This design comes from an exercise in tuning for small area, a short achievable clock period and few clock cycles per item on the open sky130 flow, not from production work.
RTL that was checked went through simulation tests only; none was proved equivalent to the original.
Some runs may be left out. An edit can pass the tests and still lose a function that they never use.
For run 5, only the layout was checked, not whether the RTL still works.

==> flow/design.v <==
module isEvenNumber(
	output wire result,
	input wire lsb
);
	assign result = ~lsb;
endmodule
module isFibonacci(
	output wire result,
	input wire [31:0] number
);
	function fib_member(input [31:0] n);
		reg [33:0] a, b, t;
		integer i;
		begin
			fib_member = 1'b0;
			a = 34'd0;
			b = 34'd1;
			for (i = 0; i < 48; i = i + 1) begin
				if ({2'b00, n} == a)
					fib_member = 1'b1;
				t = a + b;
				a = b;
				b = t;
			end
		end
	endfunction
	assign result = fib_member(number);
endmodule
module qstep(input wire p, input wire [4:0] q, output wire [4:0] m, output wire c);
	assign m[0] = q[0] & ~p | q[2] & p;
	assign m[1] = q[0] & p | q[3] & ~p;
	assign m[2] = q[1] & ~p | q[3] & p;
	assign m[3] = q[1] & p | q[4] & ~p;
	assign m[4] = q[2] & ~p | q[4] & p;
	assign c = q[3] | q[4] | q[2] & p;
endmodule
module palFront(
	output wire [49:0] state,
	input wire [31:0] number
);
	wire [4:0] f1_m;
	wire f1_c;
	qstep f1(.p(1'b0), .q({1'b0, 1'b0, 1'b0, 1'b0, 1'b1}), .m(f1_m), .c(f1_c));
	wire [4:0] f2_m;
	wire f2_c;
	qstep f2(.p(number[31]), .q({1'b0, 1'b0, 1'b0, 1'b0, f1_m[0]}), .m(f2_m), .c(f2_c));
	wire [4:0] f3_m;
	wire f3_c;
	qstep f3(.p(number[30]), .q({1'b0, 1'b0, 1'b0, f2_m[1], f2_m[0]}), .m(f3_m), .c(f3_c));
	wire [4:0] f4_m;
	wire f4_c;
	qstep f4(.p(number[29]), .q({1'b0, f3_m[3], f3_m[2], f3_m[1], f3_m[0]}), .m(f4_m), .c(f4_c));
	wire [4:0] f5_m;
	wire f5_c;
	qstep f5(.p(1'b0), .q({1'b0, 1'b0, 1'b0, 1'b0, 1'b1}), .m(f5_m), .c(f5_c));
	wire [4:0] f6_m;
	wire f6_c;
	qstep f6(.p(number[28]), .q({f4_m[4], f4_m[3], f4_m[2], f4_m[1], f4_m[0]}), .m(f6_m), .c(f6_c));
	wire [4:0] f7_m;
	wire f7_c;
	qstep f7(.p(f4_c), .q({1'b0, 1'b0, 1'b0, 1'b0, f5_m[0]}), .m(f7_m), .c(f7_c));
	wire [4:0] f8_m;
	wire f8_c;
	qstep f8(.p(number[27]), .q({f6_m[4], f6_m[3], f6_m[2], f6_m[1], f6_m[0]}), .m(f8_m), .c(f8_c));
	wire [4:0] f9_m;
	wire f9_c;
	qstep f9(.p(f6_c), .q({1'b0, 1'b0, 1'b0, f7_m[1], f7_m[0]}), .m(f9_m), .c(f9_c));
	wire [4:0] f10_m;
	wire f10_c;
	qstep f10(.p(number[26]), .q({f8_m[4], f8_m[3], f8_m[2], f8_m[1], f8_m[0]}), .m(f10_m), .c(f10_c));
	wire [4:0] f11_m;
	wire f11_c;
	qstep f11(.p(f8_c), .q({1'b0, f9_m[3], f9_m[2], f9_m[1], f9_m[0]}), .m(f11_m), .c(f11_c));
	wire [4:0] f12_m;
	wire f12_c;
	qstep f12(.p(1'b0), .q({1'b0, 1'b0, 1'b0, 1'b0, 1'b1}), .m(f12_m), .c(f12_c));
	wire [4:0] f13_m;
	wire f13_c;
	qstep f13(.p(number[25]), .q({f10_m[4], f10_m[3], f10_m[2], f10_m[1], f10_m[0]}), .m(f13_m), .c(f13_c));
	wire [4:0] f14_m;
	wire f14_c;
	qstep f14(.p(f10_c), .q({f11_m[4], f11_m[3], f11_m[2], f11_m[1], f11_m[0]}), .m(f14_m), .c(f14_c));
	wire [4:0] f15_m;
	wire f15_c;
	qstep f15(.p(f11_c), .q({1'b0, 1'b0, 1'b0, 1'b0, f12_m[0]}), .m(f15_m), .c(f15_c));
	wire [4:0] f16_m;
	wire f16_c;
	qstep f16(.p(number[24]), .q({f13_m[4], f13_m[3], f13_m[2], f13_m[1], f13_m[0]}), .m(f16_m), .c(f16_c));
	wire [4:0] f17_m;
	wire f17_c;
	qstep f17(.p(f13_c), .q({f14_m[4], f14_m[3], f14_m[2], f14_m[1], f14_m[0]}), .m(f17_m), .c(f17_c));
	wire [4:0] f18_m;
	wire f18_c;
	qstep f18(.p(f14_c), .q({1'b0, 1'b0, 1'b0, f15_m[1], f15_m[0]}), .m(f18_m), .c(f18_c));
	wire [4:0] f19_m;
	wire f19_c;
	qstep f19(.p(number[23]), .q({f16_m[4], f16_m[3], f16_m[2], f16_m[1], f16_m[0]}), .m(f19_m), .c(f19_c));
	wire [4:0] f20_m;
	wire f20_c;
	qstep f20(.p(f16_c), .q({f17_m[4], f17_m[3], f17_m[2], f17_m[1], f17_m[0]}), .m(f20_m), .c(f20_c));
	wire [4:0] f21_m;
	wire f21_c;
	qstep f21(.p(f17_c), .q({1'b0, 1'b0, f18_m[2], f18_m[1], f18_m[0]}), .m(f21_m), .c(f21_c));
	wire [4:0] f22_m;
	wire f22_c;
	qstep f22(.p(1'b0), .q({1'b0, 1'b0, 1'b0, 1'b0, 1'b1}), .m(f22_m), .c(f22_c));
	wire [4:0] f23_m;
	wire f23_c;
	qstep f23(.p(number[22]), .q({f19_m[4], f19_m[3], f19_m[2], f19_m[1], f19_m[0]}), .m(f23_m), .c(f23_c));
	wire [4:0] f24_m;
	wire f24_c;
	qstep f24(.p(f19_c), .q({f20_m[4], f20_m[3], f20_m[2], f20_m[1], f20_m[0]}), .m(f24_m), .c(f24_c));
	wire [4:0] f25_m;
	wire f25_c;
	qstep f25(.p(f20_c), .q({f21_m[4], f21_m[3], f21_m[2], f21_m[1], f21_m[0]}), .m(f25_m), .c(f25_c));
	wire [4:0] f26_m;
	wire f26_c;
	qstep f26(.p(f21_c), .q({1'b0, 1'b0, 1'b0, 1'b0, f22_m[0]}), .m(f26_m), .c(f26_c));
	wire [4:0] f27_m;
	wire f27_c;
	qstep f27(.p(number[21]), .q({f23_m[4], f23_m[3], f23_m[2], f23_m[1], f23_m[0]}), .m(f27_m), .c(f27_c));
	wire [4:0] f28_m;
	wire f28_c;
	qstep f28(.p(f23_c), .q({f24_m[4], f24_m[3], f24_m[2], f24_m[1], f24_m[0]}), .m(f28_m), .c(f28_c));
	wire [4:0] f29_m;
	wire f29_c;
	qstep f29(.p(f24_c), .q({f25_m[4], f25_m[3], f25_m[2], f25_m[1], f25_m[0]}), .m(f29_m), .c(f29_c));
	wire [4:0] f30_m;
	wire f30_c;
	qstep f30(.p(f25_c), .q({1'b0, 1'b0, 1'b0, f26_m[1], f26_m[0]}), .m(f30_m), .c(f30_c));
	wire [4:0] f31_m;
	wire f31_c;
	qstep f31(.p(number[20]), .q({f27_m[4], f27_m[3], f27_m[2], f27_m[1], f27_m[0]}), .m(f31_m), .c(f31_c));
	wire [4:0] f32_m;
	wire f32_c;
	qstep f32(.p(f27_c), .q({f28_m[4], f28_m[3], f28_m[2], f28_m[1], f28_m[0]}), .m(f32_m), .c(f32_c));
	wire [4:0] f33_m;
	wire f33_c;
	qstep f33(.p(f28_c), .q({f29_m[4], f29_m[3], f29_m[2], f29_m[1], f29_m[0]}), .m(f33_m), .c(f33_c));
	wire [4:0] f34_m;
	wire f34_c;
	qstep f34(.p(f29_c), .q({1'b0, 1'b0, f30_m[2], f30_m[1], f30_m[0]}), .m(f34_m), .c(f34_c));
	wire [4:0] f35_m;
	wire f35_c;
	qstep f35(.p(number[19]), .q({f31_m[4], f31_m[3], f31_m[2], f31_m[1], f31_m[0]}), .m(f35_m), .c(f35_c));
	wire [4:0] f36_m;
	wire f36_c;
	qstep f36(.p(f31_c), .q({f32_m[4], f32_m[3], f32_m[2], f32_m[1], f32_m[0]}), .m(f36_m), .c(f36_c));
	wire [4:0] f37_m;
	wire f37_c;
	qstep f37(.p(f32_c), .q({f33_m[4], f33_m[3], f33_m[2], f33_m[1], f33_m[0]}), .m(f37_m), .c(f37_c));
	wire [4:0] f38_m;
	wire f38_c;
	qstep f38(.p(f33_c), .q({f34_m[4], f34_m[3], f34_m[2], f34_m[1], f34_m[0]}), .m(f38_m), .c(f38_c));
	wire [4:0] f39_m;
	wire f39_c;
	qstep f39(.p(1'b0), .q({1'b0, 1'b0, 1'b0, 1'b0, 1'b1}), .m(f39_m), .c(f39_c));
	wire [4:0] f40_m;
	wire f40_c;
	qstep f40(.p(number[18]), .q({f35_m[4], f35_m[3], f35_m[2], f35_m[1], f35_m[0]}), .m(f40_m), .c(f40_c));
	wire [4:0] f41_m;
	wire f41_c;
	qstep f41(.p(f35_c), .q({f36_m[4], f36_m[3], f36_m[2], f36_m[1], f36_m[0]}), .m(f41_m), .c(f41_c));
	wire [4:0] f42_m;
	wire f42_c;
	qstep f42(.p(f36_c), .q({f37_m[4], f37_m[3], f37_m[2], f37_m[1], f37_m[0]}), .m(f42_m), .c(f42_c));
	wire [4:0] f43_m;
	wire f43_c;
	qstep f43(.p(f37_c), .q({f38_m[4], f38_m[3], f38_m[2], f38_m[1], f38_m[0]}), .m(f43_m), .c(f43_c));
	wire [4:0] f44_m;
	wire f44_c;
	qstep f44(.p(f38_c), .q({1'b0, 1'b0, 1'b0, 1'b0, f39_m[0]}), .m(f44_m), .c(f44_c));
	wire [4:0] f45_m;
	wire f45_c;
	qstep f45(.p(number[17]), .q({f40_m[4], f40_m[3], f40_m[2], f40_m[1], f40_m[0]}), .m(f45_m), .c(f45_c));
	wire [4:0] f46_m;
	wire f46_c;
	qstep f46(.p(f40_c), .q({f41_m[4], f41_m[3], f41_m[2], f41_m[1], f41_m[0]}), .m(f46_m), .c(f46_c));
	wire [4:0] f47_m;
	wire f47_c;
	qstep f47(.p(f41_c), .q({f42_m[4], f42_m[3], f42_m[2], f42_m[1], f42_m[0]}), .m(f47_m), .c(f47_c));
	wire [4:0] f48_m;
	wire f48_c;
	qstep f48(.p(f42_c), .q({f43_m[4], f43_m[3], f43_m[2], f43_m[1], f43_m[0]}), .m(f48_m), .c(f48_c));
	wire [4:0] f49_m;
	wire f49_c;
	qstep f49(.p(f43_c), .q({1'b0, 1'b0, 1'b0, f44_m[1], f44_m[0]}), .m(f49_m), .c(f49_c));
	wire [4:0] f50_m;
	wire f50_c;
	qstep f50(.p(number[16]), .q({f45_m[4], f45_m[3], f45_m[2], f45_m[1], f45_m[0]}), .m(f50_m), .c(f50_c));
	wire [4:0] f51_m;
	wire f51_c;
	qstep f51(.p(f45_c), .q({f46_m[4], f46_m[3], f46_m[2], f46_m[1], f46_m[0]}), .m(f51_m), .c(f51_c));
	wire [4:0] f52_m;
	wire f52_c;
	qstep f52(.p(f46_c), .q({f47_m[4], f47_m[3], f47_m[2], f47_m[1], f47_m[0]}), .m(f52_m), .c(f52_c));
	wire [4:0] f53_m;
	wire f53_c;
	qstep f53(.p(f47_c), .q({f48_m[4], f48_m[3], f48_m[2], f48_m[1], f48_m[0]}), .m(f53_m), .c(f53_c));
	wire [4:0] f54_m;
	wire f54_c;
	qstep f54(.p(f48_c), .q({1'b0, f49_m[3], f49_m[2], f49_m[1], f49_m[0]}), .m(f54_m), .c(f54_c));
	wire [4:0] f55_m;
	wire f55_c;
	qstep f55(.p(1'b0), .q({1'b0, 1'b0, 1'b0, 1'b0, 1'b1}), .m(f55_m), .c(f55_c));
	wire [4:0] f56_m;
	wire f56_c;
	qstep f56(.p(number[15]), .q({f50_m[4], f50_m[3], f50_m[2], f50_m[1], f50_m[0]}), .m(f56_m), .c(f56_c));
	wire [4:0] f57_m;
	wire f57_c;
	qstep f57(.p(f50_c), .q({f51_m[4], f51_m[3], f51_m[2], f51_m[1], f51_m[0]}), .m(f57_m), .c(f57_c));
	wire [4:0] f58_m;
	wire f58_c;
	qstep f58(.p(f51_c), .q({f52_m[4], f52_m[3], f52_m[2], f52_m[1], f52_m[0]}), .m(f58_m), .c(f58_c));
	wire [4:0] f59_m;
	wire f59_c;
	qstep f59(.p(f52_c), .q({f53_m[4], f53_m[3], f53_m[2], f53_m[1], f53_m[0]}), .m(f59_m), .c(f59_c));
	wire [4:0] f60_m;
	wire f60_c;
	qstep f60(.p(f53_c), .q({f54_m[4], f54_m[3], f54_m[2], f54_m[1], f54_m[0]}), .m(f60_m), .c(f60_c));
	wire [4:0] f61_m;
	wire f61_c;
	qstep f61(.p(f54_c), .q({1'b0, 1'b0, 1'b0, 1'b0, f55_m[0]}), .m(f61_m), .c(f61_c));
	wire [4:0] f62_m;
	wire f62_c;
	qstep f62(.p(number[14]), .q({f56_m[4], f56_m[3], f56_m[2], f56_m[1], f56_m[0]}), .m(f62_m), .c(f62_c));
	wire [4:0] f63_m;
	wire f63_c;
	qstep f63(.p(f56_c), .q({f57_m[4], f57_m[3], f57_m[2], f57_m[1], f57_m[0]}), .m(f63_m), .c(f63_c));
	wire [4:0] f64_m;
	wire f64_c;
	qstep f64(.p(f57_c), .q({f58_m[4], f58_m[3], f58_m[2], f58_m[1], f58_m[0]}), .m(f64_m), .c(f64_c));
	wire [4:0] f65_m;
	wire f65_c;
	qstep f65(.p(f58_c), .q({f59_m[4], f59_m[3], f59_m[2], f59_m[1], f59_m[0]}), .m(f65_m), .c(f65_c));
	wire [4:0] f66_m;
	wire f66_c;
	qstep f66(.p(f59_c), .q({f60_m[4], f60_m[3], f60_m[2], f60_m[1], f60_m[0]}), .m(f66_m), .c(f66_c));
	wire [4:0] f67_m;
	wire f67_c;
	qstep f67(.p(f60_c), .q({1'b0, 1'b0, 1'b0, f61_m[1], f61_m[0]}), .m(f67_m), .c(f67_c));
	wire [4:0] f68_m;
	wire f68_c;
	qstep f68(.p(number[13]), .q({f62_m[4], f62_m[3], f62_m[2], f62_m[1], f62_m[0]}), .m(f68_m), .c(f68_c));
	wire [4:0] f69_m;
	wire f69_c;
	qstep f69(.p(f62_c), .q({f63_m[4], f63_m[3], f63_m[2], f63_m[1], f63_m[0]}), .m(f69_m), .c(f69_c));
	wire [4:0] f70_m;
	wire f70_c;
	qstep f70(.p(f63_c), .q({f64_m[4], f64_m[3], f64_m[2], f64_m[1], f64_m[0]}), .m(f70_m), .c(f70_c));
	wire [4:0] f71_m;
	wire f71_c;
	qstep f71(.p(f64_c), .q({f65_m[4], f65_m[3], f65_m[2], f65_m[1], f65_m[0]}), .m(f71_m), .c(f71_c));
	wire [4:0] f72_m;
	wire f72_c;
	qstep f72(.p(f65_c), .q({f66_m[4], f66_m[3], f66_m[2], f66_m[1], f66_m[0]}), .m(f72_m), .c(f72_c));
	wire [4:0] f73_m;
	wire f73_c;
	qstep f73(.p(f66_c), .q({1'b0, 1'b0, f67_m[2], f67_m[1], f67_m[0]}), .m(f73_m), .c(f73_c));
	wire [4:0] f74_m;
	wire f74_c;
	qstep f74(.p(1'b0), .q({1'b0, 1'b0, 1'b0, 1'b0, 1'b1}), .m(f74_m), .c(f74_c));
	wire [4:0] f75_m;
	wire f75_c;
	qstep f75(.p(number[12]), .q({f68_m[4], f68_m[3], f68_m[2], f68_m[1], f68_m[0]}), .m(f75_m), .c(f75_c));
	wire [4:0] f76_m;
	wire f76_c;
	qstep f76(.p(f68_c), .q({f69_m[4], f69_m[3], f69_m[2], f69_m[1], f69_m[0]}), .m(f76_m), .c(f76_c));
	wire [4:0] f77_m;
	wire f77_c;
	qstep f77(.p(f69_c), .q({f70_m[4], f70_m[3], f70_m[2], f70_m[1], f70_m[0]}), .m(f77_m), .c(f77_c));
	wire [4:0] f78_m;
	wire f78_c;
	qstep f78(.p(f70_c), .q({f71_m[4], f71_m[3], f71_m[2], f71_m[1], f71_m[0]}), .m(f78_m), .c(f78_c));
	wire [4:0] f79_m;
	wire f79_c;
	qstep f79(.p(f71_c), .q({f72_m[4], f72_m[3], f72_m[2], f72_m[1], f72_m[0]}), .m(f79_m), .c(f79_c));
	wire [4:0] f80_m;
	wire f80_c;
	qstep f80(.p(f72_c), .q({f73_m[4], f73_m[3], f73_m[2], f73_m[1], f73_m[0]}), .m(f80_m), .c(f80_c));
	wire [4:0] f81_m;
	wire f81_c;
	qstep f81(.p(f73_c), .q({1'b0, 1'b0, 1'b0, 1'b0, f74_m[0]}), .m(f81_m), .c(f81_c));
	assign state = {f81_m[1], f81_m[0], f80_c, f80_m[4], f80_m[3], f80_m[2], f80_m[1], f80_m[0], f79_c, f79_m[4], f79_m[3], f79_m[2], f79_m[1], f79_m[0], f78_c, f78_m[4], f78_m[3], f78_m[2], f78_m[1], f78_m[0], f77_c, f77_m[4], f77_m[3], f77_m[2], f77_m[1], f77_m[0], f76_c, f76_m[4], f76_m[3], f76_m[2], f76_m[1], f76_m[0], f75_c, f75_m[4], f75_m[3], f75_m[2], f75_m[1], f75_m[0], number[11], number[10], number[9], number[8], number[7], number[6], number[5], number[4], number[3], number[2], number[1], number[0]};
endmodule
module palBack(
	output wire result,
	input wire [49:0] state
);
	wire [4:0] b1_m;
	wire b1_c;
	qstep b1(.p(state[11]), .q({state[16], state[15], state[14], state[13], state[12]}), .m(b1_m), .c(b1_c));
	wire [4:0] b2_m;
	wire b2_c;
	qstep b2(.p(state[17]), .q({state[22], state[21], state[20], state[19], state[18]}), .m(b2_m), .c(b2_c));
	wire [4:0] b3_m;
	wire b3_c;
	qstep b3(.p(state[23]), .q({state[28], state[27], state[26], state[25], state[24]}), .m(b3_m), .c(b3_c));
	wire [4:0] b4_m;
	wire b4_c;
	qstep b4(.p(state[29]), .q({state[34], state[33], state[32], state[31], state[30]}), .m(b4_m), .c(b4_c));
	wire [4:0] b5_m;
	wire b5_c;
	qstep b5(.p(state[35]), .q({state[40], state[39], state[38], state[37], state[36]}), .m(b5_m), .c(b5_c));
	wire [4:0] b6_m;
	wire b6_c;
	qstep b6(.p(state[41]), .q({state[46], state[45], state[44], state[43], state[42]}), .m(b6_m), .c(b6_c));
	wire [4:0] b7_m;
	wire b7_c;
	qstep b7(.p(state[47]), .q({1'b0, 1'b0, 1'b0, state[49], state[48]}), .m(b7_m), .c(b7_c));
	wire [4:0] b8_m;
	wire b8_c;
	qstep b8(.p(state[10]), .q({b1_m[4], b1_m[3], b1_m[2], b1_m[1], b1_m[0]}), .m(b8_m), .c(b8_c));
	wire [4:0] b9_m;
	wire b9_c;
	qstep b9(.p(b1_c), .q({b2_m[4], b2_m[3], b2_m[2], b2_m[1], b2_m[0]}), .m(b9_m), .c(b9_c));
	wire [4:0] b10_m;
	wire b10_c;
	qstep b10(.p(b2_c), .q({b3_m[4], b3_m[3], b3_m[2], b3_m[1], b3_m[0]}), .m(b10_m), .c(b10_c));
	wire [4:0] b11_m;
	wire b11_c;
	qstep b11(.p(b3_c), .q({b4_m[4], b4_m[3], b4_m[2], b4_m[1], b4_m[0]}), .m(b11_m), .c(b11_c));
	wire [4:0] b12_m;
	wire b12_c;
	qstep b12(.p(b4_c), .q({b5_m[4], b5_m[3], b5_m[2], b5_m[1], b5_m[0]}), .m(b12_m), .c(b12_c));
	wire [4:0] b13_m;
	wire b13_c;
	qstep b13(.p(b5_c), .q({b6_m[4], b6_m[3], b6_m[2], b6_m[1], b6_m[0]}), .m(b13_m), .c(b13_c));
	wire [4:0] b14_m;
	wire b14_c;
	qstep b14(.p(b6_c), .q({1'b0, 1'b0, b7_m[2], b7_m[1], b7_m[0]}), .m(b14_m), .c(b14_c));
	wire [4:0] b15_m;
	wire b15_c;
	qstep b15(.p(state[9]), .q({b8_m[4], b8_m[3], b8_m[2], b8_m[1], b8_m[0]}), .m(b15_m), .c(b15_c));
	wire [4:0] b16_m;
	wire b16_c;
	qstep b16(.p(b8_c), .q({b9_m[4], b9_m[3], b9_m[2], b9_m[1], b9_m[0]}), .m(b16_m), .c(b16_c));
	wire [4:0] b17_m;
	wire b17_c;
	qstep b17(.p(b9_c), .q({b10_m[4], b10_m[3], b10_m[2], b10_m[1], b10_m[0]}), .m(b17_m), .c(b17_c));
	wire [4:0] b18_m;
	wire b18_c;
	qstep b18(.p(b10_c), .q({b11_m[4], b11_m[3], b11_m[2], b11_m[1], b11_m[0]}), .m(b18_m), .c(b18_c));
	wire [4:0] b19_m;
	wire b19_c;
	qstep b19(.p(b11_c), .q({b12_m[4], b12_m[3], b12_m[2], b12_m[1], b12_m[0]}), .m(b19_m), .c(b19_c));
	wire [4:0] b20_m;
	wire b20_c;
	qstep b20(.p(b12_c), .q({b13_m[4], b13_m[3], b13_m[2], b13_m[1], b13_m[0]}), .m(b20_m), .c(b20_c));
	wire [4:0] b21_m;
	wire b21_c;
	qstep b21(.p(b13_c), .q({b14_m[4], b14_m[3], b14_m[2], b14_m[1], b14_m[0]}), .m(b21_m), .c(b21_c));
	wire [4:0] b22_m;
	wire b22_c;
	qstep b22(.p(1'b0), .q({1'b0, 1'b0, 1'b0, 1'b0, 1'b1}), .m(b22_m), .c(b22_c));
	wire [4:0] b23_m;
	wire b23_c;
	qstep b23(.p(state[8]), .q({b15_m[4], b15_m[3], b15_m[2], b15_m[1], b15_m[0]}), .m(b23_m), .c(b23_c));
	wire [4:0] b24_m;
	wire b24_c;
	qstep b24(.p(b15_c), .q({b16_m[4], b16_m[3], b16_m[2], b16_m[1], b16_m[0]}), .m(b24_m), .c(b24_c));
	wire [4:0] b25_m;
	wire b25_c;
	qstep b25(.p(b16_c), .q({b17_m[4], b17_m[3], b17_m[2], b17_m[1], b17_m[0]}), .m(b25_m), .c(b25_c));
	wire [4:0] b26_m;
	wire b26_c;
	qstep b26(.p(b17_c), .q({b18_m[4], b18_m[3], b18_m[2], b18_m[1], b18_m[0]}), .m(b26_m), .c(b26_c));
	wire [4:0] b27_m;
	wire b27_c;
	qstep b27(.p(b18_c), .q({b19_m[4], b19_m[3], b19_m[2], b19_m[1], b19_m[0]}), .m(b27_m), .c(b27_c));
	wire [4:0] b28_m;
	wire b28_c;
	qstep b28(.p(b19_c), .q({b20_m[4], b20_m[3], b20_m[2], b20_m[1], b20_m[0]}), .m(b28_m), .c(b28_c));
	wire [4:0] b29_m;
	wire b29_c;
	qstep b29(.p(b20_c), .q({b21_m[4], b21_m[3], b21_m[2], b21_m[1], b21_m[0]}), .m(b29_m), .c(b29_c));
	wire [4:0] b30_m;
	wire b30_c;
	qstep b30(.p(b21_c), .q({1'b0, 1'b0, 1'b0, 1'b0, b22_m[0]}), .m(b30_m), .c(b30_c));
	wire [4:0] b31_m;
	wire b31_c;
	qstep b31(.p(state[7]), .q({b23_m[4], b23_m[3], b23_m[2], b23_m[1], b23_m[0]}), .m(b31_m), .c(b31_c));
	wire [4:0] b32_m;
	wire b32_c;
	qstep b32(.p(b23_c), .q({b24_m[4], b24_m[3], b24_m[2], b24_m[1], b24_m[0]}), .m(b32_m), .c(b32_c));
	wire [4:0] b33_m;
	wire b33_c;
	qstep b33(.p(b24_c), .q({b25_m[4], b25_m[3], b25_m[2], b25_m[1], b25_m[0]}), .m(b33_m), .c(b33_c));
	wire [4:0] b34_m;
	wire b34_c;
	qstep b34(.p(b25_c), .q({b26_m[4], b26_m[3], b26_m[2], b26_m[1], b26_m[0]}), .m(b34_m), .c(b34_c));
	wire [4:0] b35_m;
	wire b35_c;
	qstep b35(.p(b26_c), .q({b27_m[4], b27_m[3], b27_m[2], b27_m[1], b27_m[0]}), .m(b35_m), .c(b35_c));
	wire [4:0] b36_m;
	wire b36_c;
	qstep b36(.p(b27_c), .q({b28_m[4], b28_m[3], b28_m[2], b28_m[1], b28_m[0]}), .m(b36_m), .c(b36_c));
	wire [4:0] b37_m;
	wire b37_c;
	qstep b37(.p(b28_c), .q({b29_m[4], b29_m[3], b29_m[2], b29_m[1], b29_m[0]}), .m(b37_m), .c(b37_c));
	wire [4:0] b38_m;
	wire b38_c;
	qstep b38(.p(b29_c), .q({1'b0, 1'b0, 1'b0, b30_m[1], b30_m[0]}), .m(b38_m), .c(b38_c));
	wire [4:0] b39_m;
	wire b39_c;
	qstep b39(.p(state[6]), .q({b31_m[4], b31_m[3], b31_m[2], b31_m[1], b31_m[0]}), .m(b39_m), .c(b39_c));
	wire [4:0] b40_m;
	wire b40_c;
	qstep b40(.p(b31_c), .q({b32_m[4], b32_m[3], b32_m[2], b32_m[1], b32_m[0]}), .m(b40_m), .c(b40_c));
	wire [4:0] b41_m;
	wire b41_c;
	qstep b41(.p(b32_c), .q({b33_m[4], b33_m[3], b33_m[2], b33_m[1], b33_m[0]}), .m(b41_m), .c(b41_c));
	wire [4:0] b42_m;
	wire b42_c;
	qstep b42(.p(b33_c), .q({b34_m[4], b34_m[3], b34_m[2], b34_m[1], b34_m[0]}), .m(b42_m), .c(b42_c));
	wire [4:0] b43_m;
	wire b43_c;
	qstep b43(.p(b34_c), .q({b35_m[4], b35_m[3], b35_m[2], b35_m[1], b35_m[0]}), .m(b43_m), .c(b43_c));
	wire [4:0] b44_m;
	wire b44_c;
	qstep b44(.p(b35_c), .q({b36_m[4], b36_m[3], b36_m[2], b36_m[1], b36_m[0]}), .m(b44_m), .c(b44_c));
	wire [4:0] b45_m;
	wire b45_c;
	qstep b45(.p(b36_c), .q({b37_m[4], b37_m[3], b37_m[2], b37_m[1], b37_m[0]}), .m(b45_m), .c(b45_c));
	wire [4:0] b46_m;
	wire b46_c;
	qstep b46(.p(b37_c), .q({1'b0, b38_m[3], b38_m[2], b38_m[1], b38_m[0]}), .m(b46_m), .c(b46_c));
	wire [4:0] b47_m;
	wire b47_c;
	qstep b47(.p(1'b0), .q({1'b0, 1'b0, 1'b0, 1'b0, 1'b1}), .m(b47_m), .c(b47_c));
	wire [4:0] b48_m;
	wire b48_c;
	qstep b48(.p(state[5]), .q({b39_m[4], b39_m[3], b39_m[2], b39_m[1], b39_m[0]}), .m(b48_m), .c(b48_c));
	wire [4:0] b49_m;
	wire b49_c;
	qstep b49(.p(b39_c), .q({b40_m[4], b40_m[3], b40_m[2], b40_m[1], b40_m[0]}), .m(b49_m), .c(b49_c));
	wire [4:0] b50_m;
	wire b50_c;
	qstep b50(.p(b40_c), .q({b41_m[4], b41_m[3], b41_m[2], b41_m[1], b41_m[0]}), .m(b50_m), .c(b50_c));
	wire [4:0] b51_m;
	wire b51_c;
	qstep b51(.p(b41_c), .q({b42_m[4], b42_m[3], b42_m[2], b42_m[1], b42_m[0]}), .m(b51_m), .c(b51_c));
	wire [4:0] b52_m;
	wire b52_c;
	qstep b52(.p(b42_c), .q({b43_m[4], b43_m[3], b43_m[2], b43_m[1], b43_m[0]}), .m(b52_m), .c(b52_c));
	wire [4:0] b53_m;
	wire b53_c;
	qstep b53(.p(b43_c), .q({b44_m[4], b44_m[3], b44_m[2], b44_m[1], b44_m[0]}), .m(b53_m), .c(b53_c));
	wire [4:0] b54_m;
	wire b54_c;
	qstep b54(.p(b44_c), .q({b45_m[4], b45_m[3], b45_m[2], b45_m[1], b45_m[0]}), .m(b54_m), .c(b54_c));
	wire [4:0] b55_m;
	wire b55_c;
	qstep b55(.p(b45_c), .q({b46_m[4], b46_m[3], b46_m[2], b46_m[1], b46_m[0]}), .m(b55_m), .c(b55_c));
	wire [4:0] b56_m;
	wire b56_c;
	qstep b56(.p(b46_c), .q({1'b0, 1'b0, 1'b0, 1'b0, b47_m[0]}), .m(b56_m), .c(b56_c));
	wire [4:0] b57_m;
	wire b57_c;
	qstep b57(.p(state[4]), .q({b48_m[4], b48_m[3], b48_m[2], b48_m[1], b48_m[0]}), .m(b57_m), .c(b57_c));
	wire [4:0] b58_m;
	wire b58_c;
	qstep b58(.p(b48_c), .q({b49_m[4], b49_m[3], b49_m[2], b49_m[1], b49_m[0]}), .m(b58_m), .c(b58_c));
	wire [4:0] b59_m;
	wire b59_c;
	qstep b59(.p(b49_c), .q({b50_m[4], b50_m[3], b50_m[2], b50_m[1], b50_m[0]}), .m(b59_m), .c(b59_c));
	wire [4:0] b60_m;
	wire b60_c;
	qstep b60(.p(b50_c), .q({b51_m[4], b51_m[3], b51_m[2], b51_m[1], b51_m[0]}), .m(b60_m), .c(b60_c));
	wire [4:0] b61_m;
	wire b61_c;
	qstep b61(.p(b51_c), .q({b52_m[4], b52_m[3], b52_m[2], b52_m[1], b52_m[0]}), .m(b61_m), .c(b61_c));
	wire [4:0] b62_m;
	wire b62_c;
	qstep b62(.p(b52_c), .q({b53_m[4], b53_m[3], b53_m[2], b53_m[1], b53_m[0]}), .m(b62_m), .c(b62_c));
	wire [4:0] b63_m;
	wire b63_c;
	qstep b63(.p(b53_c), .q({b54_m[4], b54_m[3], b54_m[2], b54_m[1], b54_m[0]}), .m(b63_m), .c(b63_c));
	wire [4:0] b64_m;
	wire b64_c;
	qstep b64(.p(b54_c), .q({b55_m[4], b55_m[3], b55_m[2], b55_m[1], b55_m[0]}), .m(b64_m), .c(b64_c));
	wire [4:0] b65_m;
	wire b65_c;
	qstep b65(.p(b55_c), .q({1'b0, 1'b0, 1'b0, b56_m[1], b56_m[0]}), .m(b65_m), .c(b65_c));
	wire [4:0] b66_m;
	wire b66_c;
	qstep b66(.p(state[3]), .q({b57_m[4], b57_m[3], b57_m[2], b57_m[1], b57_m[0]}), .m(b66_m), .c(b66_c));
	wire [4:0] b67_m;
	wire b67_c;
	qstep b67(.p(b57_c), .q({b58_m[4], b58_m[3], b58_m[2], b58_m[1], b58_m[0]}), .m(b67_m), .c(b67_c));
	wire [4:0] b68_m;
	wire b68_c;
	qstep b68(.p(b58_c), .q({b59_m[4], b59_m[3], b59_m[2], b59_m[1], b59_m[0]}), .m(b68_m), .c(b68_c));
	wire [4:0] b69_m;
	wire b69_c;
	qstep b69(.p(b59_c), .q({b60_m[4], b60_m[3], b60_m[2], b60_m[1], b60_m[0]}), .m(b69_m), .c(b69_c));
	wire [4:0] b70_m;
	wire b70_c;
	qstep b70(.p(b60_c), .q({b61_m[4], b61_m[3], b61_m[2], b61_m[1], b61_m[0]}), .m(b70_m), .c(b70_c));
	wire [4:0] b71_m;
	wire b71_c;
	qstep b71(.p(b61_c), .q({b62_m[4], b62_m[3], b62_m[2], b62_m[1], b62_m[0]}), .m(b71_m), .c(b71_c));
	wire [4:0] b72_m;
	wire b72_c;
	qstep b72(.p(b62_c), .q({b63_m[4], b63_m[3], b63_m[2], b63_m[1], b63_m[0]}), .m(b72_m), .c(b72_c));
	wire [4:0] b73_m;
	wire b73_c;
	qstep b73(.p(b63_c), .q({b64_m[4], b64_m[3], b64_m[2], b64_m[1], b64_m[0]}), .m(b73_m), .c(b73_c));
	wire [4:0] b74_m;
	wire b74_c;
	qstep b74(.p(b64_c), .q({1'b0, 1'b0, b65_m[2], b65_m[1], b65_m[0]}), .m(b74_m), .c(b74_c));
	wire [4:0] b75_m;
	wire b75_c;
	qstep b75(.p(1'b0), .q({1'b0, 1'b0, 1'b0, 1'b0, 1'b1}), .m(b75_m), .c(b75_c));
	wire [4:0] b76_m;
	wire b76_c;
	qstep b76(.p(state[2]), .q({b66_m[4], b66_m[3], b66_m[2], b66_m[1], b66_m[0]}), .m(b76_m), .c(b76_c));
	wire [4:0] b77_m;
	wire b77_c;
	qstep b77(.p(b66_c), .q({b67_m[4], b67_m[3], b67_m[2], b67_m[1], b67_m[0]}), .m(b77_m), .c(b77_c));
	wire [4:0] b78_m;
	wire b78_c;
	qstep b78(.p(b67_c), .q({b68_m[4], b68_m[3], b68_m[2], b68_m[1], b68_m[0]}), .m(b78_m), .c(b78_c));
	wire [4:0] b79_m;
	wire b79_c;
	qstep b79(.p(b68_c), .q({b69_m[4], b69_m[3], b69_m[2], b69_m[1], b69_m[0]}), .m(b79_m), .c(b79_c));
	wire [4:0] b80_m;
	wire b80_c;
	qstep b80(.p(b69_c), .q({b70_m[4], b70_m[3], b70_m[2], b70_m[1], b70_m[0]}), .m(b80_m), .c(b80_c));
	wire [4:0] b81_m;
	wire b81_c;
	qstep b81(.p(b70_c), .q({b71_m[4], b71_m[3], b71_m[2], b71_m[1], b71_m[0]}), .m(b81_m), .c(b81_c));
	wire [4:0] b82_m;
	wire b82_c;
	qstep b82(.p(b71_c), .q({b72_m[4], b72_m[3], b72_m[2], b72_m[1], b72_m[0]}), .m(b82_m), .c(b82_c));
	wire [4:0] b83_m;
	wire b83_c;
	qstep b83(.p(b72_c), .q({b73_m[4], b73_m[3], b73_m[2], b73_m[1], b73_m[0]}), .m(b83_m), .c(b83_c));
	wire [4:0] b84_m;
	wire b84_c;
	qstep b84(.p(b73_c), .q({b74_m[4], b74_m[3], b74_m[2], b74_m[1], b74_m[0]}), .m(b84_m), .c(b84_c));
	wire [4:0] b85_m;
	wire b85_c;
	qstep b85(.p(b74_c), .q({1'b0, 1'b0, 1'b0, 1'b0, b75_m[0]}), .m(b85_m), .c(b85_c));
	wire [4:0] b86_m;
	wire b86_c;
	qstep b86(.p(state[1]), .q({b76_m[4], b76_m[3], b76_m[2], b76_m[1], b76_m[0]}), .m(b86_m), .c(b86_c));
	wire [4:0] b87_m;
	wire b87_c;
	qstep b87(.p(b76_c), .q({b77_m[4], b77_m[3], b77_m[2], b77_m[1], b77_m[0]}), .m(b87_m), .c(b87_c));
	wire [4:0] b88_m;
	wire b88_c;
	qstep b88(.p(b77_c), .q({b78_m[4], b78_m[3], b78_m[2], b78_m[1], b78_m[0]}), .m(b88_m), .c(b88_c));
	wire [4:0] b89_m;
	wire b89_c;
	qstep b89(.p(b78_c), .q({b79_m[4], b79_m[3], b79_m[2], b79_m[1], b79_m[0]}), .m(b89_m), .c(b89_c));
	wire [4:0] b90_m;
	wire b90_c;
	qstep b90(.p(b79_c), .q({b80_m[4], b80_m[3], b80_m[2], b80_m[1], b80_m[0]}), .m(b90_m), .c(b90_c));
	wire [4:0] b91_m;
	wire b91_c;
	qstep b91(.p(b80_c), .q({b81_m[4], b81_m[3], b81_m[2], b81_m[1], b81_m[0]}), .m(b91_m), .c(b91_c));
	wire [4:0] b92_m;
	wire b92_c;
	qstep b92(.p(b81_c), .q({b82_m[4], b82_m[3], b82_m[2], b82_m[1], b82_m[0]}), .m(b92_m), .c(b92_c));
	wire [4:0] b93_m;
	wire b93_c;
	qstep b93(.p(b82_c), .q({b83_m[4], b83_m[3], b83_m[2], b83_m[1], b83_m[0]}), .m(b93_m), .c(b93_c));
	wire [4:0] b94_m;
	wire b94_c;
	qstep b94(.p(b83_c), .q({b84_m[4], b84_m[3], b84_m[2], b84_m[1], b84_m[0]}), .m(b94_m), .c(b94_c));
	wire [4:0] b95_m;
	wire b95_c;
	qstep b95(.p(b84_c), .q({1'b0, 1'b0, 1'b0, b85_m[1], b85_m[0]}), .m(b95_m), .c(b95_c));
	wire [9:0] z;
	assign z[0] = ~state[0] & b86_m[0];
	assign z[1] = ~b86_c & b87_m[0];
	assign z[2] = ~b87_c & b88_m[0];
	assign z[3] = ~b88_c & b89_m[0];
	assign z[4] = ~b89_c & b90_m[0];
	assign z[5] = ~b90_c & b91_m[0];
	assign z[6] = ~b91_c & b92_m[0];
	assign z[7] = ~b92_c & b93_m[0];
	assign z[8] = ~b93_c & b94_m[0];
	assign z[9] = ~b94_c & b95_m[0];
	wire [10:2] s;
	assign s[2] = ((state[0] ~^ b86_c) & (b86_m[0] & b87_m[0] | b86_m[1] & b87_m[1] | b86_m[2] & b87_m[2] | b86_m[3] & b87_m[3] | b86_m[4] & b87_m[4]));
	assign s[3] = ((state[0] ~^ b87_c) & (b86_m[0] & b88_m[0] | b86_m[1] & b88_m[1] | b86_m[2] & b88_m[2] | b86_m[3] & b88_m[3] | b86_m[4] & b88_m[4]));
	assign s[4] = ((state[0] ~^ b88_c) & (b86_m[0] & b89_m[0] | b86_m[1] & b89_m[1] | b86_m[2] & b89_m[2] | b86_m[3] & b89_m[3] | b86_m[4] & b89_m[4])) & ((b86_c ~^ b87_c) & (b87_m[0] & b88_m[0] | b87_m[1] & b88_m[1] | b87_m[2] & b88_m[2] | b87_m[3] & b88_m[3] | b87_m[4] & b88_m[4]));
	assign s[5] = ((state[0] ~^ b89_c) & (b86_m[0] & b90_m[0] | b86_m[1] & b90_m[1] | b86_m[2] & b90_m[2] | b86_m[3] & b90_m[3] | b86_m[4] & b90_m[4])) & ((b86_c ~^ b88_c) & (b87_m[0] & b89_m[0] | b87_m[1] & b89_m[1] | b87_m[2] & b89_m[2] | b87_m[3] & b89_m[3] | b87_m[4] & b89_m[4]));
	assign s[6] = ((state[0] ~^ b90_c) & (b86_m[0] & b91_m[0] | b86_m[1] & b91_m[1] | b86_m[2] & b91_m[2] | b86_m[3] & b91_m[3] | b86_m[4] & b91_m[4])) & ((b86_c ~^ b89_c) & (b87_m[0] & b90_m[0] | b87_m[1] & b90_m[1] | b87_m[2] & b90_m[2] | b87_m[3] & b90_m[3] | b87_m[4] & b90_m[4])) & ((b87_c ~^ b88_c) & (b88_m[0] & b89_m[0] | b88_m[1] & b89_m[1] | b88_m[2] & b89_m[2] | b88_m[3] & b89_m[3] | b88_m[4] & b89_m[4]));
	assign s[7] = ((state[0] ~^ b91_c) & (b86_m[0] & b92_m[0] | b86_m[1] & b92_m[1] | b86_m[2] & b92_m[2] | b86_m[3] & b92_m[3] | b86_m[4] & b92_m[4])) & ((b86_c ~^ b90_c) & (b87_m[0] & b91_m[0] | b87_m[1] & b91_m[1] | b87_m[2] & b91_m[2] | b87_m[3] & b91_m[3] | b87_m[4] & b91_m[4])) & ((b87_c ~^ b89_c) & (b88_m[0] & b90_m[0] | b88_m[1] & b90_m[1] | b88_m[2] & b90_m[2] | b88_m[3] & b90_m[3] | b88_m[4] & b90_m[4]));
	assign s[8] = ((state[0] ~^ b92_c) & (b86_m[0] & b93_m[0] | b86_m[1] & b93_m[1] | b86_m[2] & b93_m[2] | b86_m[3] & b93_m[3] | b86_m[4] & b93_m[4])) & ((b86_c ~^ b91_c) & (b87_m[0] & b92_m[0] | b87_m[1] & b92_m[1] | b87_m[2] & b92_m[2] | b87_m[3] & b92_m[3] | b87_m[4] & b92_m[4])) & ((b87_c ~^ b90_c) & (b88_m[0] & b91_m[0] | b88_m[1] & b91_m[1] | b88_m[2] & b91_m[2] | b88_m[3] & b91_m[3] | b88_m[4] & b91_m[4])) & ((b88_c ~^ b89_c) & (b89_m[0] & b90_m[0] | b89_m[1] & b90_m[1] | b89_m[2] & b90_m[2] | b89_m[3] & b90_m[3] | b89_m[4] & b90_m[4]));
	assign s[9] = ((state[0] ~^ b93_c) & (b86_m[0] & b94_m[0] | b86_m[1] & b94_m[1] | b86_m[2] & b94_m[2] | b86_m[3] & b94_m[3] | b86_m[4] & b94_m[4])) & ((b86_c ~^ b92_c) & (b87_m[0] & b93_m[0] | b87_m[1] & b93_m[1] | b87_m[2] & b93_m[2] | b87_m[3] & b93_m[3] | b87_m[4] & b93_m[4])) & ((b87_c ~^ b91_c) & (b88_m[0] & b92_m[0] | b88_m[1] & b92_m[1] | b88_m[2] & b92_m[2] | b88_m[3] & b92_m[3] | b88_m[4] & b92_m[4])) & ((b88_c ~^ b90_c) & (b89_m[0] & b91_m[0] | b89_m[1] & b91_m[1] | b89_m[2] & b91_m[2] | b89_m[3] & b91_m[3] | b89_m[4] & b91_m[4]));
	assign s[10] = ((state[0] ~^ b94_c) & (b86_m[0] & b95_m[0] | b86_m[1] & b95_m[1] | b86_m[2] & b95_m[2])) & ((b86_c ~^ b93_c) & (b87_m[0] & b94_m[0] | b87_m[1] & b94_m[1] | b87_m[2] & b94_m[2] | b87_m[3] & b94_m[3] | b87_m[4] & b94_m[4])) & ((b87_c ~^ b92_c) & (b88_m[0] & b93_m[0] | b88_m[1] & b93_m[1] | b88_m[2] & b93_m[2] | b88_m[3] & b93_m[3] | b88_m[4] & b93_m[4])) & ((b88_c ~^ b91_c) & (b89_m[0] & b92_m[0] | b89_m[1] & b92_m[1] | b89_m[2] & b92_m[2] | b89_m[3] & b92_m[3] | b89_m[4] & b92_m[4])) & ((b89_c ~^ b90_c) & (b90_m[0] & b91_m[0] | b90_m[1] & b91_m[1] | b90_m[2] & b91_m[2] | b90_m[3] & b91_m[3] | b90_m[4] & b91_m[4]));
	function pal(input [9:0] z, input [10:2] s);
		integer k;
		begin
			pal = 1'b1;
			for (k = 2; k <= 10; k = k + 1)
				if (!z[k - 1])
					pal = s[k];
		end
	endfunction
	assign result = pal(z, s);
endmodule
module numberAnalyzer(isEven, isFibonacci, isPalindrome, stuckStateEven, stuckStateFibonacci, stuckStatePalindrome, inp, reset, go_i, clk);
	output isEven;
	output isFibonacci;
	output isPalindrome;
	output[1:0] stuckStateEven;
	output[3:0] stuckStateFibonacci;
	output[3:0] stuckStatePalindrome;
	input[31:0] inp;
	input reset;
	input go_i;
	input clk;
	wire fib_w;
	wire [49:0] pal_w;
	isFibonacci ifn(fib_w, inp);
	palFront pf(pal_w, inp);
	reg done;
	reg fib_r;
	reg [49:0] pal_s;
	always @(posedge clk) begin
		done <= ~reset & ~done & go_i;
		fib_r <= fib_w;
		pal_s <= pal_w;
	end
	wire even_r, pal_r;
	isEvenNumber ien(even_r, pal_s[0]);
	palBack pb(pal_r, pal_s);
	assign isEven = done & even_r;
	assign isFibonacci = done & fib_r;
	assign isPalindrome = done & pal_r;
	assign stuckStateEven = {done, done & ~even_r};
	assign stuckStateFibonacci = {done & ~fib_r, {3{done & fib_r}}};
	assign stuckStatePalindrome = {done & pal_r, {2{done & ~pal_r}}, done & pal_r};
endmodule
==> flow/flow/run.sh <==
#!/bin/bash
# Own layout flow: the standard synthesis with an area-oriented ABC script
# (a copy of ORFS's scripts whose ABC script is flow/area.abc; every other
# synthesis step, and so every register and its name, is as standard), then the
# combinational logic is mapped once more with flow/remap.abc (flip-flops kept
# as they are: same instances, names and cells), then the standard layout
# from that netlist with 1x port buffers and a setup repair margin.  Each tool's
# output goes to a log of its own here.
set -euo pipefail
W=$PWD
F=$W/flow
P=${FLOW_PLATFORM:-sky130hd}
R=$W/orfs/results/$P/numberAnalyzer/base
LOGS=$W/orfs/logs/$P/numberAnalyzer/base
YOSYS=${YOSYS_EXE:-$FLOW_HOME/../tools/install/yosys/bin/yosys}
[[ -x $YOSYS ]] || YOSYS=yosys

# 1. standard synthesis, ABC script replaced
rm -rf $W/scripts_area
cp -r $FLOW_HOME/scripts $W/scripts_area
cp $F/area.abc $W/scripts_area/abc_speed.script
cp $F/area.abc $W/scripts_area/abc_area.script
bash standard.sh SCRIPTS_DIR=$W/scripts_area synth > $W/flow_synth.log 2>&1

# 2. re-map the combinational logic
cp $R/1_2_yosys.v $W/synth_1_2_yosys.v
printf 'set_driving_cell sky130_fd_sc_hd__buf_1\nset_load 5\n' > $W/remap.constr
export REMAP_IN=$W/synth_1_2_yosys.v
export REMAP_OUT=$W/remap_1_2_yosys.v
export REMAP_LIB=$FLOW_HOME/platforms/$P/lib/sky130_fd_sc_hd__tt_025C_1v80.lib
export REMAP_ABC=$F/remap.abc
export REMAP_CONSTR=$W/remap.constr
export REMAP_TOP=$FLOW_TOP
export REMAP_DONTUSE="$(grep -o -- '-dont_use [^ ]*' $LOGS/1_2_yosys.log | sed 's/-dont_use //' | sort -u | tr '\n' ' ')"
$YOSYS -c $F/remap.tcl > $W/flow_remap.log 2>&1
cp $REMAP_OUT $R/1_2_yosys.v
rm -f $R/1_synth.odb $R/1_synth.sdc

# 3. standard layout from the re-mapped netlist
bash standard.sh BUFFER_PORTS_ARGS="-buffer_cell sky130_fd_sc_hd__buf_1" SETUP_SLACK_MARGIN=90 > $W/flow_layout.log 2>&1
==> flow/flow/area.abc <==
strash
dc2
dch -f
amap -m
topo
stime -c
==> flow/flow/remap.abc <==
strash
&get -n
&dch -f
&if -K 4 -a
&mfs
&st
&put
dch -f
amap -m
topo
stime -c
==> flow/flow/remap.tcl <==
# Re-map the combinational logic of a synthesized netlist with an area-oriented ABC script.
# Flip-flop instances are kept as they are (same names and cell types).
# env: REMAP_IN, REMAP_OUT, REMAP_LIB, REMAP_ABC (script), REMAP_DONTUSE (list), REMAP_TOP
yosys -import
set lib $::env(REMAP_LIB)
read_liberty -ignore_miss_func $lib
# sequential cells stay as instances
read_verilog -defer $::env(REMAP_IN)
hierarchy -top $::env(REMAP_TOP)
setattr -mod -set keep_hierarchy 1 {=t:$_*FF*} %m
flatten
opt_clean -purge
set du {}
foreach c $::env(REMAP_DONTUSE) { lappend du -dont_use $c }
abc -script $::env(REMAP_ABC) -liberty $lib {*}$du -constr $::env(REMAP_CONSTR)
opt_clean -purge
setundef -zero
splitnets
opt_clean -purge
# nets named after the flattened cells' pins
yosys rename -hide w:*.*
hilomap -singleton -hicell sky130_fd_sc_hd__conb_1 HI -locell sky130_fd_sc_hd__conb_1 LO
insbuf -buf sky130_fd_sc_hd__buf_4 A X
opt_clean -purge
select -module $::env(REMAP_TOP)
tee -o $::env(REMAP_OUT).stat stat -liberty $lib
write_verilog -noattr -nohex -nodec -selected $::env(REMAP_OUT)
==> flow/standard.sh <==
#!/bin/bash
# synth_recipe.tcl (not shown) runs the flow's synth.tcl, then flattens the netlist and writes it again
# the make line also repeats each setting of config.mk as NAME=value (left out here)
make -C /OpenROAD-flow-scripts/flow DESIGN_CONFIG=/design/flow/config.mk WORK_HOME=/design/flow/orfs CLKGATE_MAP_FILE= SYNTH_SCRIPT=/design/flow/synth_recipe.tcl "${@:-finish}"
==> flow/config.mk <==
export PLATFORM = sky130hd
export DESIGN_NAME = numberAnalyzer
export DESIGN_NICKNAME = numberAnalyzer
export VERILOG_FILES = /design/flow/design.v
export SDC_FILE = /design/flow/constraint.sdc
export NUM_CORES = 4
export LEC_CHECK = 0
export CAP_MARGIN = 20
export CORE_MARGIN = 2
export CORE_UTILIZATION = 60
export PLACE_DENSITY = 0.75
export SLEW_MARGIN = 20
==> flow/constraint.sdc <==
create_clock -name core_clock -period 130.0 [get_ports {clk}]
set_input_delay 26.0000 -clock core_clock [delete_from_list [all_inputs] [get_ports {clk}]]
set_output_delay 26.0000 -clock core_clock [all_outputs]
set_load 0.01 [all_outputs]
Fig. 1: run 1, cell area per tile
The die is cut into 13 by 13 equal tiles; black is low, pale yellow is high, 0 to 100% covered.
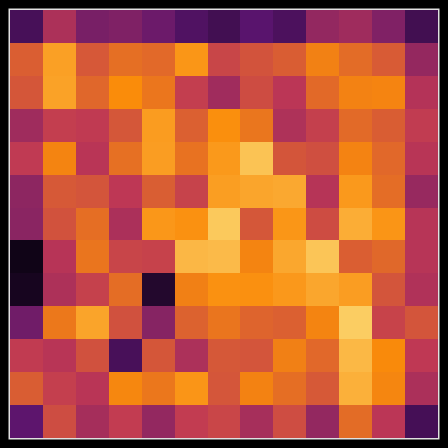
The fullest tile reaches 89%. 20% of the tiles are over 75% full. The mean over all tiles is 58%. The densest ninth of the die: centre.

Fig. 2: run 1, gate families picked out
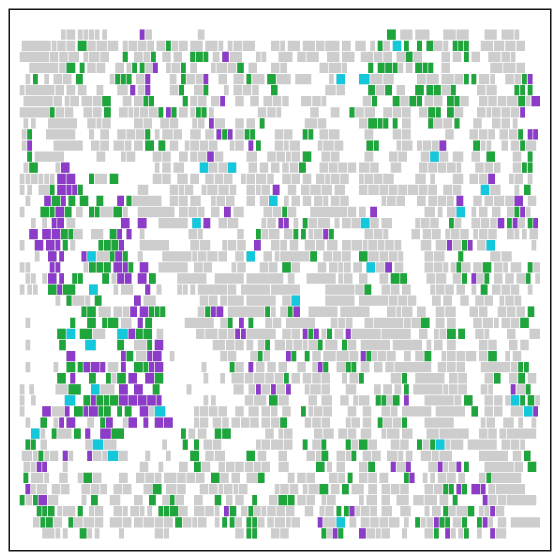
Key: NAND gates = purple [cells 164, where all over the die]; NOR gates = green [cells 335, where all over the die]; AND and OR gates = cyan [cells 30]

Fig. 3: run 1, finished layout with every layer on
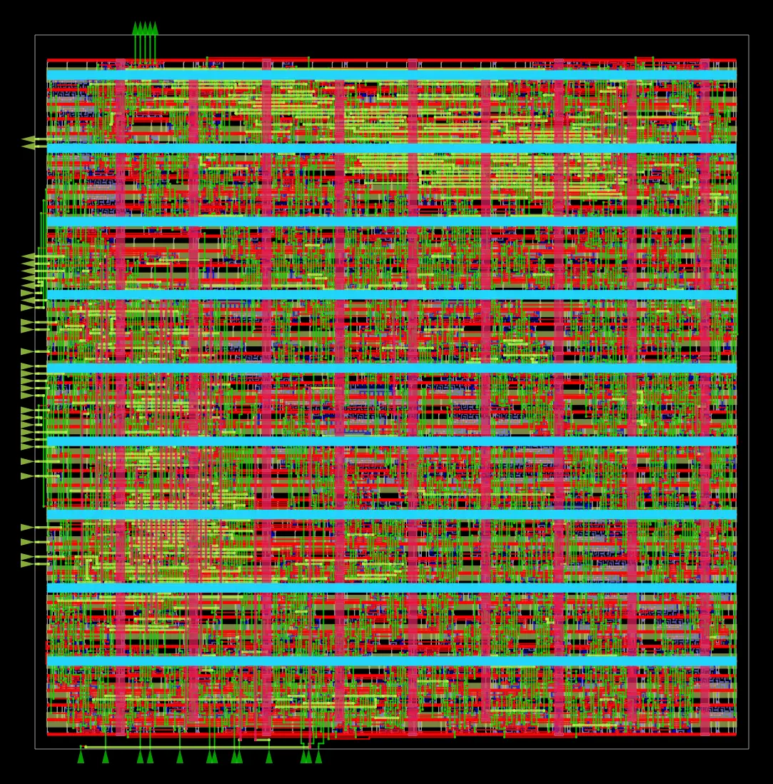
# rows: 46
final WL: 32,200 um
Die W: 133 um

==> flow_summary.toml, run 1 <==
[outcome]
status = "complete, no violations"

[grt]
use_met3_pct = 6.67

[place]
port_buffers = 47
gp_congestion = 1.01
place_area_sq_um = 10300

[floorplanning]
core_sq_um = 16000
dieArea_sq_um = 17600
io-pin-count = 48

[setup_path]
ff2ff_path_depth = 3
endpoint_kind = "primary output"
crit_start = "pal_s[11]$_DFF_P_"
slowest_delay_ns = 0.60

[job]
maxCapViolations = 0

[cells_and_area]
drive_above_1_share_pct = 0.527
num-nets-final = 1742
synthToLayoutAreaGrowth_pct = 5.62

[clock_tree]
postCtsSetupRepairBufs = 0
clock_latency_ns = 0.30
cts_tree = "built"
clockBufferDepth = 2
numCtsBuffers = 5
cts_max_level = 2

[sta]
skew_ns = 0
fmax_mhz = 29.1

[worst_hold_path]
hold_class = "reg2reg"
min_from = "done$_DFF_P_"

[detailed_routing]
drcViolationCount = 0
Testbench counts for the RTL of run 1, summed over its fixed seeds: cycles 4,800, items 2,400.
-- run 1: worst max-delay path: cells and delay by family, from the launching register on --
family / cells / cell delay [ns]
flip-flops: 1 / 0.42
AND/OR/NAND/NOR: 12 / 3.13
buffers and inverters: 5 / 1.03
AO/OA/AOI/OAI: 15 / 3.49
-- run 1: metal layers --
| layer | vias to the layer above | wire length (um) |
|---|---|---|
| li1 | 6962 | - |
| met1 | 6171 | 13700 |
| met2 | 631 | 14600 |
| met3 | 115 | 2790 |
| met4 | 0 | 1100 |
| met5 | - | 0 |
-- run 1: metrics by stage --
stage	instances	util, %	hold WS (ns)
after detailed placement	1916	64.5	0.606
after floorplan	1659	-	0.538
after global placement	1916	64.5	0.598
final	1925	65.4	0.617
after CTS	1924	65.4	0.623
after global routing	1925	65.4	0.655
-- run 1: sequential cells by signal, summed over array words and instances (netlist names) --
name and cells:
pal_s 50, done 1, fib_r 1
-- run 1: cell usage in the layout, fill, tap and decap left out, types with 18 or more instances in the layout --
cell / n
clkinv_1: 205
nand4_1: 41
nor2b_1: 32
nor2_1: 199
o22ai_1: 569
o211ai_1: 40
nand2_1: 95
nor4_1: 18
dfxtp_1: 52
buf_1: 47
nor3_1: 81
a21oi_1: 64
o21ai_0: 48
nand3_1: 26
o22a_1: 22
a211oi_1: 27
a22oi_1: 28
-- run 1: layout make-up --
cell class | count | area [sq um] | share of cell area, %
timing repair buffer | 48 | 184 | 1.76
multi-input combinational | 1395 | 8050 | 76.9
antenna | 1 | 2.50 | 0.0239
tap | 216 | 270 | 2.58
clock buffer | 5 | 125 | 1.19
clock inverter | 3 | 27.5 | 0.263
sequential | 52 | 1040 | 9.94
inverter | 205 | 769 | 7.35
-- run 1: final timing paths --
check	endpoint	slack, ns
worst max-delay path	stuckStatePalindrome[0]	95.63
worst min-delay path	done$_DFF_P_	0.62
worst max register to register	done$_DFF_P_	129.22
worst min register to register	done$_DFF_P_	0.62
==> inputs of run 2 (changes only) <==
--- a/flow/config.mk
+++ b/flow/config.mk
@@ -10,2 +10,3 @@
 export CORE_UTILIZATION = 60
+export CTS_BUF_LIST = sky130_fd_sc_hd__clkbuf_8
 export PLACE_DENSITY = 0.75
==> flow_summary.toml, run 2 <==
[cells_and_area]
final_cell_mix = "o22ai_1, clkinv_1, nor2_1"
max_flop_register = "pal_s"
drive_above_1_share_pct = 0.527
reg_top3 = "pal_s x50, done x1, fib_r x1"
synthToLayoutAreaGrowth_pct = 5.05
largest_register_ffs = 50
final_common_cell = "o22ai_1"

[clock_tree]
clock_latency_ns = 0.32
clockBufferDepth = 2
cts_tree = "built"
postCtsSetupRepairBufs = 0
numCtsBuffers = 5
cts_max_level = 2

[detailed_routing]
wl_um = 32100
wl_per_cell_um = 16.7
drcViolationCount = 0

[sta]
fin_hold_ws_ns = 0.624
skew_ns = 0
fmax_mhz = 29.0

[outcome]
status = "complete, no violations"

[floorplanning]
rows = 46
dieArea_sq_um = 17600
die_x_um = 133
core_sq_um = 16000
io-pin-count = 48

[worst_hold_path]
hold_class = "reg2reg"

[setup_path]
path_buf_inv = 5
slowest_delay_ns = 0.70
cp_top_family = "compound AO/OA/AOI/OAI gates"
endpoint_kind = "primary output"

[job]
maxCapViolations = 0

[place]
port_buffers = 47
[run 2: worst reg2reg max path: stages (launching register included)]
cell      delay [ns]
dfxtp_1         0.35
clkinv_1        0.19
nand2_1         0.12
nor2_1          0.04
[run 2: through the flow]
stage               area, sq um  std cells  utilization [%]  setup slack (ns)
finish                    10400       1925             65.1             95.57
global route              10400       1925             65.1             94.65
CTS                       10400       1924             65.1             95.64
detailed placement        10300       1916             64.5             96.01
global placement          10300       1916             64.5             96.37
floorplan                  9910       1659                -             97.11
[run 2: area by class of cell]
type	instances	area (sq um)	area share, %
flip-flops and latches	52	1040	10.0
inverters	205	769	7.39
repair buffers	48	184	1.77
clock inverters	3	27.5	0.264
clock buffers	5	68.8	0.661
diodes	1	2.50	0.0240
multi-input cells	1395	8050	77.3
well taps	216	270	2.59
[run 2: per-layer routing]
metal / part of all wire [%] / up-vias / GRT usage (%)
met5: 0 / - / 0
met1: 42 / 6124 / 42.8
met3: 8.8 / 111 / 6.63
met4: 3.3 / 0 / 11.5
met2: 46 / 649 / 58.6
li1: - / 6956 / -
[run 2: path summary, 6_finish.rpt]
| path | slack (ns) | depth (start not counted) | endpoint | startpoint |
|---|---|---|---|---|
| max | 95.57 | 26 | stuckStatePalindrome[0] | pal_s[11]$_DFF_P_ |
| min | 0.62 | 3 | done$_DFF_P_ | done$_DFF_P_ |
| max reg2reg | 129.22 | 3 | done$_DFF_P_ | done$_DFF_P_ |
| min reg2reg | 0.62 | 3 | done$_DFF_P_ | done$_DFF_P_ |
Fig. 4: run 2, nets reached from selected ports
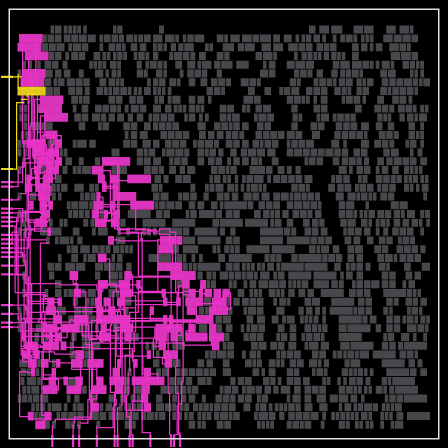
Key: inp = magenta [bits 32, direction input, end cells 210, wire 2,990 um]; stuckStateEven = yellow [bits 2, direction output, end cells 2, wire 46.4 um]

Fig. 5: run 2, wire density map
The die is cut into 27 by 27 equal tiles; black is low, pale yellow is high, scaled to the fullest tile. Values are wire area over tile area, all layers added.
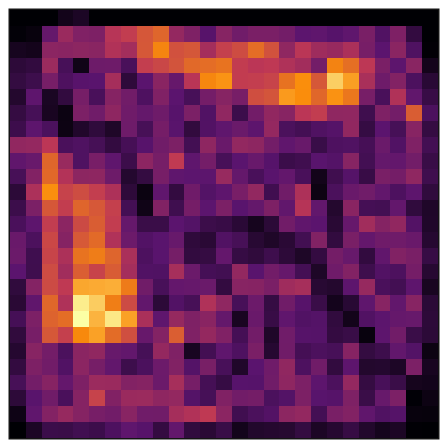
The emptiest ninth of the die: lower right. The densest ninth of the die: middle left. 13% of the tiles are over half the peak. 4.5% of the tiles are nearly empty.

==> inputs of run 3 (changes only) <==
--- a/flow/config.mk
+++ b/flow/config.mk
@@ -11,2 +11,4 @@
 export CTS_BUF_LIST = sky130_fd_sc_hd__clkbuf_8
+export CTS_CLUSTER_DIAMETER = 200
+export CTS_CLUSTER_SIZE = 50
 export PLACE_DENSITY = 0.75
Fig. 6: run 3, finished layout with every layer on
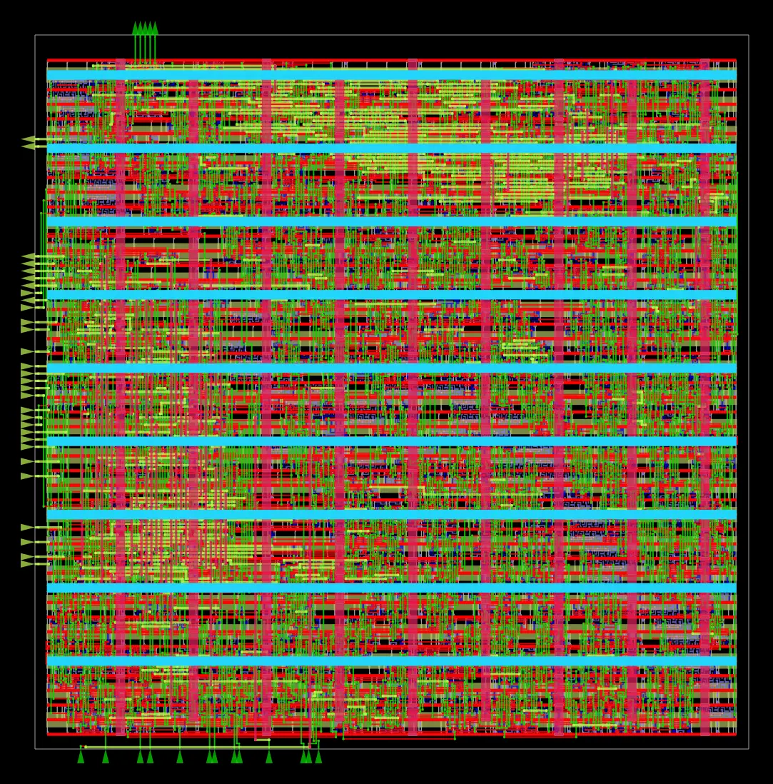
fin cells: 1,925
final WL: 32,100 um

Fig. 7: run 3, gate families picked out
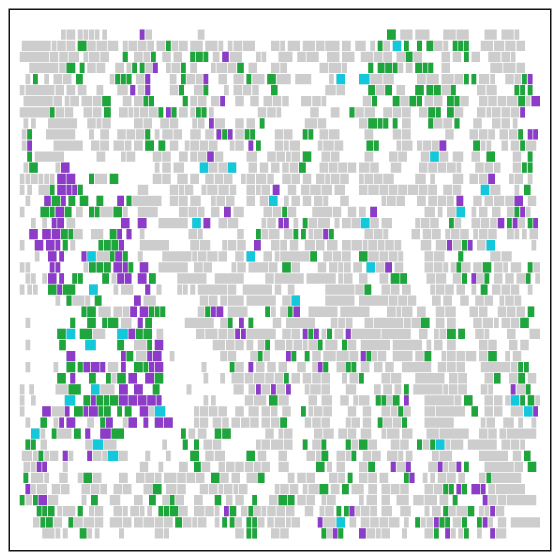
Key: NAND gates = purple [cells 164, where all over the die]; AND and OR gates = cyan [cells 30]; NOR gates = green [cells 335, where all over the die]

==> flow_summary.toml, run 3 <==
[setup_path]
endpoint_kind = "primary output"
critPathRequiredTime_ns = 104.00
r2r-end = "done$_DFF_P_"
reg2reg_slack_ns = 129.22
endpoint = "stuckStatePalindrome[0]"
slowest_delay_ns = 0.70
ff2ff_path_depth = 3
regToRegStartpoint = "done$_DFF_P_"
crit_start = "pal_s[11]$_DFF_P_"

[detailed_routing]
vias_per_cell = 7.19
wl_per_cell_um = 16.7
drcViolationCount = 0

[clock_tree]
cts_max_level = 2
clock_latency_ns = 0.32
clk_pin_slew_ns = 0.10
numCtsBuffers = 5
clockBufferDepth = 2
cts_tree = "built"
postCtsSetupRepairBufs = 0

[cells_and_area]
max_flop_register = "pal_s"
num-nets-final = 1742
largest_register_ffs = 50
multi_input_area_sq_um = 8050
ff_latch_area_sq_um = 1040
drive_above_1_share_pct = 0.527
final_common_cell = "o22ai_1"
synthToLayoutAreaGrowth_pct = 5.05
reg_top3 = "pal_s x50, done x1, fib_r x1"
nFillCells = 1525
final_cell_mix = "o22ai_1, clkinv_1, nor2_1"
final_util_pct = 65.1
fin_area_sq_um = 10400

[place]
port_buffers = 47
gp_congestion = 1.01
place_area_sq_um = 10300

[sta]
relSlewSlack_pct = 23.1
fmax_mhz = 29.0
skew_ns = 0
rsz0062_at_grt = "no"

[floorplanning]
core_sq_um = 16000
die_x_um = 133
rows = 46
dieArea_sq_um = 17600
io-pin-count = 48

[worst_hold_path]
hold_class = "reg2reg"
holdPathStages = 3

[job]
maxCapViolations = 0

[outcome]
status = "complete, no violations"
-- run 3: cell counts in the layout (fill, tap and decap cells not counted) --
Identical to the previous run, type by type.
-- run 3: worst min-delay path by stage --
| stage | end | slack, ns | start |
|---|---|---|---|
| floorplan | done$_DFF_P_ | 0.54 | done$_DFF_P_ |
| global placement | done$_DFF_P_ | 0.60 | done$_DFF_P_ |
| detailed placement | done$_DFF_P_ | 0.61 | done$_DFF_P_ |
| CTS | done$_DFF_P_ | 0.63 | done$_DFF_P_ |
| global route | done$_DFF_P_ | 0.66 | done$_DFF_P_ |
| finish | done$_DFF_P_ | 0.62 | done$_DFF_P_ |
-- run 3: critical path: cells and delay by family, from the launching register on --
family	cells	cell delay [ns]
flip-flops	1	0.37
buffers and inverters	5	1.28
AND/OR/NAND/NOR	8	2.06
AO/OA/AOI/OAI	13	4.39
-- run 3: per-stage QoR --
stage	worst slack [ns]	hold slack, ns	instances
detailed placement	96.01	0.606	1916
global placement	96.37	0.598	1916
global route	94.65	0.663	1925
CTS	95.64	0.630	1924
finish	95.57	0.624	1925
floorplan	97.11	0.538	1659
-- run 3: layout make-up --
cell class / count / share of cell area (%)
multi-input cells: 1395 / 77.3
flip-flops and latches: 52 / 10.0
inverters: 205 / 7.39
well taps: 216 / 2.59
repair buffers: 48 / 1.77
clock buffers: 5 / 0.661
clock inverters: 3 / 0.264
diodes: 1 / 0.0240
-- run 3: per-layer routing --
metal	track usage, %	vias to the layer above	wire, um
met4	11.5	0	1070
met5	0	-	0
met2	58.6	649	14700
met1	42.8	6124	13500
met3	6.63	111	2830
li1	-	6956	-
Fig. 8: run 3, cell area per tile
The die is cut into 13 by 13 equal tiles; black is low, pale yellow is high, 0 to 100% covered.
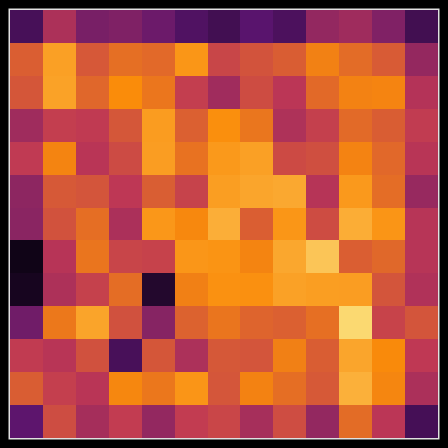

==> inputs of run 4 (changes only) <==
--- a/flow/config.mk
+++ b/flow/config.mk
@@ -9,7 +9,5 @@
 export CORE_MARGIN = 2
-export CORE_UTILIZATION = 60
+export CORE_UTILIZATION = 65
 export CTS_BUF_LIST = sky130_fd_sc_hd__clkbuf_8
-export CTS_CLUSTER_DIAMETER = 200
-export CTS_CLUSTER_SIZE = 50
-export PLACE_DENSITY = 0.75
+export PLACE_DENSITY = 0.8
 export SLEW_MARGIN = 20
Fig. 9: run 4, cell area per tile
The die is cut into 13 by 13 equal tiles; black is low, pale yellow is high, 0 to 100% covered.
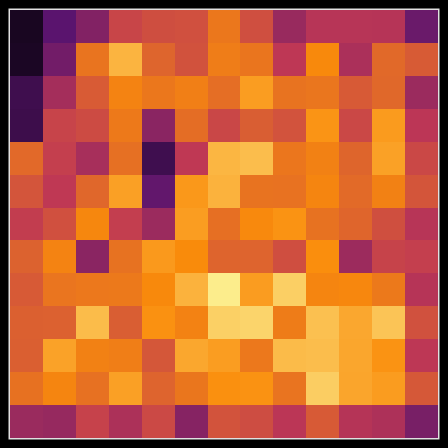
23% of the tiles are over 75% full. The mean over all tiles is 62%. The emptiest ninth of the die: upper left. The fullest tile reaches 96%.

Fig. 10: run 4, gate families picked out
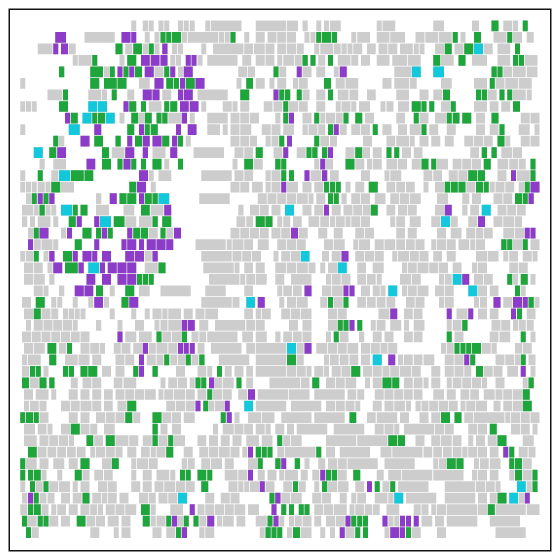
Key: NOR gates = green [cells 335, where all over the die]; AND and OR gates = cyan [cells 30, where all over the die]; NAND gates = purple [cells 164, where all over the die]

==> flow_summary.toml, run 4 <==
[outcome]
status = "complete, no violations"

[cells_and_area]
diodes = 0
nFillCells = 1359
reg_top3 = "pal_s x50, done x1, fib_r x1"
final_common_cell = "o22ai_1"
largest_register_ffs = 50
drive_above_1_share_pct = 0.527
final_cell_mix = "o22ai_1, clkinv_1, nor2_1"

[setup_path]
endpoint_kind = "primary output"
r2r-end = "done$_DFF_P_"
slowest_delay_ns = 0.70
critPathRequiredTime_ns = 104.00
reg2reg_slack_ns = 129.22

[clock_tree]
cts_tree = "built"
postCtsSetupRepairBufs = 0
clockBufferDepth = 2

[job]
maxCapViolations = 0

[sta]
rsz0062_at_grt = "no"
skew_ns = 0

[worst_hold_path]
holdPathStages = 3
hold_class = "reg2reg"
min_from = "done$_DFF_P_"

[detailed_routing]
drcViolationCount = 0
wl_um = 32300
vias_per_cell = 7.41

[floorplanning]
core_sq_um = 15000
die_x_um = 128
io-pin-count = 48
[run 4: worst max-delay path by stage]
stage | startpoint | to | cells after the start
floorplan | pal_s[11]$_DFF_P_ | stuckStatePalindrome[0] | 32
global placement | inp[30] | pal_s[47]$_DFF_P_ | 29
detailed placement | inp[28] | pal_s[41]$_DFF_P_ | 30
CTS | pal_s[11]$_DFF_P_ | stuckStatePalindrome[0] | 32
global route | pal_s[11]$_DFF_P_ | stuckStatePalindrome[0] | 28
finish | pal_s[11]$_DFF_P_ | stuckStatePalindrome[3] | 32
[run 4: cell type report]
cell class | count | area (sq um) | share of cell area (%)
Tap cell | 188 | 235 | 2.27
Inverter | 205 | 769 | 7.42
Multi-Input combinational cell | 1395 | 8050 | 77.6
Sequential cell | 52 | 1040 | 10.0
Timing Repair Buffer | 48 | 184 | 1.77
Clock buffer | 5 | 68.8 | 0.663
Clock inverter | 3 | 25.0 | 0.241
[run 4: stage by stage]
step | setup WS [ns] | utilization, % | hold slack [ns] | cells | area, sq um
3_3_place_gp | 96.44 | 68.4 | 0.589 | 1888 | 10300
5_1_grt | 94.62 | 69.0 | 0.663 | 1896 | 10400
3_5_place_dp | 96.02 | 68.4 | 0.601 | 1888 | 10300
6_report | 95.37 | 69.0 | 0.634 | 1896 | 10400
4_1_cts | 95.69 | 69.0 | 0.624 | 1896 | 10400
2_1_floorplan | 97.11 | - | 0.538 | 1659 | 9910
[run 4: metal layers]
metal / track usage [%] / part of all wire, % / vias to the layer above
met3: 4.15 / 7.2 / 151
met2: 69.0 / 48 / 758
li1: - / - / 6926
met4: 14.8 / 3.9 / 0
met1: 43.4 / 41 / 6220
met5: 0 / 0 / -
[run 4: critical path, delay by kind of cell, from the launching register on]
family                 cells  cell delay [ns]
buffers and inverters      5             1.10
AO/OA/AOI/OAI             15             3.58
AND/OR/NAND/NOR           12             3.17
flip-flops                 1             0.46
## Run 5: large edit since run 4, in outline
flow/design.v: 639 -> 675 lines; modules unchanged: 3
  palFront: edited, 249 -> 261 lines
  palBack: edited, 321 -> 345 lines
  numberAnalyzer: edited, 33 -> 33 lines
==> module numberAnalyzer as of run 5 <==
module numberAnalyzer(isEven, isFibonacci, isPalindrome, stuckStateEven, stuckStateFibonacci, stuckStatePalindrome, inp, reset, go_i, clk);
	output isEven;
	output isFibonacci;
	output isPalindrome;
	output[1:0] stuckStateEven;
	output[3:0] stuckStateFibonacci;
	output[3:0] stuckStatePalindrome;
	input[31:0] inp;
	input reset;
	input go_i;
	input clk;
	wire fib_w;
	wire [37:0] pal_w;
	isFibonacci ifn(fib_w, inp);
	palFront pf(pal_w, inp);
	reg done;
	reg fib_r;
	reg [37:0] pal_s;
	always @(posedge clk) begin
		done <= ~reset & ~done & go_i;
		fib_r <= fib_w;
		pal_s <= pal_w;
	end
	wire even_r, pal_r;
	isEvenNumber ien(even_r, pal_s[0]);
	palBack pb(pal_r, pal_s);
	assign isEven = done & even_r;
	assign isFibonacci = done & fib_r;
	assign isPalindrome = done & pal_r;
	assign stuckStateEven = {done, done & ~even_r};
	assign stuckStateFibonacci = {done & ~fib_r, {3{done & fib_r}}};
	assign stuckStatePalindrome = {done & pal_r, {2{done & ~pal_r}}, done & pal_r};
endmodule
--- a/flow/config.mk
+++ b/flow/config.mk
@@ -8,6 +8,5 @@
 export CAP_MARGIN = 20
 export CORE_MARGIN = 2
-export CORE_UTILIZATION = 65
-export CTS_BUF_LIST = sky130_fd_sc_hd__clkbuf_8
-export PLACE_DENSITY = 0.8
+export CORE_UTILIZATION = 60
+export PLACE_DENSITY = 0.75
 export SLEW_MARGIN = 20
Fig. 11: run 5, gate families picked out
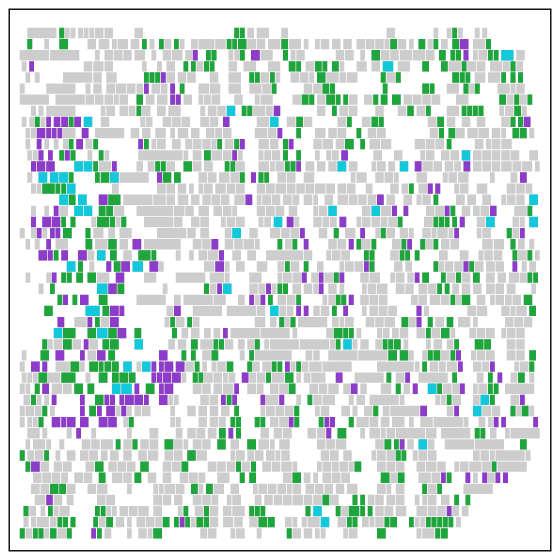
Key: NOR gates = green [cells 415, where all over the die]; NAND gates = purple [cells 189]; AND and OR gates = cyan [cells 47]

==> flow_summary.toml, run 5 <==
[cells_and_area]
ff_latch_area_sq_um = 801
fin_area_sq_um = 10400
largest_register_ffs = 38
final_cell_mix = "o22ai_1, nor2_1, clkinv_1"
nFillCells = 1537

[floorplanning]
dieArea_sq_um = 17500
core_sq_um = 15900
io-pin-count = 48

[setup_path]
endpoint_kind = "primary output"
regToRegStartpoint = "done$_DFF_P_"
reg2reg_slack_ns = 129.08
crit_start = "pal_s[12]$_DFF_P_"
ff2ff_path_depth = 3

[outcome]
status = "complete, no violations"

[clock_tree]
clockBufferDepth = 2
postCtsSetupRepairBufs = 0
numCtsBuffers = 5
clk_pin_slew_ns = 0.06
cts_max_level = 2

[sta]
relSlewSlack_pct = 28.5
fmax_mhz = 29.0

[detailed_routing]
wl_per_cell_um = 15.4
wl_um = 30700
drcViolationCount = 0
vias_per_cell = 6.97

[worst_hold_path]
hold_end = "done$_DFF_P_"
hold_class = "reg2reg"

[place]
place_area_sq_um = 10300
Fig. 12: run 5, nets reached from selected ports
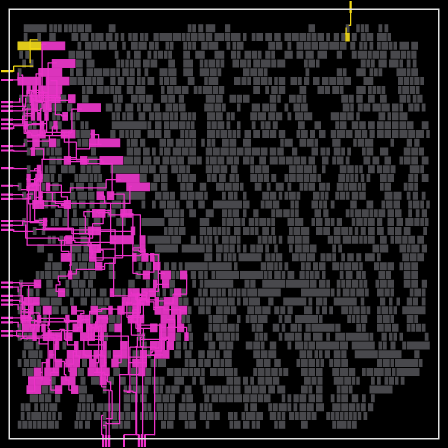
Key: stuckStateEven = yellow [bits 2, direction output, end cells 2, wire 27.9 um]; inp = magenta [bits 32, direction input, end cells 198, wire 1,980 um]

-- run 5: through the flow --
| stage | hold slack, ns | setup slack (ns) | util [%] | instances |
|---|---|---|---|---|
| floorplan | 0.539 | 96.76 | - | 1735 |
| global placement | 0.643 | 96.41 | 64.3 | 1993 |
| detailed placement | 0.658 | 95.96 | 64.3 | 1993 |
| CTS | 0.675 | 95.56 | 65.4 | 2001 |
| global route | 0.735 | 94.62 | 65.4 | 2001 |
| finish | 0.697 | 95.48 | 65.4 | 2001 |
-- run 5: layout make-up --
class | count | area share (%)
Clock buffer | 5 | 1.20
Sequential cell | 40 | 7.68
Inverter | 222 | 7.99
Tap cell | 216 | 2.59
Clock inverter | 3 | 0.444
Timing Repair Buffer | 49 | 1.84
Multi-Input combinational cell | 1466 | 78.3
-- run 5: critical path: stages (launching register included) --
cell and delay [ns]:
dfxtp_1 0.35, o32ai_1 0.61, clkinv_1 0.28, o22a_1 0.30, a211oi_1 0.71, o22ai_1 0.28
o22ai_1 0.31, o22ai_1 0.16, a211oi_1 0.59, clkinv_1 0.30, a211oi_1 0.61, clkinv_1 0.32
a211oi_1 0.59, or2_0 0.21, nand3_1 0.20, a22oi_1 0.48, nor2_1 0.11, or4_1 0.54
nor4_1 0.29, nor2_1 0.08, nor3_1 0.15, a31oi_1 0.06, nor3_1 0.15, nor2_1 0.07
nor3_1 0.28, buf_1 0.20
-- run 5: layer usage --
layer | up-vias | wire [um] | GRT usage, %
li1 | 7035 | - | -
met1 | 6192 | 13100 | 42.5
met2 | 623 | 14200 | 58.5
met3 | 97 | 2550 | 4.96
met4 | 0 | 884 | 8.64
met5 | - | 0 | 0

-- static timing again, ports no longer ideal --
The flow's constraints put no driver on any port. The routed layouts listed below were extracted and timed again, unchanged, in two steps.
Step 1, drivers: a clkbuf_16 drives clk and a buf_2 each remaining input, both assumed.
Step 2 moves the port delays by t, midway between the first and last clock arrival at a register: inputs arrive t later, outputs are due t later. That takes back most of the time a late clock gives input paths.
Slacks: no drivers / after step 1 / after step 2; pairs: no drivers / after step 1.
run	t (ns)	slack for setup (ns)	cell pins on the clock port's net
run 1	0.342	95.627 / 95.583 / 95.705	1
run 2	0.357	95.567 / 95.528 / 95.763	1
run 3	0.357	95.567 / 95.528 / 95.763	1
run 4	0.351	95.372 / 95.335 / 95.686	1
run 5	0.332	95.483 / 95.438 / 95.769	1
After both steps setup and hold are still met in every run listed.
